Context: an optimization exercise on an open-source flow, tuned for small area and a short achievable clock period. The choices shown serve that exercise and are no tape-out recipe. At most, simulation tests tie the RTL to the original design; equivalence was not proved. Some runs may be left out. An edit can pass the tests and still lose a function that they never use. Function not checked in run 2: the RTL went through the layout flow alone. Power figures rest on the tool's default switching activity, not on a simulated workload.

[flow/design.v]
module ctrl(Instruction, nPC_sel, RegWr, RegDst, ExtOp, ALUSrc, ALUctr, MemWr, MemtoReg, jumpCtr, rs, rt, rd, tarAddr, imm16);
    input [31:0] Instruction;
    output reg nPC_sel;
    output reg RegWr;
    output reg RegDst;
    output reg ExtOp;
    output reg ALUSrc;
    output reg [3:0] ALUctr;
    output reg MemWr;
    output reg MemtoReg;
    output reg jumpCtr;
    output [4:0] rs, rt, rd;
    output [25:0] tarAddr;
    output [15:0] imm16;
    parameter R = 6'b000000,
              LW = 6'b100011,
              SW = 6'b101011,
              BEQ = 6'b000100,
              ORI = 6'b001101,
              J = 6'b000010,
              LUI = 6'b001111;
    wire [5:0] opcode = Instruction[31:26];
    wire [5:0] funct = Instruction[5:0];
    assign rs = Instruction[25:21];
    assign rt = Instruction[20:16];
    assign rd = Instruction[15:11];
    assign tarAddr = Instruction[25:0];
    assign imm16 = Instruction[15:0];
    always @(*)begin
      case (opcode)
        R : begin
          if (funct == 6'b100001) begin
            ALUctr <= 4'b0010;
            RegDst = 1;
            ALUSrc = 0;
            MemtoReg = 0;
            RegWr = 1;
            MemWr = 0;
            nPC_sel = 0;
            ExtOp = 0;
            jumpCtr = 0;
          end
          else begin
            ALUctr <= 4'b0110;
            RegDst = 1;
            ALUSrc = 0;
            MemtoReg = 0;
            RegWr = 1;
            MemWr = 0;
            nPC_sel = 0;
            ExtOp = 0;
            jumpCtr = 0;
          end
        end
        LW : begin
          ALUctr <= 4'b0010;
            RegDst = 0;
            ALUSrc = 1;
            MemtoReg = 1;
            RegWr = 1;
            MemWr = 0;
            nPC_sel = 0;
            ExtOp = 1;
            jumpCtr = 0;
        end
        SW : begin
          ALUctr <= 4'b0010;
            RegDst = 0;
            ALUSrc = 1;
            MemtoReg = 0;
            RegWr = 0;
            MemWr = 1;
            nPC_sel = 0;
            ExtOp = 1;
            jumpCtr = 0;
        end
        BEQ : begin
          ALUctr <= 4'b0110;
          RegDst = 0;
          ALUSrc = 0;
          MemtoReg = 0;
          RegWr = 0;
          MemWr = 0;
          nPC_sel = 1;
          ExtOp = 0;
          jumpCtr = 0;
        end
        ORI : begin
          ALUctr = 4'b0001;
          RegDst = 0;
          ALUSrc = 1;
          MemtoReg = 0;
          RegWr = 1;
          MemWr = 0;
          nPC_sel = 0;
          ExtOp = 0;
          jumpCtr = 0;
        end
        J : begin
          ALUctr = 4'b0000;
          RegDst = 0;
          ALUSrc = 0;
          MemtoReg = 0;
          RegWr = 0;
          MemWr = 0;
          nPC_sel = 0;
          ExtOp = 0;
          jumpCtr = 1;
        end
        LUI : begin
          ALUctr = 4'b1010;
          RegDst = 0;
          ALUSrc = 1;
          MemtoReg = 0;
          RegWr = 1;
          MemWr = 0;
          nPC_sel = 0;
          ExtOp = 0;
          jumpCtr = 0;
        end
        default : begin
          ALUctr = 4'b0000;
          RegDst = 0;
          ALUSrc = 0;
          MemtoReg = 0;
          RegWr = 0;
          MemWr = 0;
          nPC_sel = 0;
          ExtOp = 0;
          jumpCtr = 0;
        end
    endcase
  end
endmodule
module regfile(clk, reset, busw, regwr, rs, rt, rw, busa, busb, RegDst, rd);
  input clk, regwr, reset, RegDst;
  input [4:0] rs, rt, rd;
  output [4:0] rw;
  input [31:0] busw;
  output [31:0] busa, busb;
  wire [4:0] rw;
  reg [31:0] regstore[31:0];
  integer i;
  integer j;
  assign rw = RegDst ? rd : rt;
  assign busa = regstore[rs];
  assign busb = regstore[rt];
  always @(posedge clk,  posedge reset)
  begin
    if (reset)
      for (i = 0; i < 32; i = i + 1) regstore[i] = 0;
    else
    if (regwr && rw != 0)
      regstore[rw] = busw;
  end
endmodule
module alu(ALUctr, busA, busB, zero, dout);
  input [3:0] ALUctr;
  input [31:0] busA, busB;
  output zero;
  output reg [31:0] dout;
  assign zero = dout == 0 ? 1 : 0;
  always @(ALUctr, busA, busB)
  begin
    case(ALUctr)
        4'b0010 : dout = busA + busB;
        4'b0110 : dout = busA - busB;
        4'b0001 : dout = busA | busB;
        4'b0111 : dout = busA & busB;
        4'b1010 : dout = {busB, 16'h0};
        default : dout = 32'h0;
    endcase
  end
endmodule
module extender (din, dout, ExtOp);
  input [15:0] din;
  output [31:0] dout;
  input ExtOp;
  assign dout = (ExtOp && din[15]) == 1 ? {16'hffff, din} : {16'h0, din};
endmodule
module mux(ina, inb, dout, s);
  input [31:0] ina;
  input [31:0] inb;
  input s;
  output [31:0] dout;
  assign dout = s ? ina : inb;
endmodule
module npc(npc_sel, zero, imm, pc, npcout, jumpCtr, tarAddr);
  input npc_sel, zero, jumpCtr;
  input [25:0] tarAddr;
  input [15:0] imm;
  input [29:0] pc;
  output [29:0] npcout;
  wire [29:0] t0, t1, immext, nextAddr;
  assign nextAddr = {pc[29:26], tarAddr};
  assign immext = (imm[15] == 0) ? {14'b0, imm} : {14'hffff, imm};
  assign t0 = pc + 1;
  assign t1 = t0 + immext;
  assign npcout = jumpCtr ? nextAddr : ((npc_sel && zero) ? t1 : t0);
endmodule
module pc(clk, reset, pcin, pcout);
  input clk, reset;
  input [29:0] pcin;
  output [29:0] pcout;
  reg [29:0] temp;
  assign pcout = temp;
  always@ (posedge clk, posedge reset)
  begin
    if(reset) temp = 30'h0000_0c00;
    else temp = pcin;
  end
endmodule
module mips_core(clk, reset, iaddr, instr, dm_addr, dm_wdata, dm_we, dm_rdata);
  input clk, reset;
  output [29:0] iaddr;
  input [31:0] instr;
  output [31:0] dm_addr;
  output [31:0] dm_wdata;
  output dm_we;
  input [31:0] dm_rdata;
  wire [31:0] ins, busw, busa, busb, dout1, dout2, dout3, dout4;
  wire [25:0] tarAddr;
  wire [15:0] imm16;
  wire [4:0] rs, rt, rw, rd;
  wire [3:0] ALUctr;
  wire nPC_sel, RegWr, RegDst, ExtOp, ALUSrc, MemWr, MemtoReg, jumpCtr, zero;
  wire [29:0] npcout, pcout;
  assign ins = instr;
  assign iaddr = pcout;
  pc pc1(clk, reset, npcout, pcout);
  npc npc1(nPC_sel, zero, ins[15:0], pcout, npcout, jumpCtr, tarAddr);
  ctrl ctrl1(ins, nPC_sel, RegWr, RegDst, ExtOp, ALUSrc, ALUctr, MemWr, MemtoReg, jumpCtr, rs, rt, rd, tarAddr, imm16);
  regfile regfile1(clk, reset, busw, RegWr, rs, rt, rw, busa, busb, RegDst, rd);
  extender extender1(imm16, dout1, ExtOp);
  mux mux1(dout1, busb, dout2, ALUSrc);
  alu alu1(ALUctr, busa, dout2, zero, dout3);
  assign dm_addr = dout3;
  assign dm_wdata = busb;
  assign dm_we = MemWr;
  assign dout4 = dm_rdata;
  mux mux2(dout4, dout3, busw, MemtoReg);
endmodule
[flow/run.sh]
#!/bin/bash
# synth_recipe.tcl (not shown) runs the flow's synth.tcl, then flattens the netlist and writes it again
# the make line also repeats each setting of config.mk as NAME=value (left out here)
make -C /OpenROAD-flow-scripts/flow DESIGN_CONFIG=/design/flow/config.mk WORK_HOME=/design/flow/orfs CLKGATE_MAP_FILE= SYNTH_SCRIPT=/design/flow/synth_recipe.tcl finish
[flow/config.mk]
export PLATFORM = sky130hd
export DESIGN_NAME = mips_core
export DESIGN_NICKNAME = mips_core
export VERILOG_FILES = /design/flow/design.v
export SDC_FILE = /design/flow/constraint.sdc
export NUM_CORES = 4
export LEC_CHECK = 0
export CAP_MARGIN = 20
export CORE_MARGIN = 2
export CORE_UTILIZATION = 30
export SLEW_MARGIN = 20
[flow/constraint.sdc]
create_clock -name core_clock -period 13.0 [get_ports {clk}]
set_input_delay 2.6000 -clock core_clock [delete_from_list [all_inputs] [get_ports {clk}]]
set_output_delay 2.6000 -clock core_clock [all_outputs]
set_load 0.01 [all_outputs]
run_1/clk_routes.png
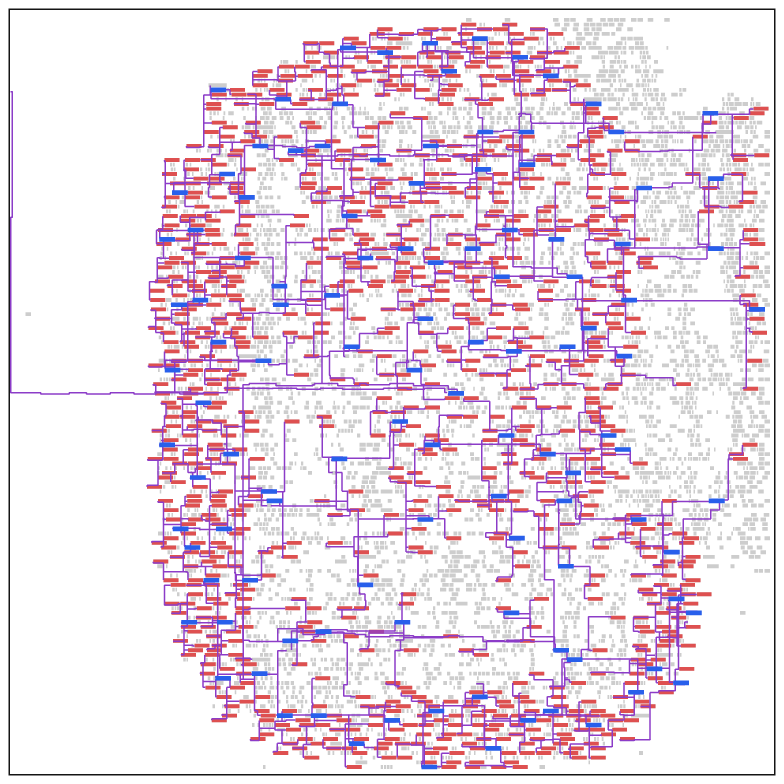
- clock wires: purple (length 15900 um)
- clock drivers: blue (count 115)
- flip-flops: red (count 1054)
- routed clock nets: 116
Clock Skew: 0.0537 ns
Clk power: 0.00358 W

run_1/placement.png
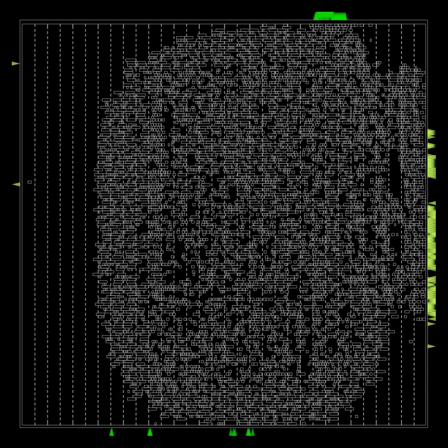
Cell Count, Final, Fillers Out: 9358
# fillers: 19800
Core Util, Final: 0.358
seq_cells: 1054

run_1/wires.png
Scale bar: 100 um. Two of the layers only.
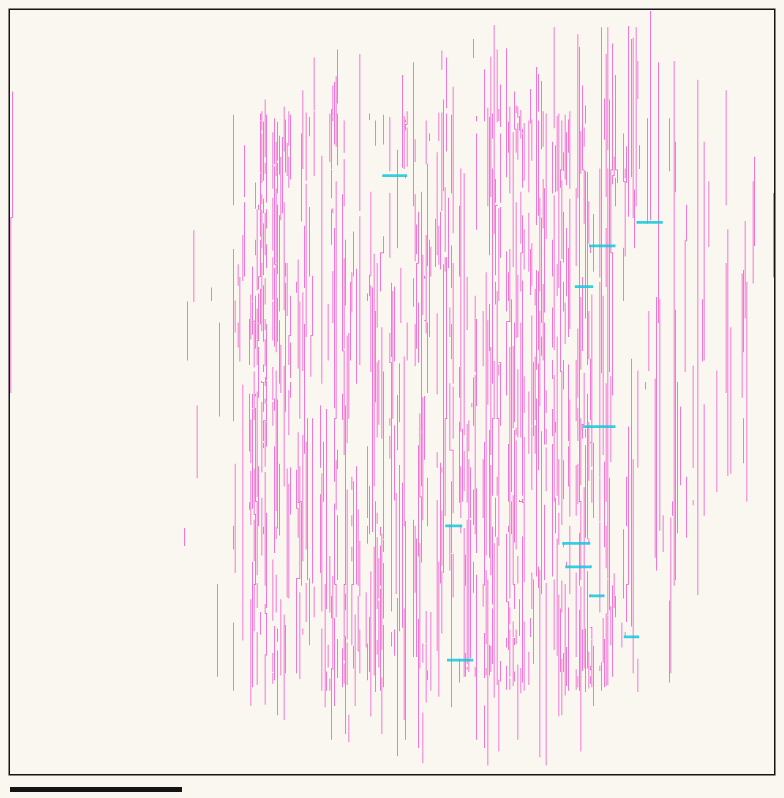
- metal 4: magenta (wire length 33.9 mm)
- metal 5: cyan (wire length 133 um)
vias after detailed routing: 61100
Tot GR Track Use: 0.359

==> results.tsv, run 1 <==
stage	metric	value	unit
status	outcome	complete, no violations	
cts	H-tree levels	3	
finish	Biggest Area Class	multi-input combinational cells	
finish	multi-input logic area	29400	sq um
route	Antenna Nets Post-Route	0	
finish	post-route cell area	69100	sq um
timing	Least-Margin Pin Slew	1.27	ns
route	first drt pass iteration count	9	
logic_synthesis	sequential fraction of the synthesis area	0.452	
timing	period utilisation layout	0.981	
cts	clock buffer depth	3	
cts	CTS Sinks	1054	
finish	share of layout cells above drive strength 1	0.128	
pwr	sequential power	0.00407	W
pwr	Switch Pwr	0.00325	W
pwr	sw frac	0.335	
finish	Antenna diodes	17	
pwr	Logic power comb	0.00205	W
timing	WHS	0.409	ns
finish	# clk buffers	161	
finish	sequential share of cell area	0.382	
setup_path	worst path bufs/invs	5	
pwr	pwr dens	140	nW/um^2
pwr	Logic pwr share	0.211	
floorplanning	tap cells	2526	
timing	Rel. slew slack	0.147	
route	Starting DRT DRC Count	11200	
logic_synthesis	Synth top area share	0.451	
route	final wirelength	365	mm
logic_synthesis	Cell variety after synth	100	
floorplanning	starting density of the core	0.302	
route	DR vias/cell	6.53	
setup_path	Arr. time, crit path	10.15	ns
[run 1: flip-flops by register name, indices dropped and copies added (netlist names)]
signal / flops
pc1.temp: 30
regfile1.regstore: 1024
[run 1: timing repair]
| action | 4_1_cts | 5_1_grt |
|---|---|---|
| resized for setup | 0 | 2 |
| setup endpoints to repair | 0 | 2 |
| buffers inserted | 0 | 0 |
[run 1: cells in the final DEF, fill, tap and decap left out, types with 21 or more instances in the layout]
cell	netlist	routed
mux2i_2	2	21
nor2_1	260	210
xor2_1	43	43
clkbuf_8	0	23
a2111oi_0	56	53
nor4_1	51	46
a22oi_1	556	556
inv_1	219	218
clkbuf_1	427	21
clkdlybuf4s50_1	0	150
clkbuf_16	0	117
and3_1	183	183
nand3_1	222	219
a22o_1	87	87
and4_1	25	25
ha_1	63	63
nor3_1	103	101
nor2_4	7	63
dfrtp_1	1052	1052
nand2_1	1008	1000
nand4_1	153	153
a21oi_1	152	148
o21ai_0	887	877
a221oi_1	71	71
mux2i_1	262	240
buf_4	16	440
xnor2_1	67	67
a21o_1	28	24
[run 1: per-layer routing]
metal / wire, um / up-vias
li1: - / 24200
met5: 132 / -
met1: 134000 / 29900
met2: 148000 / 5368
met4: 33900 / 22
met3: 48800 / 1672
[run 1: kinds of logic after synthesis]
| logic type | synth area share |
|---|---|
| DFF | 0.452 |
| adders and majority gates | 0.0142 |
| muxes | 0.0493 |
| and+or+nand+nor | 0.182 |
| AOI/OAI and AO/OA | 0.225 |
| xor gates and xnor gates | 0.0165 |
| buffers and inverters | 0.0605 |
[run 1: worst paths after layout]
check	start	endpoint	slack [ns]	cells after the start
min in group asynchronous	reset	regfile1.regstore[28][18]$_DFFE_PP0P_	2.28	3
worst min register to register	regfile1.regstore[0][19]$_DFFE_PP0P_	regfile1.regstore[0][19]$_DFFE_PP0P_	0.41	0
worst max register to register	regfile1.regstore[18][10]$_DFFE_PP0P_	pc1.temp[2]$_DFF_PP0_	4.86	31
worst max-delay path	instr[17]	dm_addr[30]	0.25	30
worst min-delay path	regfile1.regstore[0][19]$_DFFE_PP0P_	regfile1.regstore[0][19]$_DFFE_PP0P_	0.41	0
max in group asynchronous	reset	regfile1.regstore[7][10]$_DFFE_PP0P_	8.41	5
--- run 2 (diff from run 1) ---
==> flow/design.v (replaced) <==
module mips_core(clk, reset, iaddr, instr, dm_addr, dm_wdata, dm_we, dm_rdata);
  input clk, reset;
  output [29:0] iaddr;
  input [31:0] instr;
  output [31:0] dm_addr;
  output [31:0] dm_wdata;
  output dm_we;
  input [31:0] dm_rdata;
  wire [5:0] op = instr[31:26];
  wire [4:0] rs = instr[25:21];
  wire [4:0] rt = instr[20:16];
  wire [4:0] rd = instr[15:11];
  wire [15:0] imm = instr[15:0];
  wire is_r   = op == 6'b000000;
  wire is_addu = is_r & (instr[5:0] == 6'b100001);
  wire is_ori = op == 6'b001101;
  wire is_lui = op == 6'b001111;
  wire is_lw  = op == 6'b100011;
  wire is_sw  = op == 6'b101011;
  wire is_beq = op == 6'b000100;
  wire is_j   = op == 6'b000010;
  wire regwr = is_r | is_ori | is_lui | is_lw;
  wire [4:0] rw = is_r ? rd : rt;
  reg [1023:32] rf;
  reg [31:1] valid;
  reg [31:0] busa, busb;
  wire [31:0] wd;
  reg [31:1] we;
  integer r;
  always @(*) begin
    busa = 32'b0;
    busb = 32'b0;
    for (r = 1; r < 32; r = r + 1) begin
      busa = busa | ({32{valid[r] & (rs == r)}} & rf[r*32 +: 32]);
      busb = busb | ({32{valid[r] & (rt == r)}} & rf[r*32 +: 32]);
      we[r] = regwr & (rw == r);
    end
  end
  always @(posedge clk) begin
    for (r = 1; r < 32; r = r + 1)
      if (we[r]) rf[r*32 +: 32] <= wd;
  end
  always @(posedge clk, posedge reset) begin
    if (reset) valid <= 31'b0;
    else valid <= valid | we;
  end
  wire sub = ~is_addu;
  wire [31:0] alu = busa + (sub ? ~busb : busb) + {31'b0, sub};
  wire eq = alu == 32'b0;
  wire [31:0] sext = {{16{imm[15]}}, imm};
  assign wd = is_lw ? dm_rdata :
              is_lui ? {imm, 16'h0} :
              is_ori ? (busa | {16'h0, imm}) : alu;
  assign dm_addr = busa + sext;
  assign dm_wdata = busb;
  assign dm_we = is_sw;
  reg [29:0] pc;
  wire br = is_beq & eq;
  wire [30:0] pcsum = {pc, 1'b1} + {br ? sext[29:0] : 30'b0, 1'b1};
  wire [29:0] npc = is_j ? {pc[29:26], instr[25:0]} : pcsum[30:1];
  always @(posedge clk, posedge reset) begin
    if (reset) pc <= 30'h0000_0c00;
    else pc <= npc;
  end
  assign iaddr = pc;
endmodule
==> run 2 against run 1 <==
Against the previous run:
- still clean on timing, DRC and antenna
- critical path depth is the same
- worst setup slack gained 0.075 ns
- combinational power shrank 12%
- clock skew grew 0.0070 ns
- routed wire length shrank 23%
- clock power shrank 7.0%
- synthesized cell count shrank 42%
- sequential cell count shrank 1
- cell count shrank 26%
- register-to-register slack lost 2.2 ns
- first-iteration DRC count shrank 16%
- power shrank 3.0%
- critical endpoint is now dm_addr[29]
==> results.tsv, run 2 <==
stage	metric	value	unit	change
status	outcome	complete, no violations		
finish	post-route cell area	64200	sq um	-7.1%
timing	Final WS setup	0.324	ns	
timing	Least-Margin Pin Slew	1.23	ns	-0.0388 ns
logic_synthesis	proportion of synthesized area in mux cells	0.00169		-0.0476
logic_synthesis	post-synthesis async set-or-reset flop share	0.0579		
logic_synthesis	largest family of logic cells by synthesized area	compound AO/OA/AOI/OAI gates		
logic_synthesis	Synth top area share	0.600		+0.149
finish	number of flip-flops in the largest register	992		-3.1%
cts	clock buffer depth	3		unchanged
cts	H-tree levels	3		unchanged
setup_path	Arr. time, crit path	10.08	ns	-0.07 ns
pwr	pwr dens	146	nW/um^2	+4.4%
finish	commonest cells after routing, fill and taps aside	992 x edfxtp_1, 720 x buf_4, 465 x a22oi_1		
route	vias after detailed routing	46100		-25%
finish	share of layout cells above drive strength 1	0.247		+0.118
global_route	Tot GR Track Use	0.320		-0.0386
logic_synthesis	post-synthesis compound-gate area fraction	0.199		-0.0269
route	first drt pass iteration count	10		+1
logic_synthesis	XOR/XNOR Fraction of Synth Area	0.0173		+0.000789
finish	# fillers	15500		-22%
logic_synthesis	Commonest cells post-synth	992 x edfxtp_1, 465 x a22oi_1, 200 x nor2_1		
timing	WHS	0.520	ns	+0.111 ns
logic_synthesis	Post-Synth Simple-Gate Area	0.0993		-0.0828
timing	period utilisation layout	0.975		-0.00575
logic_synthesis	Syn. warnings	1		
route	Antenna Nets Post-Route	0		unchanged
floorplanning	starting density of the core	0.301		-0.000977
hold_path	hold path cells	2		+2
logic_synthesis	Cell variety after synth	78		-22%
setup_path	Worst Reg-to-Reg Cells	45		+45%
route	DR vias/cell	6.68		+2.3%
setup_path	largest fanout on the critical path	11		
timing	Rel. slew slack	0.180		+0.0329
-- run 2: changes by cell type after synthesis, moves of 106 or more --
cell      previous run  this run
edfxtp_1             0       992
nand2_1           1008       139
and3_1             183        70
nand3_1            222       105
buf_2              127         6
inv_1              219        69
a22o_1              87       193
o21ai_0            887        67
mux2i_1            262         5
clkbuf_1           427       190
dfrtp_1           1052        59
-- run 2: worst max-delay path: cells and delay by family --
| kind | cells | cell delay, ns |
|---|---|---|
| compound gates | 15 | 3.33 |
| buf+inv | 8 | 1.93 |
| simple gates | 5 | 1.73 |
| fa+ha+maj | 1 | 0.27 |
| xor+xnor | 1 | 0.17 |
-- run 2: per-layer routing --
metal,global-route usage,routed length [um],up-vias
li1,-,-,17400
met1,0.387,96500,22500
met2,0.448,112000,4850
met3,0.153,47400,1332
met4,0.218,23800,8
met5,0.00254,104,-
-- run 2: repair_timing --
| item | in CTS | in global routing |
|---|---|---|
| setup endpoints to repair | 6 | 14 |
| setup buffers | 1 | 5 |
| hold buffers | 0 | 0 |
| resized for setup | 8 | 55 |
| pin swaps | 2 | 17 |
-- run 2: final timing paths --
kind | slack [ns] | startpoint | endpoint
setup / recovery | 0.32 | instr[22] | dm_addr[29]
hold / removal | 0.52 | pc[27]$_DFFE_PP0N_ | pc[27]$_DFFE_PP0N_
setup reg to reg | 2.64 | valid[25]$_DFF_PP0_ | pc[28]$_DFFE_PP0N_
hold reg to reg | 0.52 | pc[27]$_DFFE_PP0N_ | pc[27]$_DFFE_PP0N_
max in group asynchronous | 9.91 | reset | valid[14]$_DFF_PP0_
min in group asynchronous | 2.46 | reset | pc[28]$_DFFE_PP0N_
-- run 2: layout make-up --
class                      count  area (sq um)  area share
timing repair buffer         943          8250       0.128
antenna                       12          30.0    0.000468
clock buffer                 121          2780      0.0433
tap                         2189          2740      0.0426
inverter                      71           267     0.00415
clock inverter                81           921      0.0143
sequential                  1053         31300       0.488
multi-input combinational   2431         17900       0.279
-- run 2: where the power goes --
group	total (W)	internal, W	leakage [nW]	switching, W
Combinational	0.00180	0.000624	11.6	0.00118
Sequential	0.00427	0.00422	9.68	0.0000498
Clock	0.00333	0.00190	1.79	0.00143
Total	0.00941	0.00675	23.0	0.00266
run_2/layer_met1.png
Scale bar: 100 um. Cells faint in the background.
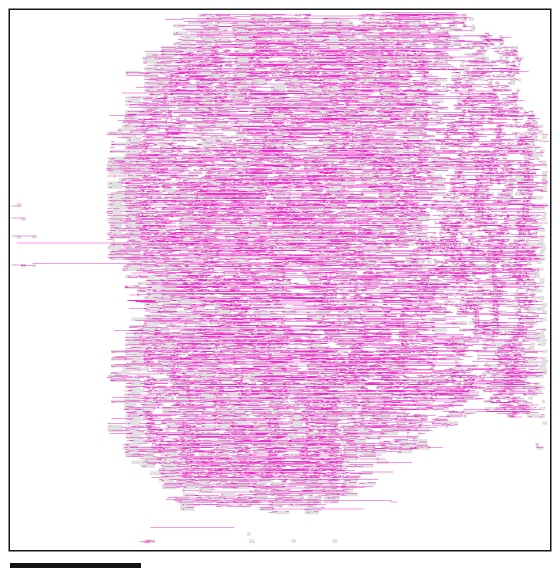
- main direction: horizontal
- nets with wire on the layer: 4511
- share of all routed wire: 35%
- longest straight run: 110 um
- wire length on this layer: 96.5 mm
final wirelength: 280 mm
M1 GR Usage: 0.387

run_2/clk_routes.png
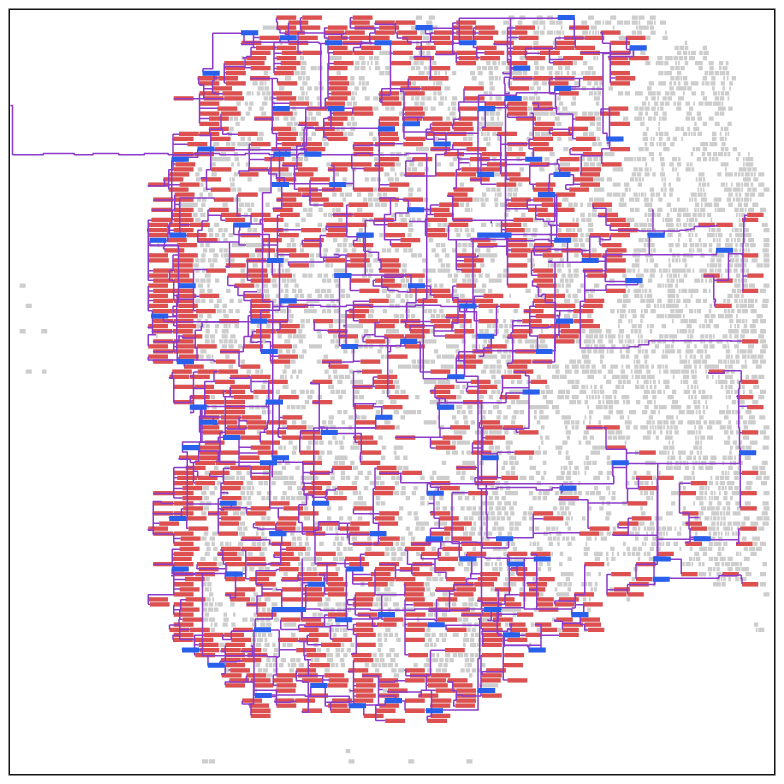
- clock wires: purple (length 13500 um)
- clock drivers: blue (count 108)
- flip-flops: red (count 1053)
- routed clock nets: 109
Clk network pwr share: 0.354
clock latency (worst-skew pair): 0.78 ns
Clock Skew: 0.0607 ns

run_2/placement.png
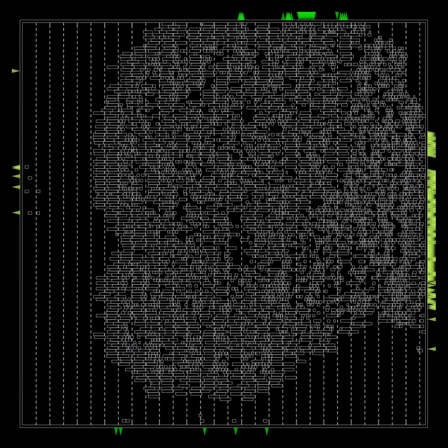
Cell Count, Final, Fillers Out: 6901
Rows: 149
core area: 165000 sq um

==> run 3: a larger rewrite; changed files in full <==
removed: flow/run.sh
==> flow/design.v <==
module rf_wsel(input e, input en, input d, input q, output y);
  assign y = (e & d) | (en & q);
endmodule
module rf_aoi222(input a0, input b0, input a1, input b1, input a2, input b2, output y);
  assign y = ~((a0 & b0) | (a1 & b1) | (a2 & b2));
endmodule
module rf_nand2(input a, input b, output y);
  assign y = ~(a & b);
endmodule
module rf_rbit(input [31:1] s, input [31:1] d, output yn);
  wire [10:0] t;
  genvar i;
  generate for (i = 0; i < 10; i = i + 1) begin : g
    rf_aoi222 u(s[3*i+1], d[3*i+1], s[3*i+2], d[3*i+2], s[3*i+3], d[3*i+3], t[i]);
  end endgenerate
  rf_nand2 u31(s[31], d[31], t[10]);
  wire [2:0] o;
  c_nand4 n0(t[0], t[1], t[2], t[3], o[0]);
  c_nand4 n1(t[4], t[5], t[6], t[7], o[1]);
  c_nand3 n2(t[8], t[9], t[10], o[2]);
  c_nor3 n3(o[0], o[1], o[2], yn);
endmodule
module c_nand2(input a, input b, output y); assign y = ~(a & b); endmodule
module c_nor2(input a, input b, output y); assign y = ~(a | b); endmodule
module c_xor2(input a, input b, output y); assign y = a ^ b; endmodule
module c_xnor2(input a, input b, output y); assign y = ~(a ^ b); endmodule
module c_inv(input a, output y); assign y = ~a; endmodule
module c_nand3(input a, input b, input c, output y); assign y = ~(a & b & c); endmodule
module c_nand4(input a, input b, input c, input d, output y); assign y = ~(a & b & c & d); endmodule
module c_nor3(input a, input b, input c, output y); assign y = ~(a | b | c); endmodule
module c_aoi21(input a1, input a2, input b1, output y); assign y = ~((a1 & a2) | b1); endmodule
module c_oai21(input a1, input a2, input b1, output y); assign y = ~((a1 | a2) & b1); endmodule
module addr_add32n(input [31:0] an, input [31:0] bn, output [31:0] s);
  wire g0_0;
  wire t0_0;
  wire p_0;
  wire g0_1;
  wire t0_1;
  wire p_1;
  wire g0_2;
  wire t0_2;
  wire p_2;
  wire g0_3;
  wire t0_3;
  wire p_3;
  wire g0_4;
  wire t0_4;
  wire p_4;
  wire g0_5;
  wire t0_5;
  wire p_5;
  wire g0_6;
  wire t0_6;
  wire p_6;
  wire g0_7;
  wire t0_7;
  wire p_7;
  wire g0_8;
  wire t0_8;
  wire p_8;
  wire g0_9;
  wire t0_9;
  wire p_9;
  wire g0_10;
  wire t0_10;
  wire p_10;
  wire g0_11;
  wire t0_11;
  wire p_11;
  wire g0_12;
  wire t0_12;
  wire p_12;
  wire g0_13;
  wire t0_13;
  wire p_13;
  wire g0_14;
  wire t0_14;
  wire p_14;
  wire g0_15;
  wire t0_15;
  wire p_15;
  wire g0_16;
  wire t0_16;
  wire p_16;
  wire g0_17;
  wire t0_17;
  wire p_17;
  wire g0_18;
  wire t0_18;
  wire p_18;
  wire g0_19;
  wire t0_19;
  wire p_19;
  wire g0_20;
  wire t0_20;
  wire p_20;
  wire g0_21;
  wire t0_21;
  wire p_21;
  wire g0_22;
  wire t0_22;
  wire p_22;
  wire g0_23;
  wire t0_23;
  wire p_23;
  wire g0_24;
  wire t0_24;
  wire p_24;
  wire g0_25;
  wire t0_25;
  wire p_25;
  wire g0_26;
  wire t0_26;
  wire p_26;
  wire g0_27;
  wire t0_27;
  wire p_27;
  wire g0_28;
  wire t0_28;
  wire p_28;
  wire g0_29;
  wire t0_29;
  wire p_29;
  wire g0_30;
  wire t0_30;
  wire p_30;
  wire g0_31;
  wire t0_31;
  wire p_31;
  wire g1_1;
  wire g1_2;
  wire t1_2;
  wire g1_3;
  wire t1_3;
  wire g1_4;
  wire t1_4;
  wire g1_5;
  wire t1_5;
  wire g1_6;
  wire t1_6;
  wire g1_7;
  wire t1_7;
  wire g1_8;
  wire t1_8;
  wire g1_9;
  wire t1_9;
  wire g1_10;
  wire t1_10;
  wire g1_11;
  wire t1_11;
  wire g1_12;
  wire t1_12;
  wire g1_13;
  wire t1_13;
  wire g1_14;
  wire t1_14;
  wire g1_15;
  wire t1_15;
  wire g1_16;
  wire t1_16;
  wire g1_17;
  wire t1_17;
  wire g1_18;
  wire t1_18;
  wire g1_19;
  wire t1_19;
  wire g1_20;
  wire t1_20;
  wire g1_21;
  wire t1_21;
  wire g1_22;
  wire t1_22;
  wire g1_23;
  wire t1_23;
  wire g1_24;
  wire t1_24;
  wire g1_25;
  wire t1_25;
  wire g1_26;
  wire t1_26;
  wire g1_27;
  wire t1_27;
  wire g1_28;
  wire t1_28;
  wire g1_29;
  wire t1_29;
  wire g1_30;
  wire t1_30;
  wire g1_31;
  wire t1_31;
  wire gi_0_0;
  wire g2_2;
  wire g2_3;
  wire g2_4;
  wire t2_4;
  wire g2_5;
  wire t2_5;
  wire g2_6;
  wire t2_6;
  wire g2_7;
  wire t2_7;
  wire g2_8;
  wire t2_8;
  wire g2_9;
  wire t2_9;
  wire g2_10;
  wire t2_10;
  wire g2_11;
  wire t2_11;
  wire g2_12;
  wire t2_12;
  wire g2_13;
  wire t2_13;
  wire g2_14;
  wire t2_14;
  wire g2_15;
  wire t2_15;
  wire g2_16;
  wire t2_16;
  wire g2_17;
  wire t2_17;
  wire g2_18;
  wire t2_18;
  wire g2_19;
  wire t2_19;
  wire g2_20;
  wire t2_20;
  wire g2_21;
  wire t2_21;
  wire g2_22;
  wire t2_22;
  wire g2_23;
  wire t2_23;
  wire g2_24;
  wire t2_24;
  wire g2_25;
  wire t2_25;
  wire g2_26;
  wire t2_26;
  wire g2_27;
  wire t2_27;
  wire g2_28;
  wire t2_28;
  wire g2_29;
  wire t2_29;
  wire g2_30;
  wire t2_30;
  wire g2_31;
  wire t2_31;
  wire g3_4;
  wire gi_1_1;
  wire g3_5;
  wire g3_6;
  wire g3_7;
  wire g3_8;
  wire t3_8;
  wire g3_9;
  wire t3_9;
  wire g3_10;
  wire t3_10;
  wire g3_11;
  wire t3_11;
  wire g3_12;
  wire t3_12;
  wire g3_13;
  wire t3_13;
  wire g3_14;
  wire t3_14;
  wire g3_15;
  wire t3_15;
  wire g3_16;
  wire t3_16;
  wire g3_17;
  wire t3_17;
  wire g3_18;
  wire t3_18;
  wire g3_19;
  wire t3_19;
  wire g3_20;
  wire t3_20;
  wire g3_21;
  wire t3_21;
  wire g3_22;
  wire t3_22;
  wire g3_23;
  wire t3_23;
  wire g3_24;
  wire t3_24;
  wire g3_25;
  wire t3_25;
  wire g3_26;
  wire t3_26;
  wire g3_27;
  wire t3_27;
  wire g3_28;
  wire t3_28;
  wire g3_29;
  wire t3_29;
  wire g3_30;
  wire t3_30;
  wire g3_31;
  wire t3_31;
  wire g4_8;
  wire g4_9;
  wire gi_2_0;
  wire g4_10;
  wire gi_3_0;
  wire g4_11;
  wire g4_12;
  wire g4_13;
  wire g4_14;
  wire g4_15;
  wire g4_16;
  wire t4_16;
  wire g4_17;
  wire t4_17;
  wire g4_18;
  wire t4_18;
  wire g4_19;
  wire t4_19;
  wire g4_20;
  wire t4_20;
  wire g4_21;
  wire t4_21;
  wire g4_22;
  wire t4_22;
  wire g4_23;
  wire t4_23;
  wire g4_24;
  wire t4_24;
  wire g4_25;
  wire t4_25;
  wire g4_26;
  wire t4_26;
  wire g4_27;
  wire t4_27;
  wire g4_28;
  wire t4_28;
  wire g4_29;
  wire t4_29;
  wire g4_30;
  wire t4_30;
  wire g4_31;
  wire t4_31;
  wire g5_16;
  wire g5_17;
  wire g5_18;
  wire g5_19;
  wire gi_4_1;
  wire g5_20;
  wire gi_5_1;
  wire g5_21;
  wire gi_6_1;
  wire g5_22;
  wire gi_7_1;
  wire g5_23;
  wire g5_24;
  wire g5_25;
  wire g5_26;
  wire g5_27;
  wire g5_28;
  wire g5_29;
  wire g5_30;
  wire g5_31;
  c_nor2 u1(an[0], bn[0], g0_0);
  c_nand2 u2(an[0], bn[0], t0_0);
  c_xor2 u3(an[0], bn[0], p_0);
  c_nor2 u4(an[1], bn[1], g0_1);
  c_nand2 u5(an[1], bn[1], t0_1);
  c_xor2 u6(an[1], bn[1], p_1);
  c_nor2 u7(an[2], bn[2], g0_2);
  c_nand2 u8(an[2], bn[2], t0_2);
  c_xor2 u9(an[2], bn[2], p_2);
  c_nor2 u10(an[3], bn[3], g0_3);
  c_nand2 u11(an[3], bn[3], t0_3);
  c_xor2 u12(an[3], bn[3], p_3);
  c_nor2 u13(an[4], bn[4], g0_4);
  c_nand2 u14(an[4], bn[4], t0_4);
  c_xor2 u15(an[4], bn[4], p_4);
  c_nor2 u16(an[5], bn[5], g0_5);
  c_nand2 u17(an[5], bn[5], t0_5);
  c_xor2 u18(an[5], bn[5], p_5);
  c_nor2 u19(an[6], bn[6], g0_6);
  c_nand2 u20(an[6], bn[6], t0_6);
  c_xor2 u21(an[6], bn[6], p_6);
  c_nor2 u22(an[7], bn[7], g0_7);
  c_nand2 u23(an[7], bn[7], t0_7);
  c_xor2 u24(an[7], bn[7], p_7);
  c_nor2 u25(an[8], bn[8], g0_8);
  c_nand2 u26(an[8], bn[8], t0_8);
  c_xor2 u27(an[8], bn[8], p_8);
  c_nor2 u28(an[9], bn[9], g0_9);
  c_nand2 u29(an[9], bn[9], t0_9);
  c_xor2 u30(an[9], bn[9], p_9);
  c_nor2 u31(an[10], bn[10], g0_10);
  c_nand2 u32(an[10], bn[10], t0_10);
  c_xor2 u33(an[10], bn[10], p_10);
  c_nor2 u34(an[11], bn[11], g0_11);
  c_nand2 u35(an[11], bn[11], t0_11);
  c_xor2 u36(an[11], bn[11], p_11);
  c_nor2 u37(an[12], bn[12], g0_12);
  c_nand2 u38(an[12], bn[12], t0_12);
  c_xor2 u39(an[12], bn[12], p_12);
  c_nor2 u40(an[13], bn[13], g0_13);
  c_nand2 u41(an[13], bn[13], t0_13);
  c_xor2 u42(an[13], bn[13], p_13);
  c_nor2 u43(an[14], bn[14], g0_14);
  c_nand2 u44(an[14], bn[14], t0_14);
  c_xor2 u45(an[14], bn[14], p_14);
  c_nor2 u46(an[15], bn[15], g0_15);
  c_nand2 u47(an[15], bn[15], t0_15);
  c_xor2 u48(an[15], bn[15], p_15);
  c_nor2 u49(an[16], bn[16], g0_16);
  c_nand2 u50(an[16], bn[16], t0_16);
  c_xor2 u51(an[16], bn[16], p_16);
  c_nor2 u52(an[17], bn[17], g0_17);
  c_nand2 u53(an[17], bn[17], t0_17);
  c_xor2 u54(an[17], bn[17], p_17);
  c_nor2 u55(an[18], bn[18], g0_18);
  c_nand2 u56(an[18], bn[18], t0_18);
  c_xor2 u57(an[18], bn[18], p_18);
  c_nor2 u58(an[19], bn[19], g0_19);
  c_nand2 u59(an[19], bn[19], t0_19);
  c_xor2 u60(an[19], bn[19], p_19);
  c_nor2 u61(an[20], bn[20], g0_20);
  c_nand2 u62(an[20], bn[20], t0_20);
  c_xor2 u63(an[20], bn[20], p_20);
  c_nor2 u64(an[21], bn[21], g0_21);
  c_nand2 u65(an[21], bn[21], t0_21);
  c_xor2 u66(an[21], bn[21], p_21);
  c_nor2 u67(an[22], bn[22], g0_22);
  c_nand2 u68(an[22], bn[22], t0_22);
  c_xor2 u69(an[22], bn[22], p_22);
  c_nor2 u70(an[23], bn[23], g0_23);
  c_nand2 u71(an[23], bn[23], t0_23);
  c_xor2 u72(an[23], bn[23], p_23);
  c_nor2 u73(an[24], bn[24], g0_24);
  c_nand2 u74(an[24], bn[24], t0_24);
  c_xor2 u75(an[24], bn[24], p_24);
  c_nor2 u76(an[25], bn[25], g0_25);
  c_nand2 u77(an[25], bn[25], t0_25);
  c_xor2 u78(an[25], bn[25], p_25);
  c_nor2 u79(an[26], bn[26], g0_26);
  c_nand2 u80(an[26], bn[26], t0_26);
  c_xor2 u81(an[26], bn[26], p_26);
  c_nor2 u82(an[27], bn[27], g0_27);
  c_nand2 u83(an[27], bn[27], t0_27);
  c_xor2 u84(an[27], bn[27], p_27);
  c_nor2 u85(an[28], bn[28], g0_28);
  c_nand2 u86(an[28], bn[28], t0_28);
  c_xor2 u87(an[28], bn[28], p_28);
  c_nor2 u88(an[29], bn[29], g0_29);
  c_nand2 u89(an[29], bn[29], t0_29);
  c_xor2 u90(an[29], bn[29], p_29);
  c_nor2 u91(an[30], bn[30], g0_30);
  c_nand2 u92(an[30], bn[30], t0_30);
  c_xor2 u93(an[30], bn[30], p_30);
  c_nor2 u94(an[31], bn[31], g0_31);
  c_nand2 u95(an[31], bn[31], t0_31);
  c_xor2 u96(an[31], bn[31], p_31);
  c_aoi21 u97(t0_1, g0_0, g0_1, g1_1);
  c_aoi21 u98(t0_2, g0_1, g0_2, g1_2);
  c_nand2 u99(t0_2, t0_1, t1_2);
  c_aoi21 u100(t0_3, g0_2, g0_3, g1_3);
  c_nand2 u101(t0_3, t0_2, t1_3);
  c_aoi21 u102(t0_4, g0_3, g0_4, g1_4);
  c_nand2 u103(t0_4, t0_3, t1_4);
  c_aoi21 u104(t0_5, g0_4, g0_5, g1_5);
  c_nand2 u105(t0_5, t0_4, t1_5);
  c_aoi21 u106(t0_6, g0_5, g0_6, g1_6);
  c_nand2 u107(t0_6, t0_5, t1_6);
  c_aoi21 u108(t0_7, g0_6, g0_7, g1_7);
  c_nand2 u109(t0_7, t0_6, t1_7);
  c_aoi21 u110(t0_8, g0_7, g0_8, g1_8);
  c_nand2 u111(t0_8, t0_7, t1_8);
  c_aoi21 u112(t0_9, g0_8, g0_9, g1_9);
  c_nand2 u113(t0_9, t0_8, t1_9);
  c_aoi21 u114(t0_10, g0_9, g0_10, g1_10);
  c_nand2 u115(t0_10, t0_9, t1_10);
  c_aoi21 u116(t0_11, g0_10, g0_11, g1_11);
  c_nand2 u117(t0_11, t0_10, t1_11);
  c_aoi21 u118(t0_12, g0_11, g0_12, g1_12);
  c_nand2 u119(t0_12, t0_11, t1_12);
  c_aoi21 u120(t0_13, g0_12, g0_13, g1_13);
  c_nand2 u121(t0_13, t0_12, t1_13);
  c_aoi21 u122(t0_14, g0_13, g0_14, g1_14);
  c_nand2 u123(t0_14, t0_13, t1_14);
  c_aoi21 u124(t0_15, g0_14, g0_15, g1_15);
  c_nand2 u125(t0_15, t0_14, t1_15);
  c_aoi21 u126(t0_16, g0_15, g0_16, g1_16);
  c_nand2 u127(t0_16, t0_15, t1_16);
  c_aoi21 u128(t0_17, g0_16, g0_17, g1_17);
  c_nand2 u129(t0_17, t0_16, t1_17);
  c_aoi21 u130(t0_18, g0_17, g0_18, g1_18);
  c_nand2 u131(t0_18, t0_17, t1_18);
  c_aoi21 u132(t0_19, g0_18, g0_19, g1_19);
  c_nand2 u133(t0_19, t0_18, t1_19);
  c_aoi21 u134(t0_20, g0_19, g0_20, g1_20);
  c_nand2 u135(t0_20, t0_19, t1_20);
  c_aoi21 u136(t0_21, g0_20, g0_21, g1_21);
  c_nand2 u137(t0_21, t0_20, t1_21);
  c_aoi21 u138(t0_22, g0_21, g0_22, g1_22);
  c_nand2 u139(t0_22, t0_21, t1_22);
  c_aoi21 u140(t0_23, g0_22, g0_23, g1_23);
  c_nand2 u141(t0_23, t0_22, t1_23);
  c_aoi21 u142(t0_24, g0_23, g0_24, g1_24);
  c_nand2 u143(t0_24, t0_23, t1_24);
  c_aoi21 u144(t0_25, g0_24, g0_25, g1_25);
  c_nand2 u145(t0_25, t0_24, t1_25);
  c_aoi21 u146(t0_26, g0_25, g0_26, g1_26);
  c_nand2 u147(t0_26, t0_25, t1_26);
  c_aoi21 u148(t0_27, g0_26, g0_27, g1_27);
  c_nand2 u149(t0_27, t0_26, t1_27);
  c_aoi21 u150(t0_28, g0_27, g0_28, g1_28);
  c_nand2 u151(t0_28, t0_27, t1_28);
  c_aoi21 u152(t0_29, g0_28, g0_29, g1_29);
  c_nand2 u153(t0_29, t0_28, t1_29);
  c_aoi21 u154(t0_30, g0_29, g0_30, g1_30);
  c_nand2 u155(t0_30, t0_29, t1_30);
  c_aoi21 u156(t0_31, g0_30, g0_31, g1_31);
  c_nand2 u157(t0_31, t0_30, t1_31);
  c_inv u158(g0_0, gi_0_0);
  c_oai21 u159(t1_2, gi_0_0, g1_2, g2_2);
  c_oai21 u160(t1_3, g1_1, g1_3, g2_3);
  c_oai21 u161(t1_4, g1_2, g1_4, g2_4);
  c_nor2 u162(t1_4, t1_2, t2_4);
  c_oai21 u163(t1_5, g1_3, g1_5, g2_5);
  c_nor2 u164(t1_5, t1_3, t2_5);
  c_oai21 u165(t1_6, g1_4, g1_6, g2_6);
  c_nor2 u166(t1_6, t1_4, t2_6);
  c_oai21 u167(t1_7, g1_5, g1_7, g2_7);
  c_nor2 u168(t1_7, t1_5, t2_7);
  c_oai21 u169(t1_8, g1_6, g1_8, g2_8);
  c_nor2 u170(t1_8, t1_6, t2_8);
  c_oai21 u171(t1_9, g1_7, g1_9, g2_9);
  c_nor2 u172(t1_9, t1_7, t2_9);
  c_oai21 u173(t1_10, g1_8, g1_10, g2_10);
  c_nor2 u174(t1_10, t1_8, t2_10);
  c_oai21 u175(t1_11, g1_9, g1_11, g2_11);
  c_nor2 u176(t1_11, t1_9, t2_11);
  c_oai21 u177(t1_12, g1_10, g1_12, g2_12);
  c_nor2 u178(t1_12, t1_10, t2_12);
  c_oai21 u179(t1_13, g1_11, g1_13, g2_13);
  c_nor2 u180(t1_13, t1_11, t2_13);
  c_oai21 u181(t1_14, g1_12, g1_14, g2_14);
  c_nor2 u182(t1_14, t1_12, t2_14);
  c_oai21 u183(t1_15, g1_13, g1_15, g2_15);
  c_nor2 u184(t1_15, t1_13, t2_15);
  c_oai21 u185(t1_16, g1_14, g1_16, g2_16);
  c_nor2 u186(t1_16, t1_14, t2_16);
  c_oai21 u187(t1_17, g1_15, g1_17, g2_17);
  c_nor2 u188(t1_17, t1_15, t2_17);
  c_oai21 u189(t1_18, g1_16, g1_18, g2_18);
  c_nor2 u190(t1_18, t1_16, t2_18);
  c_oai21 u191(t1_19, g1_17, g1_19, g2_19);
  c_nor2 u192(t1_19, t1_17, t2_19);
  c_oai21 u193(t1_20, g1_18, g1_20, g2_20);
  c_nor2 u194(t1_20, t1_18, t2_20);
  c_oai21 u195(t1_21, g1_19, g1_21, g2_21);
  c_nor2 u196(t1_21, t1_19, t2_21);
  c_oai21 u197(t1_22, g1_20, g1_22, g2_22);
  c_nor2 u198(t1_22, t1_20, t2_22);
  c_oai21 u199(t1_23, g1_21, g1_23, g2_23);
  c_nor2 u200(t1_23, t1_21, t2_23);
  c_oai21 u201(t1_24, g1_22, g1_24, g2_24);
  c_nor2 u202(t1_24, t1_22, t2_24);
  c_oai21 u203(t1_25, g1_23, g1_25, g2_25);
  c_nor2 u204(t1_25, t1_23, t2_25);
  c_oai21 u205(t1_26, g1_24, g1_26, g2_26);
  c_nor2 u206(t1_26, t1_24, t2_26);
  c_oai21 u207(t1_27, g1_25, g1_27, g2_27);
  c_nor2 u208(t1_27, t1_25, t2_27);
  c_oai21 u209(t1_28, g1_26, g1_28, g2_28);
  c_nor2 u210(t1_28, t1_26, t2_28);
  c_oai21 u211(t1_29, g1_27, g1_29, g2_29);
  c_nor2 u212(t1_29, t1_27, t2_29);
  c_oai21 u213(t1_30, g1_28, g1_30, g2_30);
  c_nor2 u214(t1_30, t1_28, t2_30);
  c_oai21 u215(t1_31, g1_29, g1_31, g2_31);
  c_nor2 u216(t1_31, t1_29, t2_31);
  c_aoi21 u217(t2_4, g0_0, g2_4, g3_4);
  c_inv u218(g1_1, gi_1_1);
  c_aoi21 u219(t2_5, gi_1_1, g2_5, g3_5);
  c_aoi21 u220(t2_6, g2_2, g2_6, g3_6);
  c_aoi21 u221(t2_7, g2_3, g2_7, g3_7);
  c_aoi21 u222(t2_8, g2_4, g2_8, g3_8);
  c_nand2 u223(t2_8, t2_4, t3_8);
  c_aoi21 u224(t2_9, g2_5, g2_9, g3_9);
  c_nand2 u225(t2_9, t2_5, t3_9);
  c_aoi21 u226(t2_10, g2_6, g2_10, g3_10);
  c_nand2 u227(t2_10, t2_6, t3_10);
  c_aoi21 u228(t2_11, g2_7, g2_11, g3_11);
  c_nand2 u229(t2_11, t2_7, t3_11);
  c_aoi21 u230(t2_12, g2_8, g2_12, g3_12);
  c_nand2 u231(t2_12, t2_8, t3_12);
  c_aoi21 u232(t2_13, g2_9, g2_13, g3_13);
  c_nand2 u233(t2_13, t2_9, t3_13);
  c_aoi21 u234(t2_14, g2_10, g2_14, g3_14);
  c_nand2 u235(t2_14, t2_10, t3_14);
  c_aoi21 u236(t2_15, g2_11, g2_15, g3_15);
  c_nand2 u237(t2_15, t2_11, t3_15);
  c_aoi21 u238(t2_16, g2_12, g2_16, g3_16);
  c_nand2 u239(t2_16, t2_12, t3_16);
  c_aoi21 u240(t2_17, g2_13, g2_17, g3_17);
  c_nand2 u241(t2_17, t2_13, t3_17);
  c_aoi21 u242(t2_18, g2_14, g2_18, g3_18);
  c_nand2 u243(t2_18, t2_14, t3_18);
  c_aoi21 u244(t2_19, g2_15, g2_19, g3_19);
  c_nand2 u245(t2_19, t2_15, t3_19);
  c_aoi21 u246(t2_20, g2_16, g2_20, g3_20);
  c_nand2 u247(t2_20, t2_16, t3_20);
  c_aoi21 u248(t2_21, g2_17, g2_21, g3_21);
  c_nand2 u249(t2_21, t2_17, t3_21);
  c_aoi21 u250(t2_22, g2_18, g2_22, g3_22);
  c_nand2 u251(t2_22, t2_18, t3_22);
  c_aoi21 u252(t2_23, g2_19, g2_23, g3_23);
  c_nand2 u253(t2_23, t2_19, t3_23);
  c_aoi21 u254(t2_24, g2_20, g2_24, g3_24);
  c_nand2 u255(t2_24, t2_20, t3_24);
  c_aoi21 u256(t2_25, g2_21, g2_25, g3_25);
  c_nand2 u257(t2_25, t2_21, t3_25);
  c_aoi21 u258(t2_26, g2_22, g2_26, g3_26);
  c_nand2 u259(t2_26, t2_22, t3_26);
  c_aoi21 u260(t2_27, g2_23, g2_27, g3_27);
  c_nand2 u261(t2_27, t2_23, t3_27);
  c_aoi21 u262(t2_28, g2_24, g2_28, g3_28);
  c_nand2 u263(t2_28, t2_24, t3_28);
  c_aoi21 u264(t2_29, g2_25, g2_29, g3_29);
  c_nand2 u265(t2_29, t2_25, t3_29);
  c_aoi21 u266(t2_30, g2_26, g2_30, g3_30);
  c_nand2 u267(t2_30, t2_26, t3_30);
  c_aoi21 u268(t2_31, g2_27, g2_31, g3_31);
  c_nand2 u269(t2_31, t2_27, t3_31);
  c_oai21 u270(t3_8, gi_0_0, g3_8, g4_8);
  c_oai21 u271(t3_9, g1_1, g3_9, g4_9);
  c_inv u272(g2_2, gi_2_0);
  c_oai21 u273(t3_10, gi_2_0, g3_10, g4_10);
  c_inv u274(g2_3, gi_3_0);
  c_oai21 u275(t3_11, gi_3_0, g3_11, g4_11);
  c_oai21 u276(t3_12, g3_4, g3_12, g4_12);
  c_oai21 u277(t3_13, g3_5, g3_13, g4_13);
  c_oai21 u278(t3_14, g3_6, g3_14, g4_14);
  c_oai21 u279(t3_15, g3_7, g3_15, g4_15);
  c_oai21 u280(t3_16, g3_8, g3_16, g4_16);
  c_nor2 u281(t3_16, t3_8, t4_16);
  c_oai21 u282(t3_17, g3_9, g3_17, g4_17);
  c_nor2 u283(t3_17, t3_9, t4_17);
  c_oai21 u284(t3_18, g3_10, g3_18, g4_18);
  c_nor2 u285(t3_18, t3_10, t4_18);
  c_oai21 u286(t3_19, g3_11, g3_19, g4_19);
  c_nor2 u287(t3_19, t3_11, t4_19);
  c_oai21 u288(t3_20, g3_12, g3_20, g4_20);
  c_nor2 u289(t3_20, t3_12, t4_20);
  c_oai21 u290(t3_21, g3_13, g3_21, g4_21);
  c_nor2 u291(t3_21, t3_13, t4_21);
  c_oai21 u292(t3_22, g3_14, g3_22, g4_22);
  c_nor2 u293(t3_22, t3_14, t4_22);
  c_oai21 u294(t3_23, g3_15, g3_23, g4_23);
  c_nor2 u295(t3_23, t3_15, t4_23);
  c_oai21 u296(t3_24, g3_16, g3_24, g4_24);
  c_nor2 u297(t3_24, t3_16, t4_24);
  c_oai21 u298(t3_25, g3_17, g3_25, g4_25);
  c_nor2 u299(t3_25, t3_17, t4_25);
  c_oai21 u300(t3_26, g3_18, g3_26, g4_26);
  c_nor2 u301(t3_26, t3_18, t4_26);
  c_oai21 u302(t3_27, g3_19, g3_27, g4_27);
  c_nor2 u303(t3_27, t3_19, t4_27);
  c_oai21 u304(t3_28, g3_20, g3_28, g4_28);
  c_nor2 u305(t3_28, t3_20, t4_28);
  c_oai21 u306(t3_29, g3_21, g3_29, g4_29);
  c_nor2 u307(t3_29, t3_21, t4_29);
  c_oai21 u308(t3_30, g3_22, g3_30, g4_30);
  c_nor2 u309(t3_30, t3_22, t4_30);
  c_oai21 u310(t3_31, g3_23, g3_31, g4_31);
  c_nor2 u311(t3_31, t3_23, t4_31);
  c_aoi21 u312(t4_16, g0_0, g4_16, g5_16);
  c_aoi21 u313(t4_17, gi_1_1, g4_17, g5_17);
  c_aoi21 u314(t4_18, g2_2, g4_18, g5_18);
  c_aoi21 u315(t4_19, g2_3, g4_19, g5_19);
  c_inv u316(g3_4, gi_4_1);
  c_aoi21 u317(t4_20, gi_4_1, g4_20, g5_20);
  c_inv u318(g3_5, gi_5_1);
  c_aoi21 u319(t4_21, gi_5_1, g4_21, g5_21);
  c_inv u320(g3_6, gi_6_1);
  c_aoi21 u321(t4_22, gi_6_1, g4_22, g5_22);
  c_inv u322(g3_7, gi_7_1);
  c_aoi21 u323(t4_23, gi_7_1, g4_23, g5_23);
  c_aoi21 u324(t4_24, g4_8, g4_24, g5_24);
  c_aoi21 u325(t4_25, g4_9, g4_25, g5_25);
  c_aoi21 u326(t4_26, g4_10, g4_26, g5_26);
  c_aoi21 u327(t4_27, g4_11, g4_27, g5_27);
  c_aoi21 u328(t4_28, g4_12, g4_28, g5_28);
  c_aoi21 u329(t4_29, g4_13, g4_29, g5_29);
  c_aoi21 u330(t4_30, g4_14, g4_30, g5_30);
  c_aoi21 u331(t4_31, g4_15, g4_31, g5_31);
  assign s[0] = p_0;
  c_xor2 u332(p_1, g0_0, s[1]);
  c_xnor2 u333(p_2, g1_1, s[2]);
  c_xor2 u334(p_3, g2_2, s[3]);
  c_xor2 u335(p_4, g2_3, s[4]);
  c_xnor2 u336(p_5, g3_4, s[5]);
  c_xnor2 u337(p_6, g3_5, s[6]);
  c_xnor2 u338(p_7, g3_6, s[7]);
  c_xnor2 u339(p_8, g3_7, s[8]);
  c_xor2 u340(p_9, g4_8, s[9]);
  c_xor2 u341(p_10, g4_9, s[10]);
  c_xor2 u342(p_11, g4_10, s[11]);
  c_xor2 u343(p_12, g4_11, s[12]);
  c_xor2 u344(p_13, g4_12, s[13]);
  c_xor2 u345(p_14, g4_13, s[14]);
  c_xor2 u346(p_15, g4_14, s[15]);
  c_xor2 u347(p_16, g4_15, s[16]);
  c_xnor2 u348(p_17, g5_16, s[17]);
  c_xnor2 u349(p_18, g5_17, s[18]);
  c_xnor2 u350(p_19, g5_18, s[19]);
  c_xnor2 u351(p_20, g5_19, s[20]);
  c_xnor2 u352(p_21, g5_20, s[21]);
  c_xnor2 u353(p_22, g5_21, s[22]);
  c_xnor2 u354(p_23, g5_22, s[23]);
  c_xnor2 u355(p_24, g5_23, s[24]);
  c_xnor2 u356(p_25, g5_24, s[25]);
  c_xnor2 u357(p_26, g5_25, s[26]);
  c_xnor2 u358(p_27, g5_26, s[27]);
  c_xnor2 u359(p_28, g5_27, s[28]);
  c_xnor2 u360(p_29, g5_28, s[29]);
  c_xnor2 u361(p_30, g5_29, s[30]);
  c_xnor2 u362(p_31, g5_30, s[31]);
endmodule
module mips_core(clk, reset, iaddr, instr, dm_addr, dm_wdata, dm_we, dm_rdata);
  input clk, reset;
  output [29:0] iaddr;
  input [31:0] instr;
  output [31:0] dm_addr;
  output [31:0] dm_wdata;
  output dm_we;
  input [31:0] dm_rdata;
  wire [5:0] op = instr[31:26];
  wire [4:0] rs = instr[25:21];
  wire [4:0] rt = instr[20:16];
  wire [4:0] rd = instr[15:11];
  wire [15:0] imm = instr[15:0];
  wire is_r    = op == 6'b000000;
  wire is_addu = is_r & (instr[5:0] == 6'b100001);
  wire is_ori  = op == 6'b001101;
  wire is_lui  = op == 6'b001111;
  wire is_lw   = op == 6'b100011;
  wire is_sw   = op == 6'b101011;
  wire is_beq  = op == 6'b000100;
  wire is_j    = op == 6'b000010;
  wire regwr = is_r | is_ori | is_lui | is_lw;
  wire [4:0] rw = is_r ? rd : rt;
  reg [1023:32] rf;
  reg [31:1] valid;
  reg [31:1] sa, sb, we;
  wire [1023:32] rf_next;
  wire [31:0] busa_n, busb_n, wd;
  wire [31:0] busa = ~busa_n;
  wire [31:0] busb = ~busb_n;
  integer r;
  always @(*) begin
    for (r = 1; r < 32; r = r + 1) begin
      sa[r] = valid[r] & (rs == r);
      sb[r] = valid[r] & (rt == r);
      we[r] = regwr & (rw == r);
    end
  end
  genvar b, k;
  generate for (b = 0; b < 32; b = b + 1) begin : rb
    wire [31:1] col;
    for (k = 1; k < 32; k = k + 1) begin : c
      assign col[k] = rf[k*32 + b];
      rf_wsel w(we[k], ~we[k], wd[b], rf[k*32 + b], rf_next[k*32 + b]);
    end
    rf_rbit ua(sa, col, busa_n[b]);
    rf_rbit ub(sb, col, busb_n[b]);
  end endgenerate
  always @(posedge clk) rf <= rf_next;
  always @(posedge clk, posedge reset) begin
    if (reset) valid <= 31'b0;
    else valid <= valid | we;
  end
  wire sub = ~is_addu;
  wire [31:0] alu = busa + (sub ? ~busb : busb) + {31'b0, sub};
  wire eq = busa == busb;
  wire [31:0] sext = {{16{imm[15]}}, imm};
  assign wd = is_lw ? dm_rdata :
              is_lui ? {imm, 16'h0} :
              is_ori ? (busa | {16'h0, imm}) : alu;
  addr_add32n addr_add(busa_n, ~sext, dm_addr);
  assign dm_wdata = busb;
  assign dm_we = is_sw;
  reg [29:0] pc;
  wire [29:0] pc1 = pc + 30'd1;
  wire [29:0] pcb = pc1 + sext[29:0];
  wire [29:0] npc = is_j ? {pc[29:26], instr[25:0]} : (is_beq & eq) ? pcb : pc1;
  always @(posedge clk, posedge reset) begin
    if (reset) pc <= 30'h0000_0c00;
    else pc <= npc;
  end
  assign iaddr = pc;
endmodule
==> flow/flow/run.sh <==
#!/bin/bash
# The standard layout, with two changes:
# - the port buffers that buffer_ports inserts are plain buf_2 cells (the
#   default pick is a delay cell, clkdlybuf4s50_1, that the later timing
#   repair leaves in place on the output paths);
# - before floorplan, flow/downsize.tcl gives each combinational cell its
#   smallest drive strength, and the flow's repair sizes up what it needs.
set -euo pipefail
bash standard.sh BUFFER_PORTS_ARGS="-buffer_cell sky130_fd_sc_hd__buf_2" \
  PRE_FLOORPLAN_TCL="$PWD/flow/downsize.tcl" finish > standard.log 2>&1
==> flow/flow/downsize.tcl <==
# Before floorplan: give every combinational cell the smallest drive strength
# of its kind (synthesis maps each gate with a fixed load model and often
# picks a larger one); the timing repair of the flow sizes up what it needs.
set db [ord::get_db]
set smallest [dict create]
foreach lib [$db getLibs] {
  foreach m [$lib getMasters] {
    set n [$m getName]
    if {[regexp {^(sky130_fd_sc_hd__[a-z0-9]+)_[0-9]+$} $n -> base]} {
      if {[string match *lpflow* $n] || [string match *__df* $n] || [string match *__sdf* $n] || [string match *__edf* $n]} { continue }
      set a [expr {[$m getWidth] * [$m getHeight]}]
      if {![dict exists $smallest $base] || $a < [lindex [dict get $smallest $base] 0]} {
        dict set smallest $base [list $a $m]
      }
    }
  }
}
set n_swapped 0
foreach inst [[ord::get_db_block] getInsts] {
  set m [$inst getMaster]
  if {[regexp {^(sky130_fd_sc_hd__[a-z0-9]+)_[0-9]+$} [$m getName] -> base]} {
    if {![dict exists $smallest $base]} { continue }
    set s [lindex [dict get $smallest $base] 1]
    if {[$s getName] ne [$m getName]} {
      if {[$inst swapMaster $s]} { incr n_swapped }
    }
  }
}
puts "downsize: $n_swapped cells set to their smallest drive strength"
==> flow/standard.sh <==
#!/bin/bash
# synth_recipe.tcl (not shown) runs the flow's synth.tcl, then flattens the netlist and writes it again
# the make line also repeats each setting of config.mk as NAME=value (left out here)
make -C /OpenROAD-flow-scripts/flow DESIGN_CONFIG=/design/flow/config.mk WORK_HOME=/design/flow/orfs CLKGATE_MAP_FILE= SYNTH_SCRIPT=/design/flow/synth_recipe.tcl "${@:-finish}"
==> flow/config.mk <==
export PLATFORM = sky130hd
export DESIGN_NAME = mips_core
export DESIGN_NICKNAME = mips_core
export VERILOG_FILES = /design/flow/design.v
export SDC_FILE = /design/flow/constraint.sdc
export NUM_CORES = 4
export LEC_CHECK = 0
export CAP_MARGIN = 20
export CORE_MARGIN = 2
export CORE_UTILIZATION = 50
export CTS_CLUSTER_DIAMETER = 80
export CTS_CLUSTER_SIZE = 24
export PLACE_DENSITY = 0.64
export SETUP_SLACK_MARGIN = 4.4
export SLEW_MARGIN = 20
export SYNTH_HIERARCHICAL = 1
==> run 3 against run 2 <==
Against the previous run:
- largest power group unchanged
- clock skew is 0.022 ns lower
- first-iteration DRC count is 32% higher
- worst setup slack better by 3.7 ns
- count of clock-buffer cells in the layout is 60 lower
- non-clock buffer count is 481 lower
- die area is 43% lower
- utilization is 20 points higher
- critical endpoint is now dm_addr[25]
- sequential power is 21% lower
==> results.tsv, run 3 <==
stage	metric	value	unit	change
status	outcome	complete, no violations		
pwr	pwr dens	112	nW/um^2	-24%
placement	IO buf count	160		
finish	post-route cell area	55400	sq um	-14%
timing	unrepaired setup endpoints after global routing	yes		
global_route	GRT overflow	0		
setup_path	R2R Setup Slk	6.57	ns	+3.93 ns
placement	hpwl dp	150	mm	
route	first drt pass iteration count	22		+12
cts	CTS Hold Buffers Added	0		unchanged
setup_path	crit path from	instr[23]		
setup_path	Worst Reg-to-Reg Cells	20		-56%
route	final wirelength	235	mm	-16%
finish	sequential cell area	21400	sq um	-32%
route	DR vias/cell	7.84		+17%
global_route	initial antenna violation count	9		
pwr	Worst VDD drop	106	uV	
setup_path	FF-to-FF Start	valid[7]$_DFF_PP0_		
timing	setup TNS	0	ns	
global_route	first-pass GRT wire length	325	mm	
setup_path	Req. time, crit path	10.40	ns	
finish	multi-input logic area	26600	sq um	+48%
setup_path	CP Class	primary input to output port		
finish	share of layout cells above drive strength 1	0.157		-0.0895
cts	Worst-path clk slew	0.07	ns	
floorplanning	Rows	112		-25%
setup_path	largest fanout on the critical path	16		+5
setup_path	kind of start point of the critical path	primary input		
cts	H-tree levels	2		-1
timing	period utilisation layout	0.694		-0.281
floorplanning	Ports	161		
timing	Final WS setup	3.98	ns	+3.65 ns
setup_path	Arr. time, crit path	6.42	ns	-3.66 ns
finish	number of flip-flops in the largest register	992		unchanged
cts	clock buffer depth	3		unchanged
finish	commonest cells after routing, fill and taps aside	992 x a22o_1, 992 x dfxtp_1, 640 x a222oi_1		
route	Antenna Nets Post-Route	0		unchanged
timing	Rel. slew slack	0.157		-0.0228
setup_path	reg2reg end	rf[346]$_DFF_P_		
timing	WHS	0.468	ns	-0.0520 ns
setup_path	CP endpoint	dm_addr[25]		
logic_synthesis	Syn Inst Count	4547		
placement	gp weighted congestion	1.07		
floorplanning	starting density of the core	0.504		+0.203
logic_synthesis	Syn. warnings	7		+6
run	max cap viols	0		
timing	Least-Margin Pin Slew	1.26	ns	+0.0343 ns
run 3: per-stage QoR:
step	total power, W	std cells
2_1_floorplan	0.00398	4547
3_3_place_gp	0.00425	6126
3_5_place_dp	0.00425	6127
4_1_cts	0.00616	6256
5_1_grt	0.00639	6298
6_report	0.00620	6300
run 3: how the worst min path moves through the flow:
stage / from / cells after the start / slack, ns / end
5_1_grt: pc[29]$_DFFE_PP0N_ / 1 / 0.48 / pc[29]$_DFFE_PP0N_
4_1_cts: pc[29]$_DFFE_PP0N_ / 1 / 0.47 / pc[29]$_DFFE_PP0N_
6_report: pc[29]$_DFFE_PP0N_ / 1 / 0.47 / pc[29]$_DFFE_PP0N_
3_5_place_dp: pc[29]$_DFFE_PP0N_ / 1 / 0.46 / pc[29]$_DFFE_PP0N_
2_1_floorplan: valid[11]$_DFF_PP0_ / 1 / 0.44 / valid[11]$_DFF_PP0_
3_3_place_gp: pc[29]$_DFFE_PP0N_ / 1 / 0.46 / pc[29]$_DFFE_PP0N_
run 3: timing repair:
action | in CTS | in global routing
pin swaps | 128 | 104
setup endpoints to repair | 251 | 356
resized for setup | 227 | 141
setup buffers | 44 | 31
gates cloned | 8 | 5
run 3: area by class of cell:
class                      instances  area share
tap                             1254      0.0283
sequential                      1053       0.386
timing repair buffer             462      0.0670
antenna                            6    0.000271
multi-input combinational       3309       0.480
clock inverter                    16     0.00361
inverter                         139     0.00942
clock buffer                      61      0.0254
run 3: report_power, final:
group | internal (W) | switching [W]
logic | 0.000329 | 0.000516
registers | 0.00330 | 0.0000818
clock network | 0.000815 | 0.00116
run 3: routing by layer:
metal,track usage,share of wire,wire length [um]
met1,0.596,0.37,86400
met2,0.638,0.40,93300
met3,0.164,0.16,37400
met4,0.262,0.074,17500
met5,0,0.00026,61
run 3: worst max-delay path, stage by stage:
cell and delay, ns:
buf_12 0.12, and2_4 0.20, and3_4 0.21, buf_4 0.16, clkbuf_16 0.20, a222oi_1 0.49
nand4_1 0.53, nor3_1 0.30, buf_4 0.25, nor2_1 0.11, a21oi_2 0.27, o21ai_2 0.17
a21oi_4 0.20, o21ai_4 0.11, a21oi_2 0.18, xnor2_2 0.14, buf_2 0.16
run_3/wires.png
Scale bar: 100 um. Two of the layers only.
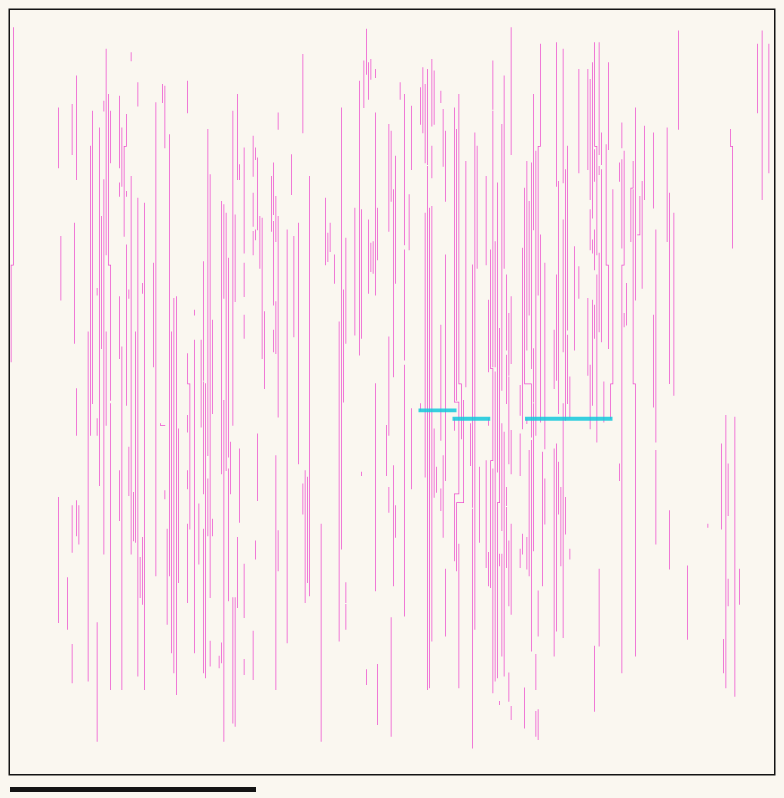
Tot GR Track Use: 0.453
vias after detailed routing: 49400

run_3/clk_routes.png
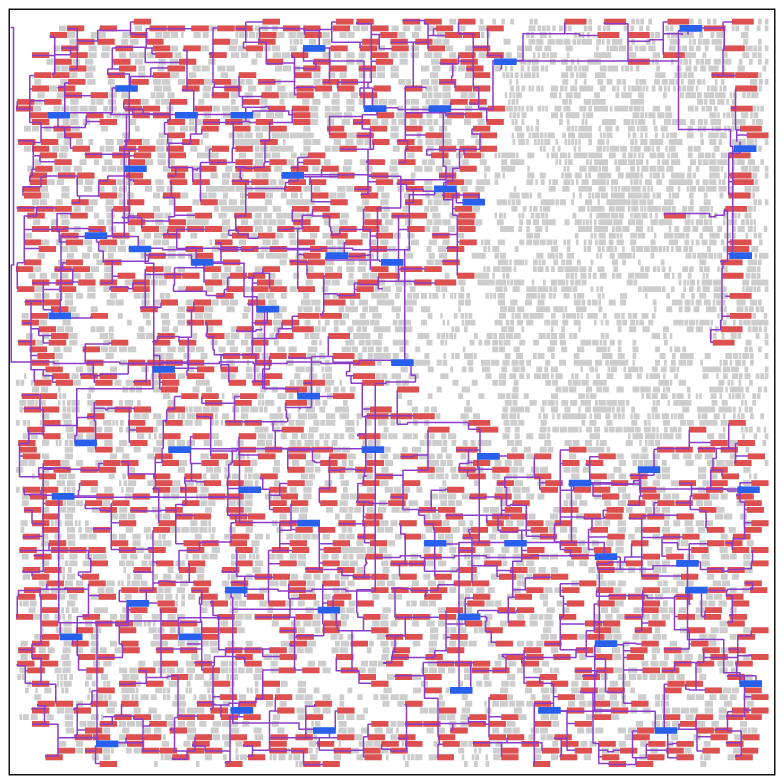
Clk power: 0.00197 W
clock latency (worst-skew pair): 0.72 ns
Clock Skew: 0.0385 ns

run_3/placement.png
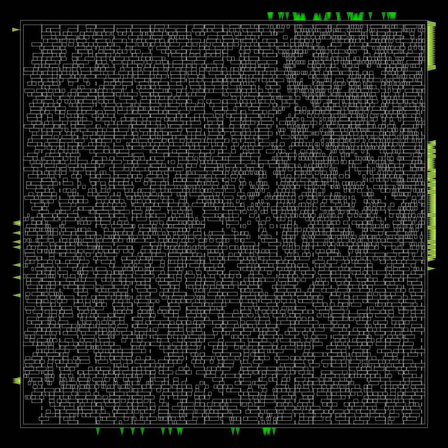
core area: 93300 sq um
tap cells: 1254
# fillers: 8071
Cell Count, Final, Fillers Out: 6300
sequential share of cell area: 0.386

--- run 4 (diff from run 3) ---
--- a/flow/design.v
+++ b/flow/design.v
@@ -8,5 +8,5 @@
   assign y = ~(a & b);
 endmodule
-module rf_rbit(input [31:1] s, input [31:1] d, output yn);
+module rf_rbit(input [31:1] s, input [31:1] d, output yn, output yn2);
   wire [10:0] t;
   genvar i;
@@ -20,4 +20,5 @@
   c_nand3 n2(t[8], t[9], t[10], o[2]);
   c_nor3 n3(o[0], o[1], o[2], yn);
+  c_nor3 n4(o[0], o[1], o[2], yn2);
 endmodule
 module c_nand2(input a, input b, output y); assign y = ~(a & b); endmodule
@@ -754,5 +755,5 @@
   reg [31:1] sa, sb, we;
   wire [1023:32] rf_next;
-  wire [31:0] busa_n, busb_n, wd;
+  wire [31:0] busa_n, busa_n2, busb_n, busb_n2, wd;
   wire [31:0] busa = ~busa_n;
   wire [31:0] busb = ~busb_n;
@@ -772,6 +773,6 @@
       rf_wsel w(we[k], ~we[k], wd[b], rf[k*32 + b], rf_next[k*32 + b]);
     end
-    rf_rbit ua(sa, col, busa_n[b]);
-    rf_rbit ub(sb, col, busb_n[b]);
+    rf_rbit ua(sa, col, busa_n[b], busa_n2[b]);
+    rf_rbit ub(sb, col, busb_n[b], busb_n2[b]);
   end endgenerate
   always @(posedge clk) rf <= rf_next;
@@ -787,6 +788,6 @@
               is_lui ? {imm, 16'h0} :
               is_ori ? (busa | {16'h0, imm}) : alu;
-  addr_add32n addr_add(busa_n, ~sext, dm_addr);
-  assign dm_wdata = busb;
+  addr_add32n addr_add(busa_n2, ~sext, dm_addr);
+  assign dm_wdata = ~busb_n2;
   assign dm_we = is_sw;
   reg [29:0] pc;
==> run 4 against run 3 <==
Against the previous run:
- first-iteration DRC count is 9.9% higher
- sequential cell count stayed put
- global-route usage is 2.2 points higher
- critical path type unchanged
- power is 1.2% lower
- maximum frequency is 2.7% higher
==> results.tsv, run 4 <==
stage	metric	value	unit	change
floorplanning	Ports	161		unchanged
cts	Worst-path clk slew	0.10	ns	+0.03 ns
setup_path	largest fanout on the critical path	20		+4
timing	Least-Margin Pin Slew	1.27	ns	+0.00607 ns
timing	unrepaired setup endpoints after global routing	yes		
setup_path	Arr. time, crit path	6.19	ns	-0.23 ns
status	outcome	complete, no violations		
cts	clock latency (worst-skew pair)	0.72	ns	about the same
logic_synthesis	Syn. warnings	7		unchanged
run	max cap viols	0		unchanged
route	DR vias/cell	7.92		+1.1%
finish	post-route cell area	56500	sq um	+1.9%
placement	hpwl dp	155	mm	+3.1%
pwr	pwr dens	109	nW/um^2	-3.0%
global_route	initial antenna violation count	4		-5
cts	CTS Hold Buffers Added	0		unchanged
setup_path	kind of start point of the critical path	primary input		
placement	IO buf count	160		unchanged
finish	share of layout cells above drive strength 1	0.171		+0.0140
finish	commonest cells after routing, fill and taps aside	992 x a22o_1, 992 x dfxtp_1, 640 x a222oi_1		
global_route	GRT overflow	0		unchanged
floorplanning	Rows	113		+0.89%
timing	period utilisation layout	0.676		-0.0179
setup_path	Req. time, crit path	10.40	ns	about the same
floorplanning	starting density of the core	0.502		-0.00170
route	Antenna Nets Post-Route	0		unchanged
pwr	Worst VDD drop	119	uV	+12%
cts	clock buffer depth	3		unchanged
floorplanning	core area	94700	sq um	+1.5%
timing	Final WS setup	4.21	ns	+0.233 ns
run 4: cell types whose count changed in the layout (fill, tap and decap cells not counted), sizes merged, moves of 28 or more:
cell,previous run,this run
xor2,79,109
nor3,82,153
xnor2,124,85
nand2,240,273
buf,454,482
a21oi,202,171
run 4: area by class of cell:
type / instances / area (sq um)
clock buffer: 61 / 1380
clock inverter: 9 / 135
fill: 8213 / 38300
inverter: 142 / 533
multi-input combinational: 3418 / 27500
sequential: 1053 / 21400
tap: 1265 / 1580
timing repair buffer: 487 / 3950
run 4: per-layer routing:
| metal | global-route usage | routed length [um] |
|---|---|---|
| met1 | 0.603 | 88100 |
| met2 | 0.667 | 97900 |
| met3 | 0.172 | 39300 |
| met4 | 0.332 | 22600 |
| met5 | 0.00919 | 347 |
run 4: timing repair:
action | 4_1_cts | 5_1_grt
buffers inserted | 105 | 50
pin swaps | 157 | 118
resized for setup | 251 | 159
gates cloned | 8 | 8
setup endpoints to repair | 75 | 220
run 4: path summary, 6_finish.rpt:
path,from,end,slack [ns],cells after the start
setup reg to reg,valid[9]$_DFF_PP0_,rf[829]$_DFF_P_,6.54,17
hold reg to reg,valid[29]$_DFF_PP0_,valid[29]$_DFF_PP0_,0.49,1
min in group asynchronous,reset,valid[16]$_DFF_PP0_,2.19,3
setup / recovery,instr[18],dm_wdata[1],4.21,11
max in group asynchronous,reset,pc[9]$_DFF_PP0_,10.18,3
hold / removal,valid[29]$_DFF_PP0_,valid[29]$_DFF_PP0_,0.49,1
run 4: worst max-delay path: stages:
cell and delay [ns]:
buf_2 0.19, inv_1 0.20, nor3_1 0.08, buf_4 0.17, and3_1 0.46, buf_4 0.38, a222oi_1 0.47, nand4_1 0.36
nor3_1 1.00, inv_1 0.08, buf_2 0.18
run 4: metrics by stage:
stage          total power [W]  cells
3_3_place_gp           0.00423   6192
2_1_floorplan          0.00397   4651
5_1_grt                0.00631   6435
3_5_place_dp           0.00424   6194
4_1_cts                0.00608   6377
6_report               0.00613   6435
run 4: where the power goes:
group          total [W]  internal [W]  switching [W]
clock network    0.00191      0.000784        0.00113
logic           0.000842      0.000322       0.000520
registers        0.00338       0.00330      0.0000815
total            0.00613       0.00440        0.00173
run_4/clocks.png
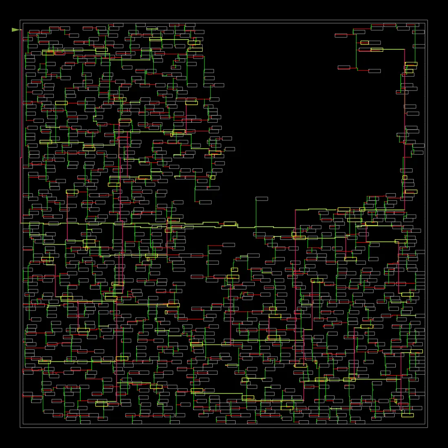
CTS Sinks: 1053
Clock Skew: 0.0580 ns
# clk buffers: 61

run_4/sizes.png
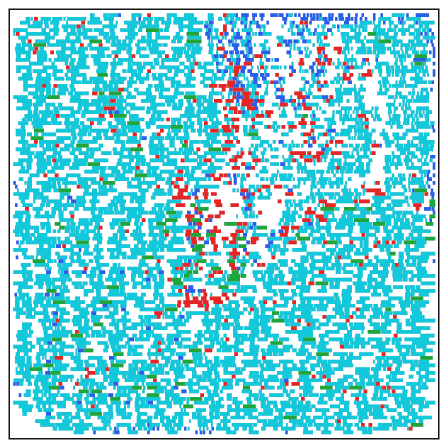
- _2 cells: blue (cells 352; share 6.8%)
- _0 and _1 cells: cyan (cells 4284; share 83%)
- _6 and larger: green (cells 126; share 2.4%)
- _3 and _4 cells: red (cells 408; share 7.9%)

run_4/wires.png
Scale bar: 100 um. Two of the layers only.
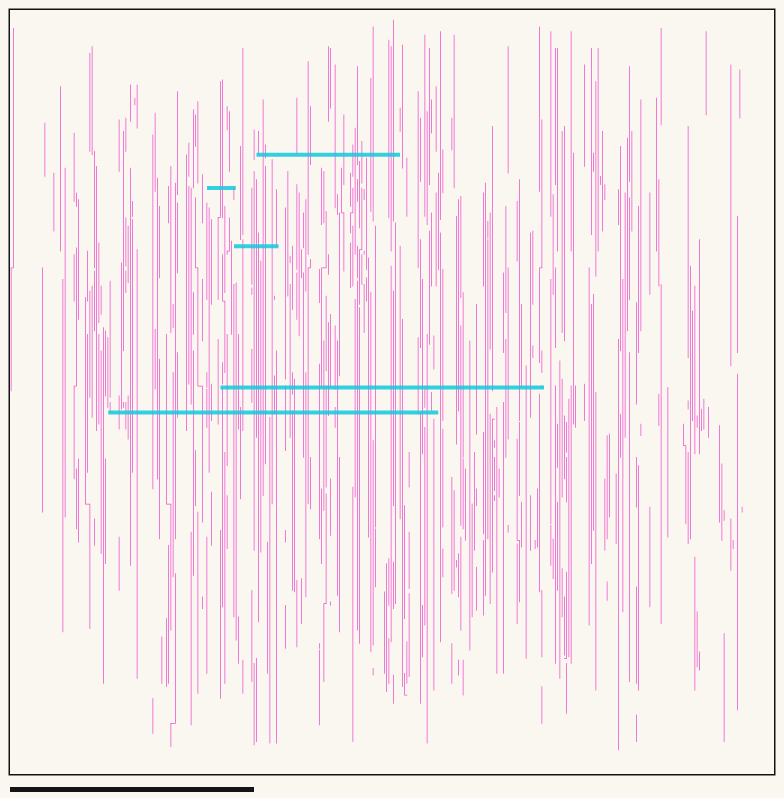
- metal 5: cyan (wire length 348 um)
- metal 4: magenta (wire length 22.6 mm)
vias after detailed routing: 51000
Tot GR Track Use: 0.475
WL/cell: 38.6 um
final wirelength: 248 mm

--- run 5 (diff from run 4) ---
--- a/flow/design.v
+++ b/flow/design.v
@@ -8,5 +8,5 @@
   assign y = ~(a & b);
 endmodule
-module rf_rbit(input [31:1] s, input [31:1] d, output yn, output yn2);
+module rf_rbit(input [31:1] s, input [31:1] d, output yn);
   wire [10:0] t;
   genvar i;
@@ -20,5 +20,4 @@
   c_nand3 n2(t[8], t[9], t[10], o[2]);
   c_nor3 n3(o[0], o[1], o[2], yn);
-  c_nor3 n4(o[0], o[1], o[2], yn2);
 endmodule
 module c_nand2(input a, input b, output y); assign y = ~(a & b); endmodule
@@ -755,5 +754,5 @@
   reg [31:1] sa, sb, we;
   wire [1023:32] rf_next;
-  wire [31:0] busa_n, busa_n2, busb_n, busb_n2, wd;
+  wire [31:0] busa_n, busb_n, wd;
   wire [31:0] busa = ~busa_n;
   wire [31:0] busb = ~busb_n;
@@ -773,6 +772,6 @@
       rf_wsel w(we[k], ~we[k], wd[b], rf[k*32 + b], rf_next[k*32 + b]);
     end
-    rf_rbit ua(sa, col, busa_n[b], busa_n2[b]);
-    rf_rbit ub(sb, col, busb_n[b], busb_n2[b]);
+    rf_rbit ua(sa, col, busa_n[b]);
+    rf_rbit ub(sb, col, busb_n[b]);
   end endgenerate
   always @(posedge clk) rf <= rf_next;
@@ -788,6 +787,6 @@
               is_lui ? {imm, 16'h0} :
               is_ori ? (busa | {16'h0, imm}) : alu;
-  addr_add32n addr_add(busa_n2, ~sext, dm_addr);
-  assign dm_wdata = ~busb_n2;
+  addr_add32n addr_add(busa_n, ~sext, dm_addr);
+  assign dm_wdata = busb;
   assign dm_we = is_sw;
   reg [29:0] pc;
==> flow/run.sh (new file) <==
#!/bin/bash
# synth_recipe.tcl (not shown) runs the flow's synth.tcl, then flattens the netlist and writes it again
# the make line also repeats each setting of config.mk as NAME=value (left out here)
make -C /OpenROAD-flow-scripts/flow DESIGN_CONFIG=/design/flow/config.mk WORK_HOME=/design/flow/orfs CLKGATE_MAP_FILE= SYNTH_SCRIPT=/design/flow/synth_recipe.tcl finish
--- a/flow/config.mk
+++ b/flow/config.mk
@@ -8,9 +8,6 @@
 export CAP_MARGIN = 20
 export CORE_MARGIN = 2
-export CORE_UTILIZATION = 50
-export CTS_CLUSTER_DIAMETER = 80
-export CTS_CLUSTER_SIZE = 24
-export PLACE_DENSITY = 0.64
-export SETUP_SLACK_MARGIN = 4.4
+export CORE_UTILIZATION = 55
+export PLACE_DENSITY = 0.68
 export SLEW_MARGIN = 20
 export SYNTH_HIERARCHICAL = 1
removed: flow/flow/run.sh
removed: flow/flow/downsize.tcl
removed: flow/standard.sh
==> run 5 against run 4 <==
Against the previous run:
- combinational power rose by 4.0%
- power up 23%
- non-clock buffer count down 161
- sequential share of layout area grew 0.25 points
- count of clock-buffer cells in the layout up 107
- register-to-register slack lost 0.52 ns
- synthesized cell count shrank 2.2%
- hold slack worse by 0.012 ns
- final area down 0.66%
- utilization increased by 6.0 points
- global-route usage shrank 0.89 points
- largest cell class unchanged
==> results.tsv, run 5 <==
stage	metric	value	unit	change
status	outcome	complete, no violations		
cts	H-tree levels	3		
route	final wirelength	220	mm	-11%
floorplanning	Ports	161		unchanged
pwr	Clk network pwr share	0.432		+0.120
logic_synthesis	sequential fraction of the synthesis area	0.448		
placement	hpwl dp	134	mm	-13%
pwr	leakage	21.7	nW	
finish	commonest cells after routing, fill and taps aside	992 x a22o_1, 992 x dfxtp_1, 640 x a222oi_1		
route	DR vias/cell	7.99		+0.87%
floorplanning	core area	85500	sq um	-9.7%
finish	Cell Count, Final, Fillers Out	6173		-4.1%
route	vias after detailed routing	49300		-3.2%
logic_synthesis	Syn. warnings	7		unchanged
global_route	initial antenna violation count	0		-4
cts	Resize count post-CTS	0		-100%
setup_path	Worst path most repeated cell	a21oi_2		
setup_path	largest fanout on the critical path	19		-5.0%
setup_path	worst path bufs/invs	3		-3
timing	fin. max-slew vios	0		
finish	# fillers	6970		-15%
pwr	Worst VDD drop	128	uV	+7.8%
timing	Least-Margin Pin Slew	1.27	ns	+0.00116 ns
cts	Worst-path clk slew	0.06	ns	-0.04 ns
cts	clock buffer depth	3		unchanged
setup_path	slowest stage delay, CP	0.99	ns	about the same
cts	CTS tree	yes		
global_route	Tot GR Track Use	0.466		-0.00894
run	max cap viols	0		unchanged
timing	unrepaired setup endpoints after global routing	no		
pwr	internal power	0.00558	W	+27%
global_route	GRT overflow	0		unchanged
floorplanning	die height	298	um	
setup_path	Crit-path slowest cell	nor3_2		
cts	Post-CTS Setup Repair Bufs	0		-100%
logic_synthesis	Synth Register Bits	1053		
timing	period utilisation layout	0.840		+0.163
pwr	pwr dens	134	nW/um^2	+23%
cts	CTS Hold Buffers Added	0		unchanged
floorplanning	starting density of the core	0.557		+0.0551
setup_path	kind of start point of the critical path	primary input		
setup_path	CP delay by family, top	simple AND/OR/NAND/NOR gates		
pwr	Switch Pwr	0.00194	W	+12%
setup_path	Req. time, crit path	10.40	ns	about the same
placement	IO buf count	160		unchanged
pwr	sequential power	0.00339	W	about the same
global_route	first-pass GRT wire length	312	mm	
pwr	Biggest consumer	sequential cells		
route	Antenna Nets Post-Route	0		unchanged
setup_path	CP cell instances	clkdlybuf4s50_1, nor2b_1, and3_1, buf_4, a222oi_1, nand4_1, nor3_2, nand2_1, a21oi_2, o21ai_1, a21oi_2, o21ai_1, a21oi_2, xnor2_1, clkdlybuf4s50_1		
cts	CTS Sinks	1053		unchanged
pwr	Logic power comb	0.000876	W	+4.0%
pwr	Logic pwr share	0.117		-0.020
pwr	register share of total power	0.451		-0.100
floorplanning	Rows	107		-5.3%
floorplanning	Chip Width	298	um	
setup_path	Arr. time, crit path	8.31	ns	+2.12 ns
placement	Placed Cells	5964		-3.7%
pwr	sw frac	0.257		-0.0243
[run 5: cells by family (layout without fill, tap and decap cells)]
family,count (synthesis),in the layout,synth area share
adder cells (fa/ha/maj),62,62,0.0166
buffers and inverters,187,669,0.0149
XOR/XNOR,203,203,0.0373
flip-flops,1053,1053,0.448
AND/OR/NAND/NOR,964,964,0.106
AO/OA/AOI/OAI,2069,2069,0.375
multiplexers,9,9,0.00192
[run 5: layout make-up]
class	count	area, sq um	area share
Tap cell	1144	1430	0.0255
Sequential cell	1053	21400	0.381
Timing Repair Buffer	326	2980	0.0532
Multi-Input combinational cell	3307	26100	0.465
Inverter	139	522	0.00930
Clock buffer	168	3250	0.0580
Clock inverter	36	450	0.00803
[run 5: metrics by stage]
stage                     power, W   util
after floorplan            0.00399      -
after global placement     0.00431  0.610
after detailed placement   0.00432  0.611
after CTS                  0.00749  0.654
after global routing       0.00772  0.656
final                      0.00752  0.656
[run 5: path summary, 6_finish.rpt]
check	startpoint	end	slack, ns	cells after the start
max	instr[23]	dm_addr[28]	2.09	15
min	valid[23]$_DFF_PP0_	valid[23]$_DFF_PP0_	0.47	1
max reg2reg	valid[21]$_DFF_PP0_	rf[696]$_DFF_P_	6.02	20
min reg2reg	valid[23]$_DFF_PP0_	valid[23]$_DFF_PP0_	0.47	1
max in group asynchronous	reset	valid[2]$_DFF_PP0_	9.88	3
min in group asynchronous	reset	pc[15]$_DFF_PP0_	2.50	3
[run 5: worst reg2reg max path, stage by stage (launching register included)]
cell	delay (ns)
dfrtp_1	0.39
and3_2	0.43
buf_4	0.35
a222oi_1	0.32
nand4_1	0.40
nor3_2	0.72
nand2_1	0.19
o21a_1	0.18
fa_1	0.43
a211oi_1	0.35
o211ai_1	0.19
a31oi_1	0.45
nand4b_1	0.18
a21boi_0	0.15
nor3b_1	0.25
o211ai_1	0.16
a31oi_1	0.22
xor2_1	0.14
o21ai_2	0.76
buf_4	0.44
a22o_1	0.20
[run 5: metal layers]
layer  track usage  wire [um]  vias up  share of wire
met5        0.0153        280        -         0.0013
met4         0.322      17500        6          0.079
met3         0.175      36100      905           0.16
met2         0.665      89200     4597           0.40
met1         0.581      77200    23600           0.35
li1              -          -    20200              -
run_5/clocks.png
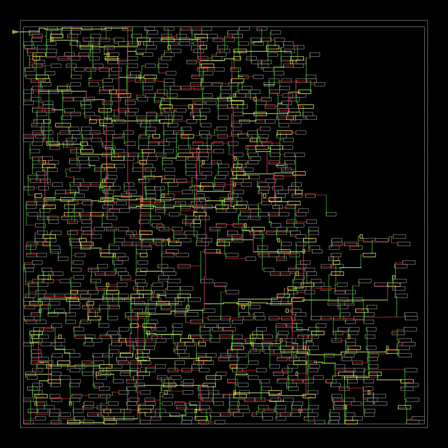
Clk power: 0.00325 W
total CTS buffers: 108
# clk buffers: 168
clock latency (worst-skew pair): 0.71 ns
seq_cells: 1053

run_5/clk_routes.png
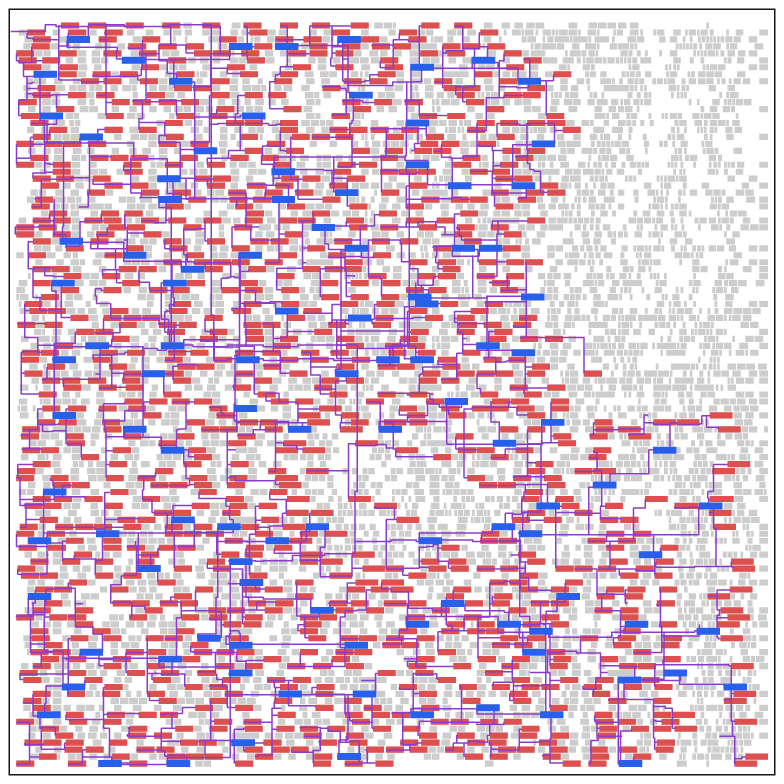
- flip-flops: red (count 1053)
- clock wires: purple (length 12200 um)
- clock drivers: blue (count 108)
- routed clock nets: 109

run_5/sizes.png
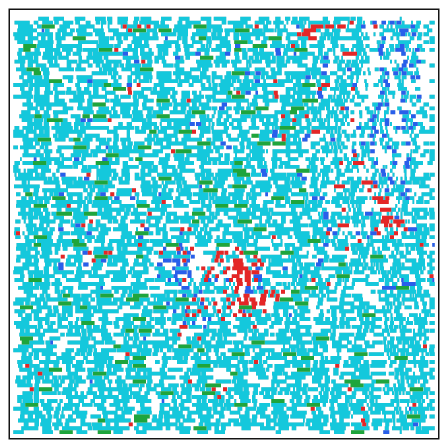
area delta synth->final: 17.6%
Final WS setup: 2.09 ns
Non-clk bufs: 326
post-route cell area: 56100 sq um

--- run 6 (diff from run 5) ---
--- a/flow/config.mk
+++ b/flow/config.mk
@@ -10,4 +10,5 @@
 export CORE_UTILIZATION = 55
 export PLACE_DENSITY = 0.68
+export SETUP_SLACK_MARGIN = 4.0
 export SLEW_MARGIN = 20
 export SYNTH_HIERARCHICAL = 1
==> run 6 against run 5 <==
Against the previous run:
- worst setup slack better by 1.7 ns
- utilization is 1.6 points higher
- hold slack improved by 0.0030 ns
- highest routed layer unchanged
- first-iteration DRC count shrank 0.89%
- final area increased by 2.4%
- non-clock buffer count grew 82
- maximum frequency is 19% higher
- sequential power is essentially flat
- via count up 1.6%
==> results.tsv, run 6 <==
stage	metric	value	unit	change
status	outcome	complete, no violations		
floorplanning	tap cells	1144		unchanged
global_route	GRT overflow	0		unchanged
timing	Final WS setup	3.81	ns	+1.72 ns
setup_path	FF-to-FF Start	valid[24]$_DFF_PP0_		
cts	CTS Sinks	1053		unchanged
setup_path	Req. time, crit path	10.40	ns	about the same
pwr	pwr dens	131	nW/um^2	-2.0%
setup_path	largest fanout on the critical path	32		+13
route	Antenna Nets Post-Route	0		unchanged
global_route	Tot GR Track Use	0.478		+0.0116
setup_path	Arr. time, crit path	6.59	ns	-1.72 ns
run	max cap viols	0		unchanged
cts	Post-CTS Setup Repair Bufs	54		+54
finish	seq_cells	1053		unchanged
logic_synthesis	Syn. warnings	7		unchanged
finish	area delta synth->final	20.5	%	
finish	fraction of area in multi-input gates	0.463		-0.00199
finish	multi-input logic area	26600	sq um	+2.0%
setup_path	CP endpoint	dm_addr[23]		
cts	total CTS buffers	108		unchanged
timing	fin. max-slew vios	0		unchanged
floorplanning	core area	85500	sq um	unchanged
finish	Biggest Area Class	multi-input combinational cells		
setup_path	R2R Setup Slk	6.44	ns	+0.42 ns
logic_synthesis	sequential fraction of the synthesis area	0.448		unchanged
setup_path	crit path from	instr[22]		
finish	Non-clk bufs	408		+25%
pwr	internal power	0.00559	W	about the same
cts	clock buffer depth	3		unchanged
timing	Least-Margin Pin Slew	1.21	ns	-0.0606 ns
global_route	initial antenna violation count	3		+3
finish	Signal inverters	139		unchanged
pwr	register share of total power	0.450		about the same
cts	CTS Hold Buffers Added	0		unchanged
floorplanning	die height	298	um	unchanged
setup_path	reg2reg end	rf[380]$_DFF_P_		
pwr	Worst VDD drop	128	uV	-0.54%
pwr	Switch Pwr	0.00196	W	+1.3%
pwr	leakage	22.5	nW	+3.6%
setup_path	kind of start point of the critical path	primary input		
route	DR vias/cell	8.00		about the same
floorplanning	Ports	161		unchanged
finish	multi-input gates	3313		+0.18%
global_route	first-pass GRT wire length	318	mm	+2.0%
finish	sequential cell area	21400	sq um	unchanged
logic_synthesis	Synth Register Bits	1053		unchanged
pwr	Logic pwr share	0.118		about the same
finish	clock network area share	0.0644		-0.00158
cts	clock latency (worst-skew pair)	0.71	ns	about the same
cts	Worst-path clk slew	0.06	ns	about the same
finish	commonest cells after routing, fill and taps aside	992 x a22o_1, 992 x dfxtp_1, 640 x a222oi_1		
floorplanning	Chip Width	298	um	unchanged
run 6: how the worst min path moves through the flow:
stage / depth (start not counted) / startpoint / end / slack (ns)
CTS: 1 / pc[29]$_DFFE_PP0N_ / pc[29]$_DFFE_PP0N_ / 0.48
detailed placement: 1 / valid[23]$_DFF_PP0_ / valid[23]$_DFF_PP0_ / 0.46
global route: 1 / pc[29]$_DFFE_PP0N_ / pc[29]$_DFFE_PP0N_ / 0.50
floorplan: 1 / valid[11]$_DFF_PP0_ / valid[11]$_DFF_PP0_ / 0.44
finish: 1 / pc[29]$_DFFE_PP0N_ / pc[29]$_DFFE_PP0N_ / 0.48
global placement: 1 / pc[29]$_DFFE_PP0N_ / pc[29]$_DFFE_PP0N_ / 0.46
run 6: through the flow:
| step | std cells | utilization | hold slack [ns] |
|---|---|---|---|
| after global routing | 6261 | 0.672 | 0.502 |
| after CTS | 6227 | 0.665 | 0.480 |
| final | 6263 | 0.672 | 0.478 |
| after floorplan | 4547 | - | 0.440 |
| after global placement | 5962 | 0.610 | 0.465 |
| after detailed placement | 5964 | 0.611 | 0.464 |
run 6: worst max-delay path, stage by stage:
cell and delay (ns):
buf_4 0.18, nor3b_2 0.21, and3_1 0.20, buf_12 0.21
a222oi_1 0.44, nand4_1 0.62, nor3_4 0.36, buf_6 0.17
nand2_1 0.10, a21oi_2 0.22, o21ai_1 0.16, a21oi_2 0.19
o21ai_1 0.10, a21oi_2 0.12, xnor2_1 0.13, clkdlybuf4s50_1 0.55
run 6: per-layer routing:
| metal | GRT usage | part of all wire |
|---|---|---|
| met5 | 0.00106 | 0.000049 |
| met4 | 0.338 | 0.088 |
| met3 | 0.198 | 0.17 |
| met2 | 0.670 | 0.40 |
| met1 | 0.591 | 0.35 |
run 6: power groups by stage:
stage	logic, W	registers, W	clock network [W]
3_5_place_dp	0.000856	0.00346	0
2_1_floorplan	0.000530	0.00346	0
6_report	0.000889	0.00340	0.00326
5_1_grt	0.000963	0.00341	0.00337
3_3_place_gp	0.000848	0.00346	0
4_1_cts	0.000869	0.00339	0.00324
run 6: cells by family after synthesis:
| group | synth area share |
|---|---|
| AO/OA/AOI/OAI | 0.375 |
| flip-flops | 0.448 |
| buffers and inverters | 0.0149 |
| AND/OR/NAND/NOR | 0.106 |
| XOR/XNOR | 0.0373 |
| multiplexers | 0.00192 |
| adder cells (fa/ha/maj) | 0.0166 |
run_6/layer_met1.png
Scale bar: 100 um. Cells faint in the background.
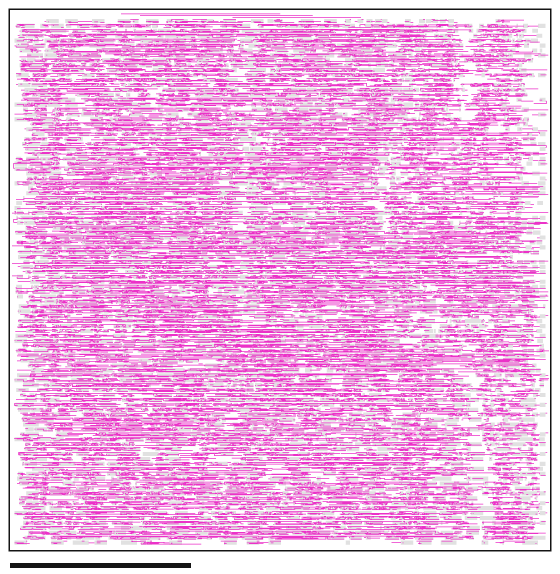
- share of all routed wire: 35%
- longest straight run: 98.4 um
- main direction: horizontal
- nets with wire on the layer: 4937
- wire length on this layer: 79.0 mm
final wirelength: 226 mm
vias after detailed routing: 50100
M1 GR Usage: 0.591

run_6/sizes.png
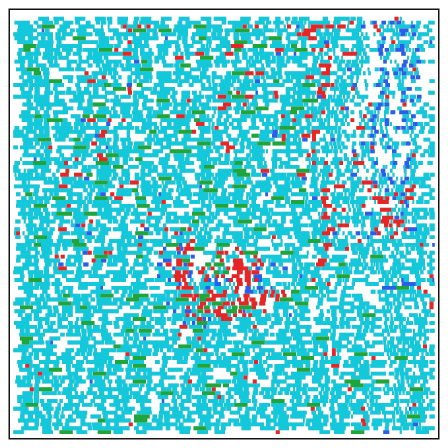
- _2 cells: blue (cells 193; share 3.8%)
- _6 and larger: green (cells 187; share 3.7%)
- _0 and _1 cells: cyan (cells 4405; share 86%)
- _3 and _4 cells: red (cells 332; share 6.5%)

run_6/placement.png
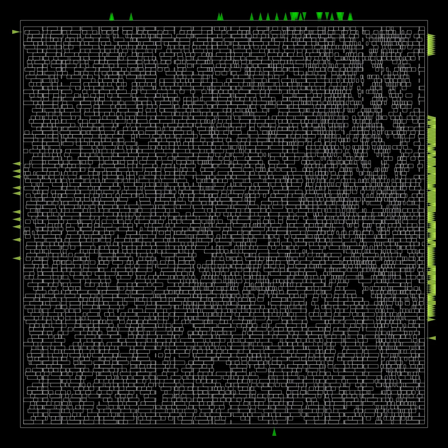
# fillers: 6873
Rows: 107

--- run 7 (diff from run 6) ---
==> flow/flow/run.sh (new file) <==
#!/bin/bash
# The standard layout, with the port buffers that buffer_ports inserts made
# plain buf_4 cells (the default pick is a delay cell, clkdlybuf4s50_1,
# that the later timing repair leaves in place on the output paths).
set -euo pipefail
bash standard.sh BUFFER_PORTS_ARGS="-buffer_cell sky130_fd_sc_hd__buf_4" finish > standard.log 2>&1
==> flow/standard.sh (new file) <==
#!/bin/bash
# synth_recipe.tcl (not shown) runs the flow's synth.tcl, then flattens the netlist and writes it again
# the make line also repeats each setting of config.mk as NAME=value (left out here)
make -C /OpenROAD-flow-scripts/flow DESIGN_CONFIG=/design/flow/config.mk WORK_HOME=/design/flow/orfs CLKGATE_MAP_FILE= SYNTH_SCRIPT=/design/flow/synth_recipe.tcl "${@:-finish}"
--- a/flow/config.mk
+++ b/flow/config.mk
@@ -8,7 +8,7 @@
 export CAP_MARGIN = 20
 export CORE_MARGIN = 2
-export CORE_UTILIZATION = 55
-export PLACE_DENSITY = 0.68
-export SETUP_SLACK_MARGIN = 4.0
+export CORE_UTILIZATION = 50
+export PLACE_DENSITY = 0.64
+export SETUP_SLACK_MARGIN = 5.0
 export SLEW_MARGIN = 20
 export SYNTH_HIERARCHICAL = 1
removed: flow/run.sh
==> run 7 against run 6 <==
Against the previous run:
- still clean on timing, DRC and antenna
- routed wire length increased by 7.2%
- utilization decreased by 4.7 points
- synthesized cell count unchanged
- critical path depth increased by 2
- maximum frequency increased by 3.6%
- clock skew decreased by 0.010 ns
- sequential power about the same
- first-iteration DRC count increased by 9.6%
- hold slack improved by 0.0020 ns
- synthesized area unchanged
- count of clock-buffer cells in the layout decreased by 5
- critical path type unchanged
- critical endpoint is now dm_addr[31]
==> results.tsv, run 7 <==
stage	metric	value	unit	change
setup_path	slowest stage delay, CP	0.65	ns	+0.03 ns
cts	CTS Hold Buffers Added	0		unchanged
pwr	pwr dens	127	nW/um^2	-3.2%
setup_path	largest fanout on the critical path	9		-72%
logic_synthesis	Syn Inst Count	4547		
timing	Least-Margin Pin Slew	1.23	ns	+0.0160 ns
setup_path	CP Class	primary input to output port		
hold_path	hold path cells	1		unchanged
hold_path	Hold Crit Endpoint	pc[29]$_DFFE_PP0N_		
setup_path	R2R Setup Slk	6.81	ns	+0.37 ns
setup_path	Crit-path slowest cell	nand4_1		
pwr	leakage	23.2	nW	+3.3%
cts	CTS Sinks	1053		unchanged
timing	WHS	0.480	ns	+0.00200 ns
setup_path	Arr. time, crit path	6.27	ns	-0.32 ns
setup_path	worst path bufs/invs	5		+1
setup_path	FF-to-FF Start	valid[7]$_DFF_PP0_		
global_route	first-pass GRT wire length	333	mm	+4.8%
setup_path	CP cell instances	buf_8, nand2_2, nor2_4, and3_4, buf_12, a222oi_1, nand4_1, nor3_2, buf_6, nor2_2, a21oi_4, buf_6, o21ai_4, a21oi_2, o21ai_2, a21oi_2, xnor2_1, buf_4		
finish	commonest cells after routing, fill and taps aside	992 x a22o_1, 992 x dfxtp_1, 640 x a222oi_1		
run	max cap viols	0		unchanged
global_route	Tot GR Track Use	0.463		-0.0147
finish	# fillers	7795		+13%
logic_synthesis	Syn. warnings	7		unchanged
cts	Worst-path clk slew	0.06	ns	about the same
floorplanning	die height	313	um	+4.8%
route	vias after detailed routing	51300		+2.4%
pwr	Worst VDD drop	107	uV	-16%
setup_path	kind of start point of the critical path	primary input		
cts	total CTS buffers	109		+0.93%
route	DR vias/cell	7.90		-1.2%
finish	sequential cell area	21400	sq um	unchanged
status	outcome	complete, no violations		
cts	clock buffer depth	3		unchanged
logic_synthesis	Synth Flop Type	dfxtp_1		
floorplanning	Chip Width	313	um	+4.8%
timing	fin. max-slew vios	0		unchanged
setup_path	Req. time, crit path	10.40	ns	about the same
global_route	GRT overflow	0		unchanged
logic_synthesis	EDFF count, synth	0		
logic_synthesis	dominant cell type by area after synthesis	dfxtp_1		
logic_synthesis	sequential fraction of the synthesis area	0.448		unchanged
floorplanning	Ports	161		unchanged
setup_path	CP delay by family, top	simple AND/OR/NAND/NOR gates		
route	Antenna Nets Post-Route	0		unchanged
[run 7: cell counts after synthesis]
Identical to the previous run, type by type.
[run 7: worst register-to-register path: stages (launching register included)]
cell	delay [ns]
dfrtp_1	0.41
and3_4	0.23
buf_12	0.14
buf_16	0.15
a222oi_1	0.52
nand4_1	0.48
nor3_2	0.26
buf_6	0.20
buf_4	0.14
buf_6	0.10
buf_4	0.14
inv_1	0.05
ha_1	0.36
o21ai_0	0.13
o211ai_1	0.31
a31oi_2	0.21
nand4b_1	0.21
a21boi_0	0.35
nor2_1	0.12
o21ai_0	0.28
xnor2_1	0.10
o21ai_0	0.35
o21a_1	0.18
buf_4	0.42
a22o_1	0.29
[run 7: where the power goes]
part	total [W]	switching [W]	internal (W)
registers	0.00341	0.000103	0.00330
clock network	0.00322	0.00138	0.00184
logic	0.000898	0.000528	0.000369
[run 7: how the worst max path moves through the flow]
stage	start	end	slack (ns)	cells past startpoint
6_report	instr[22]	dm_addr[31]	4.13	18
5_1_grt	instr[23]	dm_addr[31]	4.20	17
4_1_cts	instr[23]	dm_addr[30]	4.50	16
3_5_place_dp	instr[25]	dm_addr[28]	3.46	14
3_3_place_gp	instr[25]	dm_addr[28]	3.54	14
2_1_floorplan	instr[20]	rf[1008]$_DFF_P_	5.01	20
[run 7: logic make-up after synthesis]
group / synth area share
XOR/XNOR: 0.0373
multiplexers: 0.00192
AND/OR/NAND/NOR: 0.106
AO/OA/AOI/OAI: 0.375
adder cells (fa/ha/maj): 0.0166
flip-flops: 0.448
buffers and inverters: 0.0149
[run 7: repair_timing]
item,in CTS,in global routing
setup endpoints to repair,304,363
resized for setup,224,108
buffers inserted,112,62
pin swaps,141,84
cloned,33,6
[run 7: layer usage]
| metal | track usage | vias to the layer above | part of all wire |
|---|---|---|---|
| met5 | 0.00532 | - | 0.00032 |
| met4 | 0.338 | 6 | 0.089 |
| met3 | 0.193 | 1117 | 0.17 |
| met2 | 0.629 | 4929 | 0.39 |
| met1 | 0.584 | 24500 | 0.35 |
| li1 | - | 20700 | - |
[run 7: area by class of cell]
cell class,instances,area share
clock inverter,31,0.00590
tap,1265,0.0268
timing repair buffer,497,0.0772
clock buffer,163,0.0548
inverter,139,0.00907
sequential,1053,0.362
multi-input combinational,3337,0.464
antenna,4,0.000169
run_7/placement.png
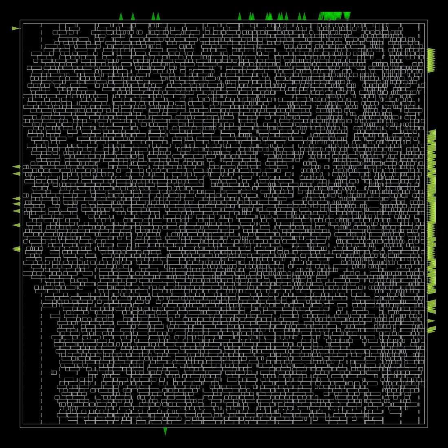
Core Util, Final: 0.624
sequential share of cell area: 0.362
core area: 94700 sq um

run_7/layer_met1.png
Scale bar: 100 um. Cells faint in the background.
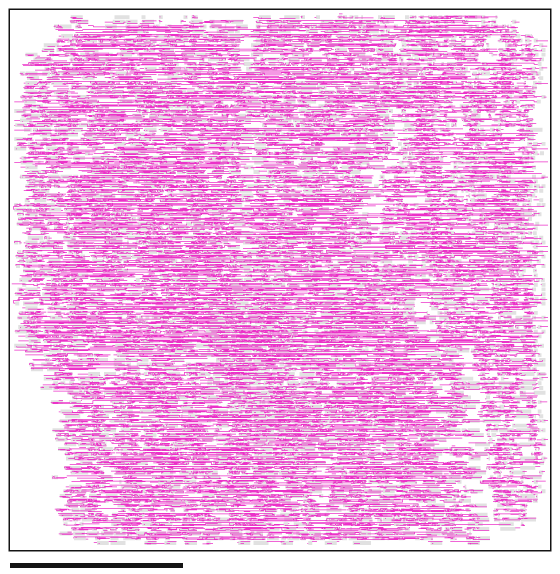
- longest straight run: 128 um
- wire length on this layer: 85.0 mm
M1 GR Usage: 0.584
final wirelength: 243 mm

run_7/sizes.png
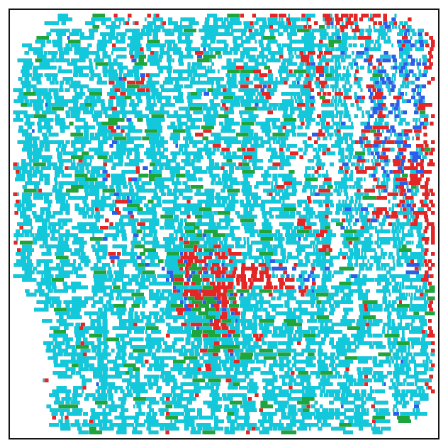
- _6 and larger: green (cells 235; share 4.5%)
- _2 cells: blue (cells 243; share 4.7%)
- _3 and _4 cells: red (cells 601; share 12%)
- _0 and _1 cells: cyan (cells 4141; share 79%)
post-route cell area: 59200 sq um
area delta synth->final: 24.0%
Non-clk bufs: 497
Final WS setup: 4.13 ns

--- run 8 (diff from run 7) ---
--- a/flow/design.v
+++ b/flow/design.v
@@ -8,5 +8,5 @@
   assign y = ~(a & b);
 endmodule
-module rf_rbit(input [31:1] s, input [31:1] d, output yn);
+module rf_rbit(input [31:1] s, input [31:1] d, output yn, output yn2);
   wire [10:0] t;
   genvar i;
@@ -20,4 +20,5 @@
   c_nand3 n2(t[8], t[9], t[10], o[2]);
   c_nor3 n3(o[0], o[1], o[2], yn);
+  c_nor3 n4(o[0], o[1], o[2], yn2);
 endmodule
 module c_nand2(input a, input b, output y); assign y = ~(a & b); endmodule
@@ -754,5 +755,5 @@
   reg [31:1] sa, sb, we;
   wire [1023:32] rf_next;
-  wire [31:0] busa_n, busb_n, wd;
+  wire [31:0] busa_n, busa_n2, busb_n, busb_n2, wd;
   wire [31:0] busa = ~busa_n;
   wire [31:0] busb = ~busb_n;
@@ -772,6 +773,6 @@
       rf_wsel w(we[k], ~we[k], wd[b], rf[k*32 + b], rf_next[k*32 + b]);
     end
-    rf_rbit ua(sa, col, busa_n[b]);
-    rf_rbit ub(sb, col, busb_n[b]);
+    rf_rbit ua(sa, col, busa_n[b], busa_n2[b]);
+    rf_rbit ub(sb, col, busb_n[b], busb_n2[b]);
   end endgenerate
   always @(posedge clk) rf <= rf_next;
@@ -787,6 +788,6 @@
               is_lui ? {imm, 16'h0} :
               is_ori ? (busa | {16'h0, imm}) : alu;
-  addr_add32n addr_add(busa_n, ~sext, dm_addr);
-  assign dm_wdata = busb;
+  addr_add32n addr_add(busa_n2, ~sext, dm_addr);
+  assign dm_wdata = ~busb_n2;
   assign dm_we = is_sw;
   reg [29:0] pc;
--- a/flow/config.mk
+++ b/flow/config.mk
@@ -9,4 +9,5 @@
 export CORE_MARGIN = 2
 export CORE_UTILIZATION = 50
+export CTS_BUF_LIST = sky130_fd_sc_hd__clkbuf_4 sky130_fd_sc_hd__clkbuf_8
 export PLACE_DENSITY = 0.64
 export SETUP_SLACK_MARGIN = 5.0
==> run 8 against run 7 <==
Against the previous run:
- count of clock-buffer cells in the layout grew 109
- global-route usage grew 0.43 points
- clock power is essentially flat
- cell count grew 4.0%
- non-clock buffer count grew 35
- utilization grew 0.14 points
==> results.tsv, run 8 <==
stage	metric	value	unit	change
floorplanning	core area	96400	sq um	+1.8%
setup_path	kind of start point of the critical path	primary input		
logic_synthesis	EDFF count, synth	0		unchanged
timing	fin. max-slew vios	0		unchanged
finish	post-route cell area	60300	sq um	+2.0%
logic_synthesis	dominant cell type by area after synthesis	dfxtp_1		
setup_path	largest fanout on the critical path	7		-2
finish	commonest cells after routing, fill and taps aside	992 x a22o_1, 992 x dfxtp_1, 640 x a222oi_1		
status	outcome	complete, no violations		
floorplanning	die height	316	um	+0.87%
cts	Resize count post-CTS	229		+2.2%
logic_synthesis	Synth Flop Type	dfxtp_1		
pwr	Worst VDD drop	105	uV	-2.2%
logic_synthesis	Syn. warnings	7		unchanged
finish	area delta synth->final	24.3	%	
floorplanning	Ports	161		unchanged
global_route	Tot GR Track Use	0.467		+0.00430
route	DR vias/cell	7.76		-1.8%
cts	total CTS buffers	171		+57%
logic_synthesis	Syn Inst Count	4651		+2.3%
setup_path	FF-to-FF Start	valid[19]$_DFF_PP0_		
logic_synthesis	sequential fraction of the synthesis area	0.441		-0.00777
cts	CTS Hold Buffers Added	0		unchanged
timing	Least-Margin Pin Slew	1.44	ns	+0.213 ns
cts	CTS Sinks	1053		unchanged
global_route	GRT overflow	0		unchanged
run	max cap viols	0		unchanged
global_route	first-pass GRT wire length	340	mm	+2.1%
floorplanning	Chip Width	316	um	+0.87%
timing	Final WS setup	4.46	ns	+0.322 ns
setup_path	CP Class	primary input to output port		
route	Antenna Nets Post-Route	0		unchanged
setup_path	crit path from	instr[21]		
cts	Worst-path clk slew	0.06	ns	about the same
pwr	pwr dens	124	nW/um^2	-2.4%
cts	clock buffer depth	3		unchanged
cts	Post-CTS Setup Repair Bufs	196		+75%
pwr	leakage	24.0	nW	+3.1%
run 8: path summary, 6_finish.rpt:
path,endpoint,slack [ns],cells after the start
max,dm_addr[29],4.46,17
min,valid[28]$_DFF_PP0_,0.49,1
max reg2reg,rf[988]$_DFF_P_,6.80,21
min reg2reg,valid[28]$_DFF_PP0_,0.49,1
max in group asynchronous,valid[2]$_DFF_PP0_,10.40,3
min in group asynchronous,pc[6]$_DFF_PP0_,1.95,3
run 8: cell type report:
| class | instances | area, sq um | share of cell area |
|---|---|---|---|
| repair buffers | 532 | 4770 | 0.0791 |
| inverters | 142 | 533 | 0.00883 |
| multi-input cells | 3435 | 28200 | 0.468 |
| clock inverters | 34 | 387 | 0.00641 |
| flip-flops and latches | 1053 | 21400 | 0.354 |
| clock buffers | 272 | 3410 | 0.0565 |
| well taps | 1276 | 1600 | 0.0265 |
| diodes | 5 | 12.5 | 0.000207 |
run 8: worst max-delay path, stage by stage:
cell      delay [ns]
buf_12          0.13
and2_4          0.17
buf_4           0.20
and3_4          0.21
buf_4           0.20
a222oi_1        0.46
nand4_1         0.16
buf_4           0.22
nor3_4          0.33
nand2_2         0.17
a21oi_4         0.24
o21ai_2         0.11
a21oi_2         0.16
o21ai_2         0.13
a21oi_2         0.16
xnor2_1         0.14
buf_4           0.15
run 8: report_power, final:
part	internal [W]	leakage [nW]	total [W]	switching, W
logic	0.000358	13.2	0.000875	0.000517
clock network	0.00178	2.02	0.00322	0.00145
registers	0.00330	8.76	0.00339	0.0000913
run 8: layer usage:
metal  share of wire  vias up  routed length [um]  global-route usage
li1                -    21300                   -                   -
met1            0.35    25100               87000               0.579
met2            0.40     4833               97600               0.654
met3            0.16     1085               38700               0.181
met4           0.090        8               22100               0.349
met5          0.0017        -                 421              0.0128
run 8: metrics by stage:
step	utilization	hold WS [ns]	std cells
after floorplan	-	0.439	4651
after global placement	0.545	0.458	6162
after detailed placement	0.545	0.460	6162
after CTS	0.615	0.489	6693
after global routing	0.626	0.506	6748
final	0.626	0.492	6749
run 8: kinds of logic after synthesis:
group | after synthesis | share of synthesized area
fa+ha+maj | 62 | 0.0163
mux | 6 | 0.00124
flops | 1053 | 0.441
simple gates | 1070 | 0.122
compound gates | 2075 | 0.370
xor+xnor | 194 | 0.0350
buf+inv | 191 | 0.0149
run_8/sizes.png
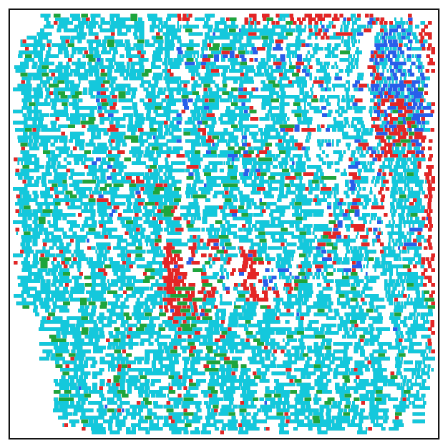
- _2 cells: blue (cells 292; share 5.3%)
- _0 and _1 cells: cyan (cells 4175; share 76%)
- _3 and _4 cells: red (cells 673; share 12%)
- _6 and larger: green (cells 328; share 6.0%)

run_8/wires.png
Scale bar: 100 um. Two of the layers only.
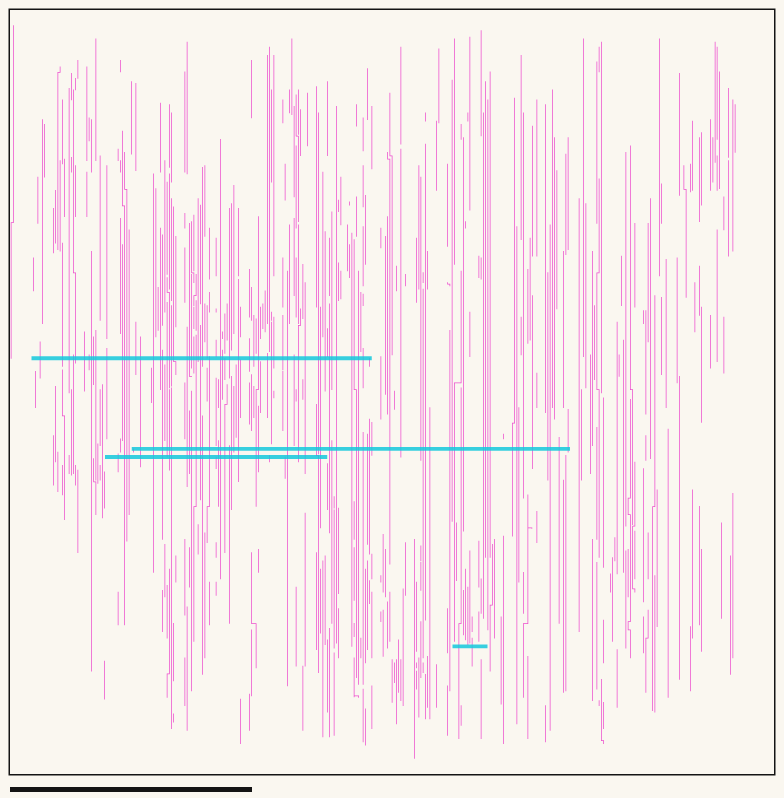
- metal 4: magenta (wire length 22.1 mm)
- metal 5: cyan (wire length 421 um)

run_8/layer_met1.png
Scale bar: 100 um. Cells faint in the background.
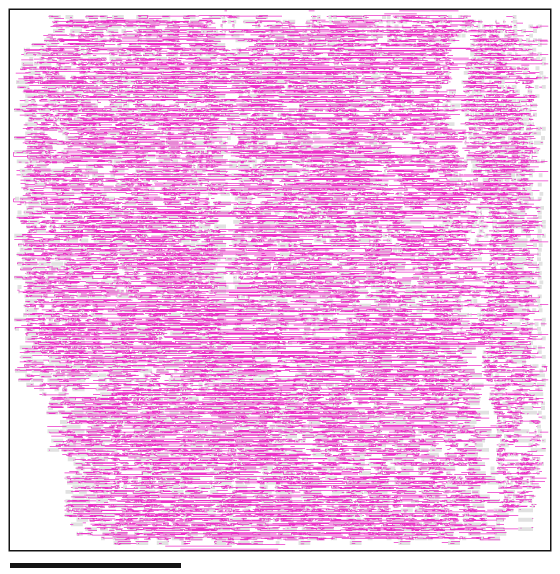
- share of all routed wire: 35%
- longest straight run: 101 um
vias after detailed routing: 52400
M1 GR Usage: 0.579
final wirelength: 246 mm

--- run 9 (diff from run 8) ---
==> flow/flow/run.sh (replaced) <==
#!/bin/bash
# The standard layout, with the port buffers that buffer_ports inserts made
# plain buf_2 cells (the default pick is a delay cell, clkdlybuf4s50_1,
# that the later timing repair leaves in place on the output paths).
set -euo pipefail
bash standard.sh BUFFER_PORTS_ARGS="-buffer_cell sky130_fd_sc_hd__buf_2" finish > standard.log 2>&1
--- a/flow/config.mk
+++ b/flow/config.mk
@@ -9,7 +9,8 @@
 export CORE_MARGIN = 2
 export CORE_UTILIZATION = 50
-export CTS_BUF_LIST = sky130_fd_sc_hd__clkbuf_4 sky130_fd_sc_hd__clkbuf_8
+export CTS_CLUSTER_DIAMETER = 80
+export CTS_CLUSTER_SIZE = 24
 export PLACE_DENSITY = 0.64
-export SETUP_SLACK_MARGIN = 5.0
+export SETUP_SLACK_MARGIN = 4.3
 export SLEW_MARGIN = 20
 export SYNTH_HIERARCHICAL = 1
==> run 9 against run 8 <==
Against the previous run:
- combinational power fell by 5.8%
- non-clock buffer count decreased by 126
- clock power shrank 39%
- largest cell class unchanged
- highest routed layer unchanged
==> results.tsv, run 9 <==
stage	metric	value	unit	change
logic_synthesis	Syn Inst Count	4651		unchanged
logic_synthesis	Syn. warnings	7		unchanged
route	DR vias/cell	7.81		+0.68%
finish	multi-input logic area	27400	sq um	-2.9%
finish	commonest cells after routing, fill and taps aside	992 x a22o_1, 992 x dfxtp_1, 640 x a222oi_1		
finish	Core Util, Final	0.576		-0.0502
setup_path	Worst path most repeated cell	a21oi_2		
setup_path	largest fanout on the critical path	16		+9
timing	Least-Margin Pin Slew	1.21	ns	-0.235 ns
finish	sequential cell area	21400	sq um	unchanged
timing	Final WS setup	4.30	ns	-0.158 ns
pwr	pwr dens	111	nW/um^2	-10%
cts	clock buffer depth	3		unchanged
timing	fin. max-slew vios	0		unchanged
logic_synthesis	EDFF count, synth	0		unchanged
setup_path	worst path bufs/invs	3		-2
setup_path	slowest stage delay, CP	0.46	ns	about the same
logic_synthesis	dominant cell type by area after synthesis	dfxtp_1		
cts	Worst-path clk slew	0.10	ns	+0.04 ns
setup_path	kind of start point of the critical path	primary input		
global_route	GRT overflow	0		unchanged
finish	Cell Count, Final, Fillers Out	6371		-5.6%
route	vias after detailed routing	49800		-5.0%
floorplanning	Chip Width	316	um	unchanged
setup_path	Crit-path slowest cell	nand4_1		
route	Antenna Nets Post-Route	0		unchanged
cts	CTS Hold Buffers Added	0		unchanged
global_route	Tot GR Track Use	0.441		-0.0263
finish	post-route cell area	55500	sq um	-8.0%
floorplanning	Ports	161		unchanged
status	outcome	complete, no violations		
pwr	leakage	21.6	nW	-9.8%
logic_synthesis	sequential fraction of the synthesis area	0.441		unchanged
cts	Resize count post-CTS	74		-68%
timing	WHS	0.502	ns	+0.0105 ns
setup_path	CP cell instances	clkbuf_4, nor2b_2, and2_4, and3_2, a222oi_1, nand4_1, nor3_4, buf_4, nand2_1, a21oi_2, o21ai_1, a21oi_2, o21ai_1, a21oi_2, xnor2_1, buf_2		
cts	total CTS buffers	54		-68%
setup_path	CP Class	primary input to output port		
floorplanning	die height	316	um	unchanged
finish	area delta synth->final	14.4	%	
pwr	Worst VDD drop	115	uV	+9.0%
## run 9: per-layer routing
layer	global-route usage	routed length, um
met1	0.562	84800
met2	0.631	94200
met3	0.158	34600
met4	0.283	18000
met5	0	161
## run 9: cell families (layout without fill, tap and decap cells)
| group | Yosys count | after routing | synth area share |
|---|---|---|---|
| other | 0 | 1 | 0 |
| DFF | 1053 | 1053 | 0.441 |
| adders and majority gates | 62 | 62 | 0.0163 |
| buffers and inverters | 191 | 622 | 0.0149 |
| and+or+nand+nor | 1070 | 1082 | 0.122 |
| xor gates and xnor gates | 194 | 194 | 0.0350 |
| muxes | 6 | 6 | 0.00124 |
| AOI/OAI and AO/OA | 2075 | 2075 | 0.370 |
## run 9: worst paths after layout
path	startpoint	depth (start not counted)	end	slack [ns]
hold reg to reg	valid[1]$_DFF_PP0_	1	valid[1]$_DFF_PP0_	0.50
setup / recovery	instr[24]	16	dm_addr[28]	4.30
hold / removal	valid[1]$_DFF_PP0_	1	valid[1]$_DFF_PP0_	0.50
min in group asynchronous	reset	3	pc[8]$_DFF_PP0_	2.14
setup reg to reg	valid[13]$_DFF_PP0_	19	rf[315]$_DFF_P_	6.43
max in group asynchronous	reset	3	valid[6]$_DFF_PP0_	10.21
## run 9: where the power goes
part	switching [W]	internal, W	total [W]
clock	0.00116	0.000814	0.00198
sequential	0.0000781	0.00330	0.00338
combinational	0.000506	0.000319	0.000824
## run 9: area by class of cell
| cell class | instances | share of cell area |
|---|---|---|
| antenna | 1 | 0.0000451 |
| multi-input combinational | 3419 | 0.494 |
| sequential | 1053 | 0.385 |
| clock inverter | 11 | 0.00259 |
| tap | 1276 | 0.0288 |
| inverter | 142 | 0.00960 |
| clock buffer | 63 | 0.0261 |
| timing repair buffer | 406 | 0.0534 |
## run 9: per-module statistics from Yosys, one instance, submodules excluded, a selection
module | flops+latches | times used | cell area (sq um)
c_nand2 | 0 | 82 | 3.75
rf_aoi222 | 0 | 640 | 10.0
addr_add32n | 0 | 1 | 7.51
c_oai21 | 0 | 52 | 5.00
rf_wsel | 0 | 992 | 8.76
rf_nand2 | 0 | 64 | 3.75
c_nor3 | 0 | 128 | 10.0
c_aoi21 | 0 | 72 | 8.76
c_nand4 | 0 | 128 | 6.26
c_xnor2 | 0 | 20 | 8.76
mips_core | 1053 | 1 | 28700
c_nand3 | 0 | 64 | 5.00
c_inv | 0 | 8 | 3.75
run_9/wires.png
Scale bar: 100 um. Two of the layers only.
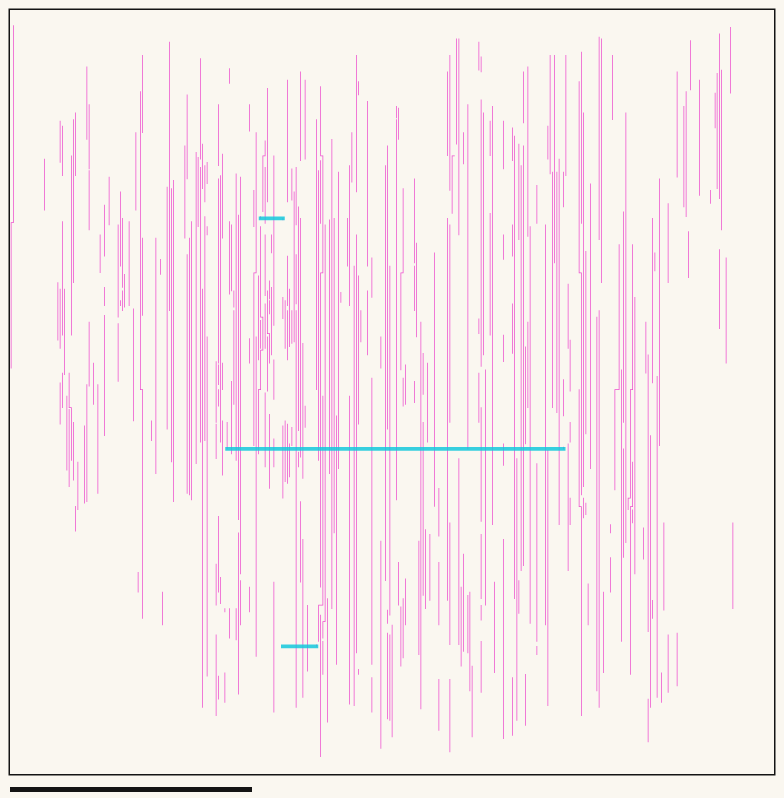
- metal 4: magenta (wire length 18000 um)
- metal 5: cyan (wire length 162 um)

run_9/clocks.png
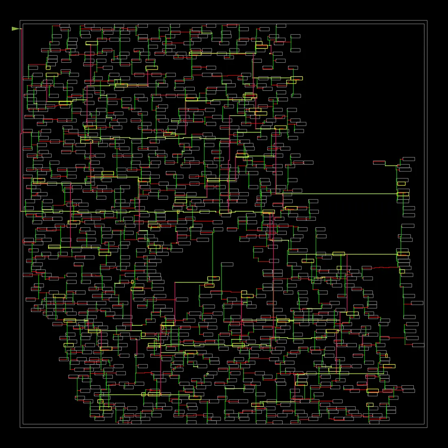
clock latency (worst-skew pair): 0.73 ns
Clk power: 0.00198 W

run_9/clk_routes.png
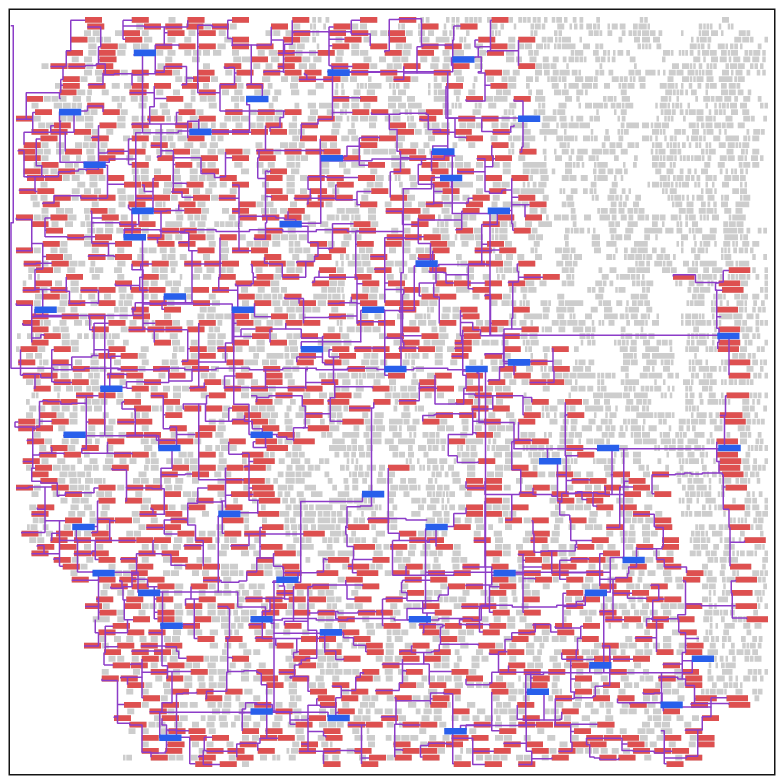
- clock drivers: blue (count 54)
- flip-flops: red (count 1053)
- clock wires: purple (length 11800 um)
- routed clock nets: 55
Clock Skew: 0.0595 ns
Clk network pwr share: 0.320

## port drivers added, routing unchanged
Ports are ideal in the flow. The routed layouts listed here were re-timed in OpenROAD.
Step 1, drivers: a clkbuf_16 drives clk and a buf_2 each remaining input, both assumed.
Step 2, shift: input delay + t, output delay - t, t = (earliest + latest rising clock arrival at the registers) / 2. This alone moves slack from input paths to output paths.
a / b / c = ideal ports / drivers / drivers and shift; a / b = the first two.
run	shift t [ns]	slack for setup (ns)	cell pins on the clock port's net
run 1	0.895	0.250 / 0.097 / 0.097	1
run 2	0.839	0.324 / 0.292 / -0.294	1
run 3	0.771	3.975 / 3.924 / 3.711	1
run 4	0.762	4.208 / 4.187 / 3.682	1
run 5	0.760	2.086 / 2.062 / 2.062	1
run 6	0.773	3.810 / 3.785 / 3.207	1
run 7	0.796	4.134 / 4.086 / 4.086	1
run 8	0.967	4.456 / 4.405 / 4.005	1
run 9	0.764	4.298 / 4.269 / 3.646	1
Met with ideal ports but missed after step 2: setup timing in run 2. The setup slack of run 9, which loses most, moves by -0.029 ns with the drivers and by -0.652 ns with both steps.
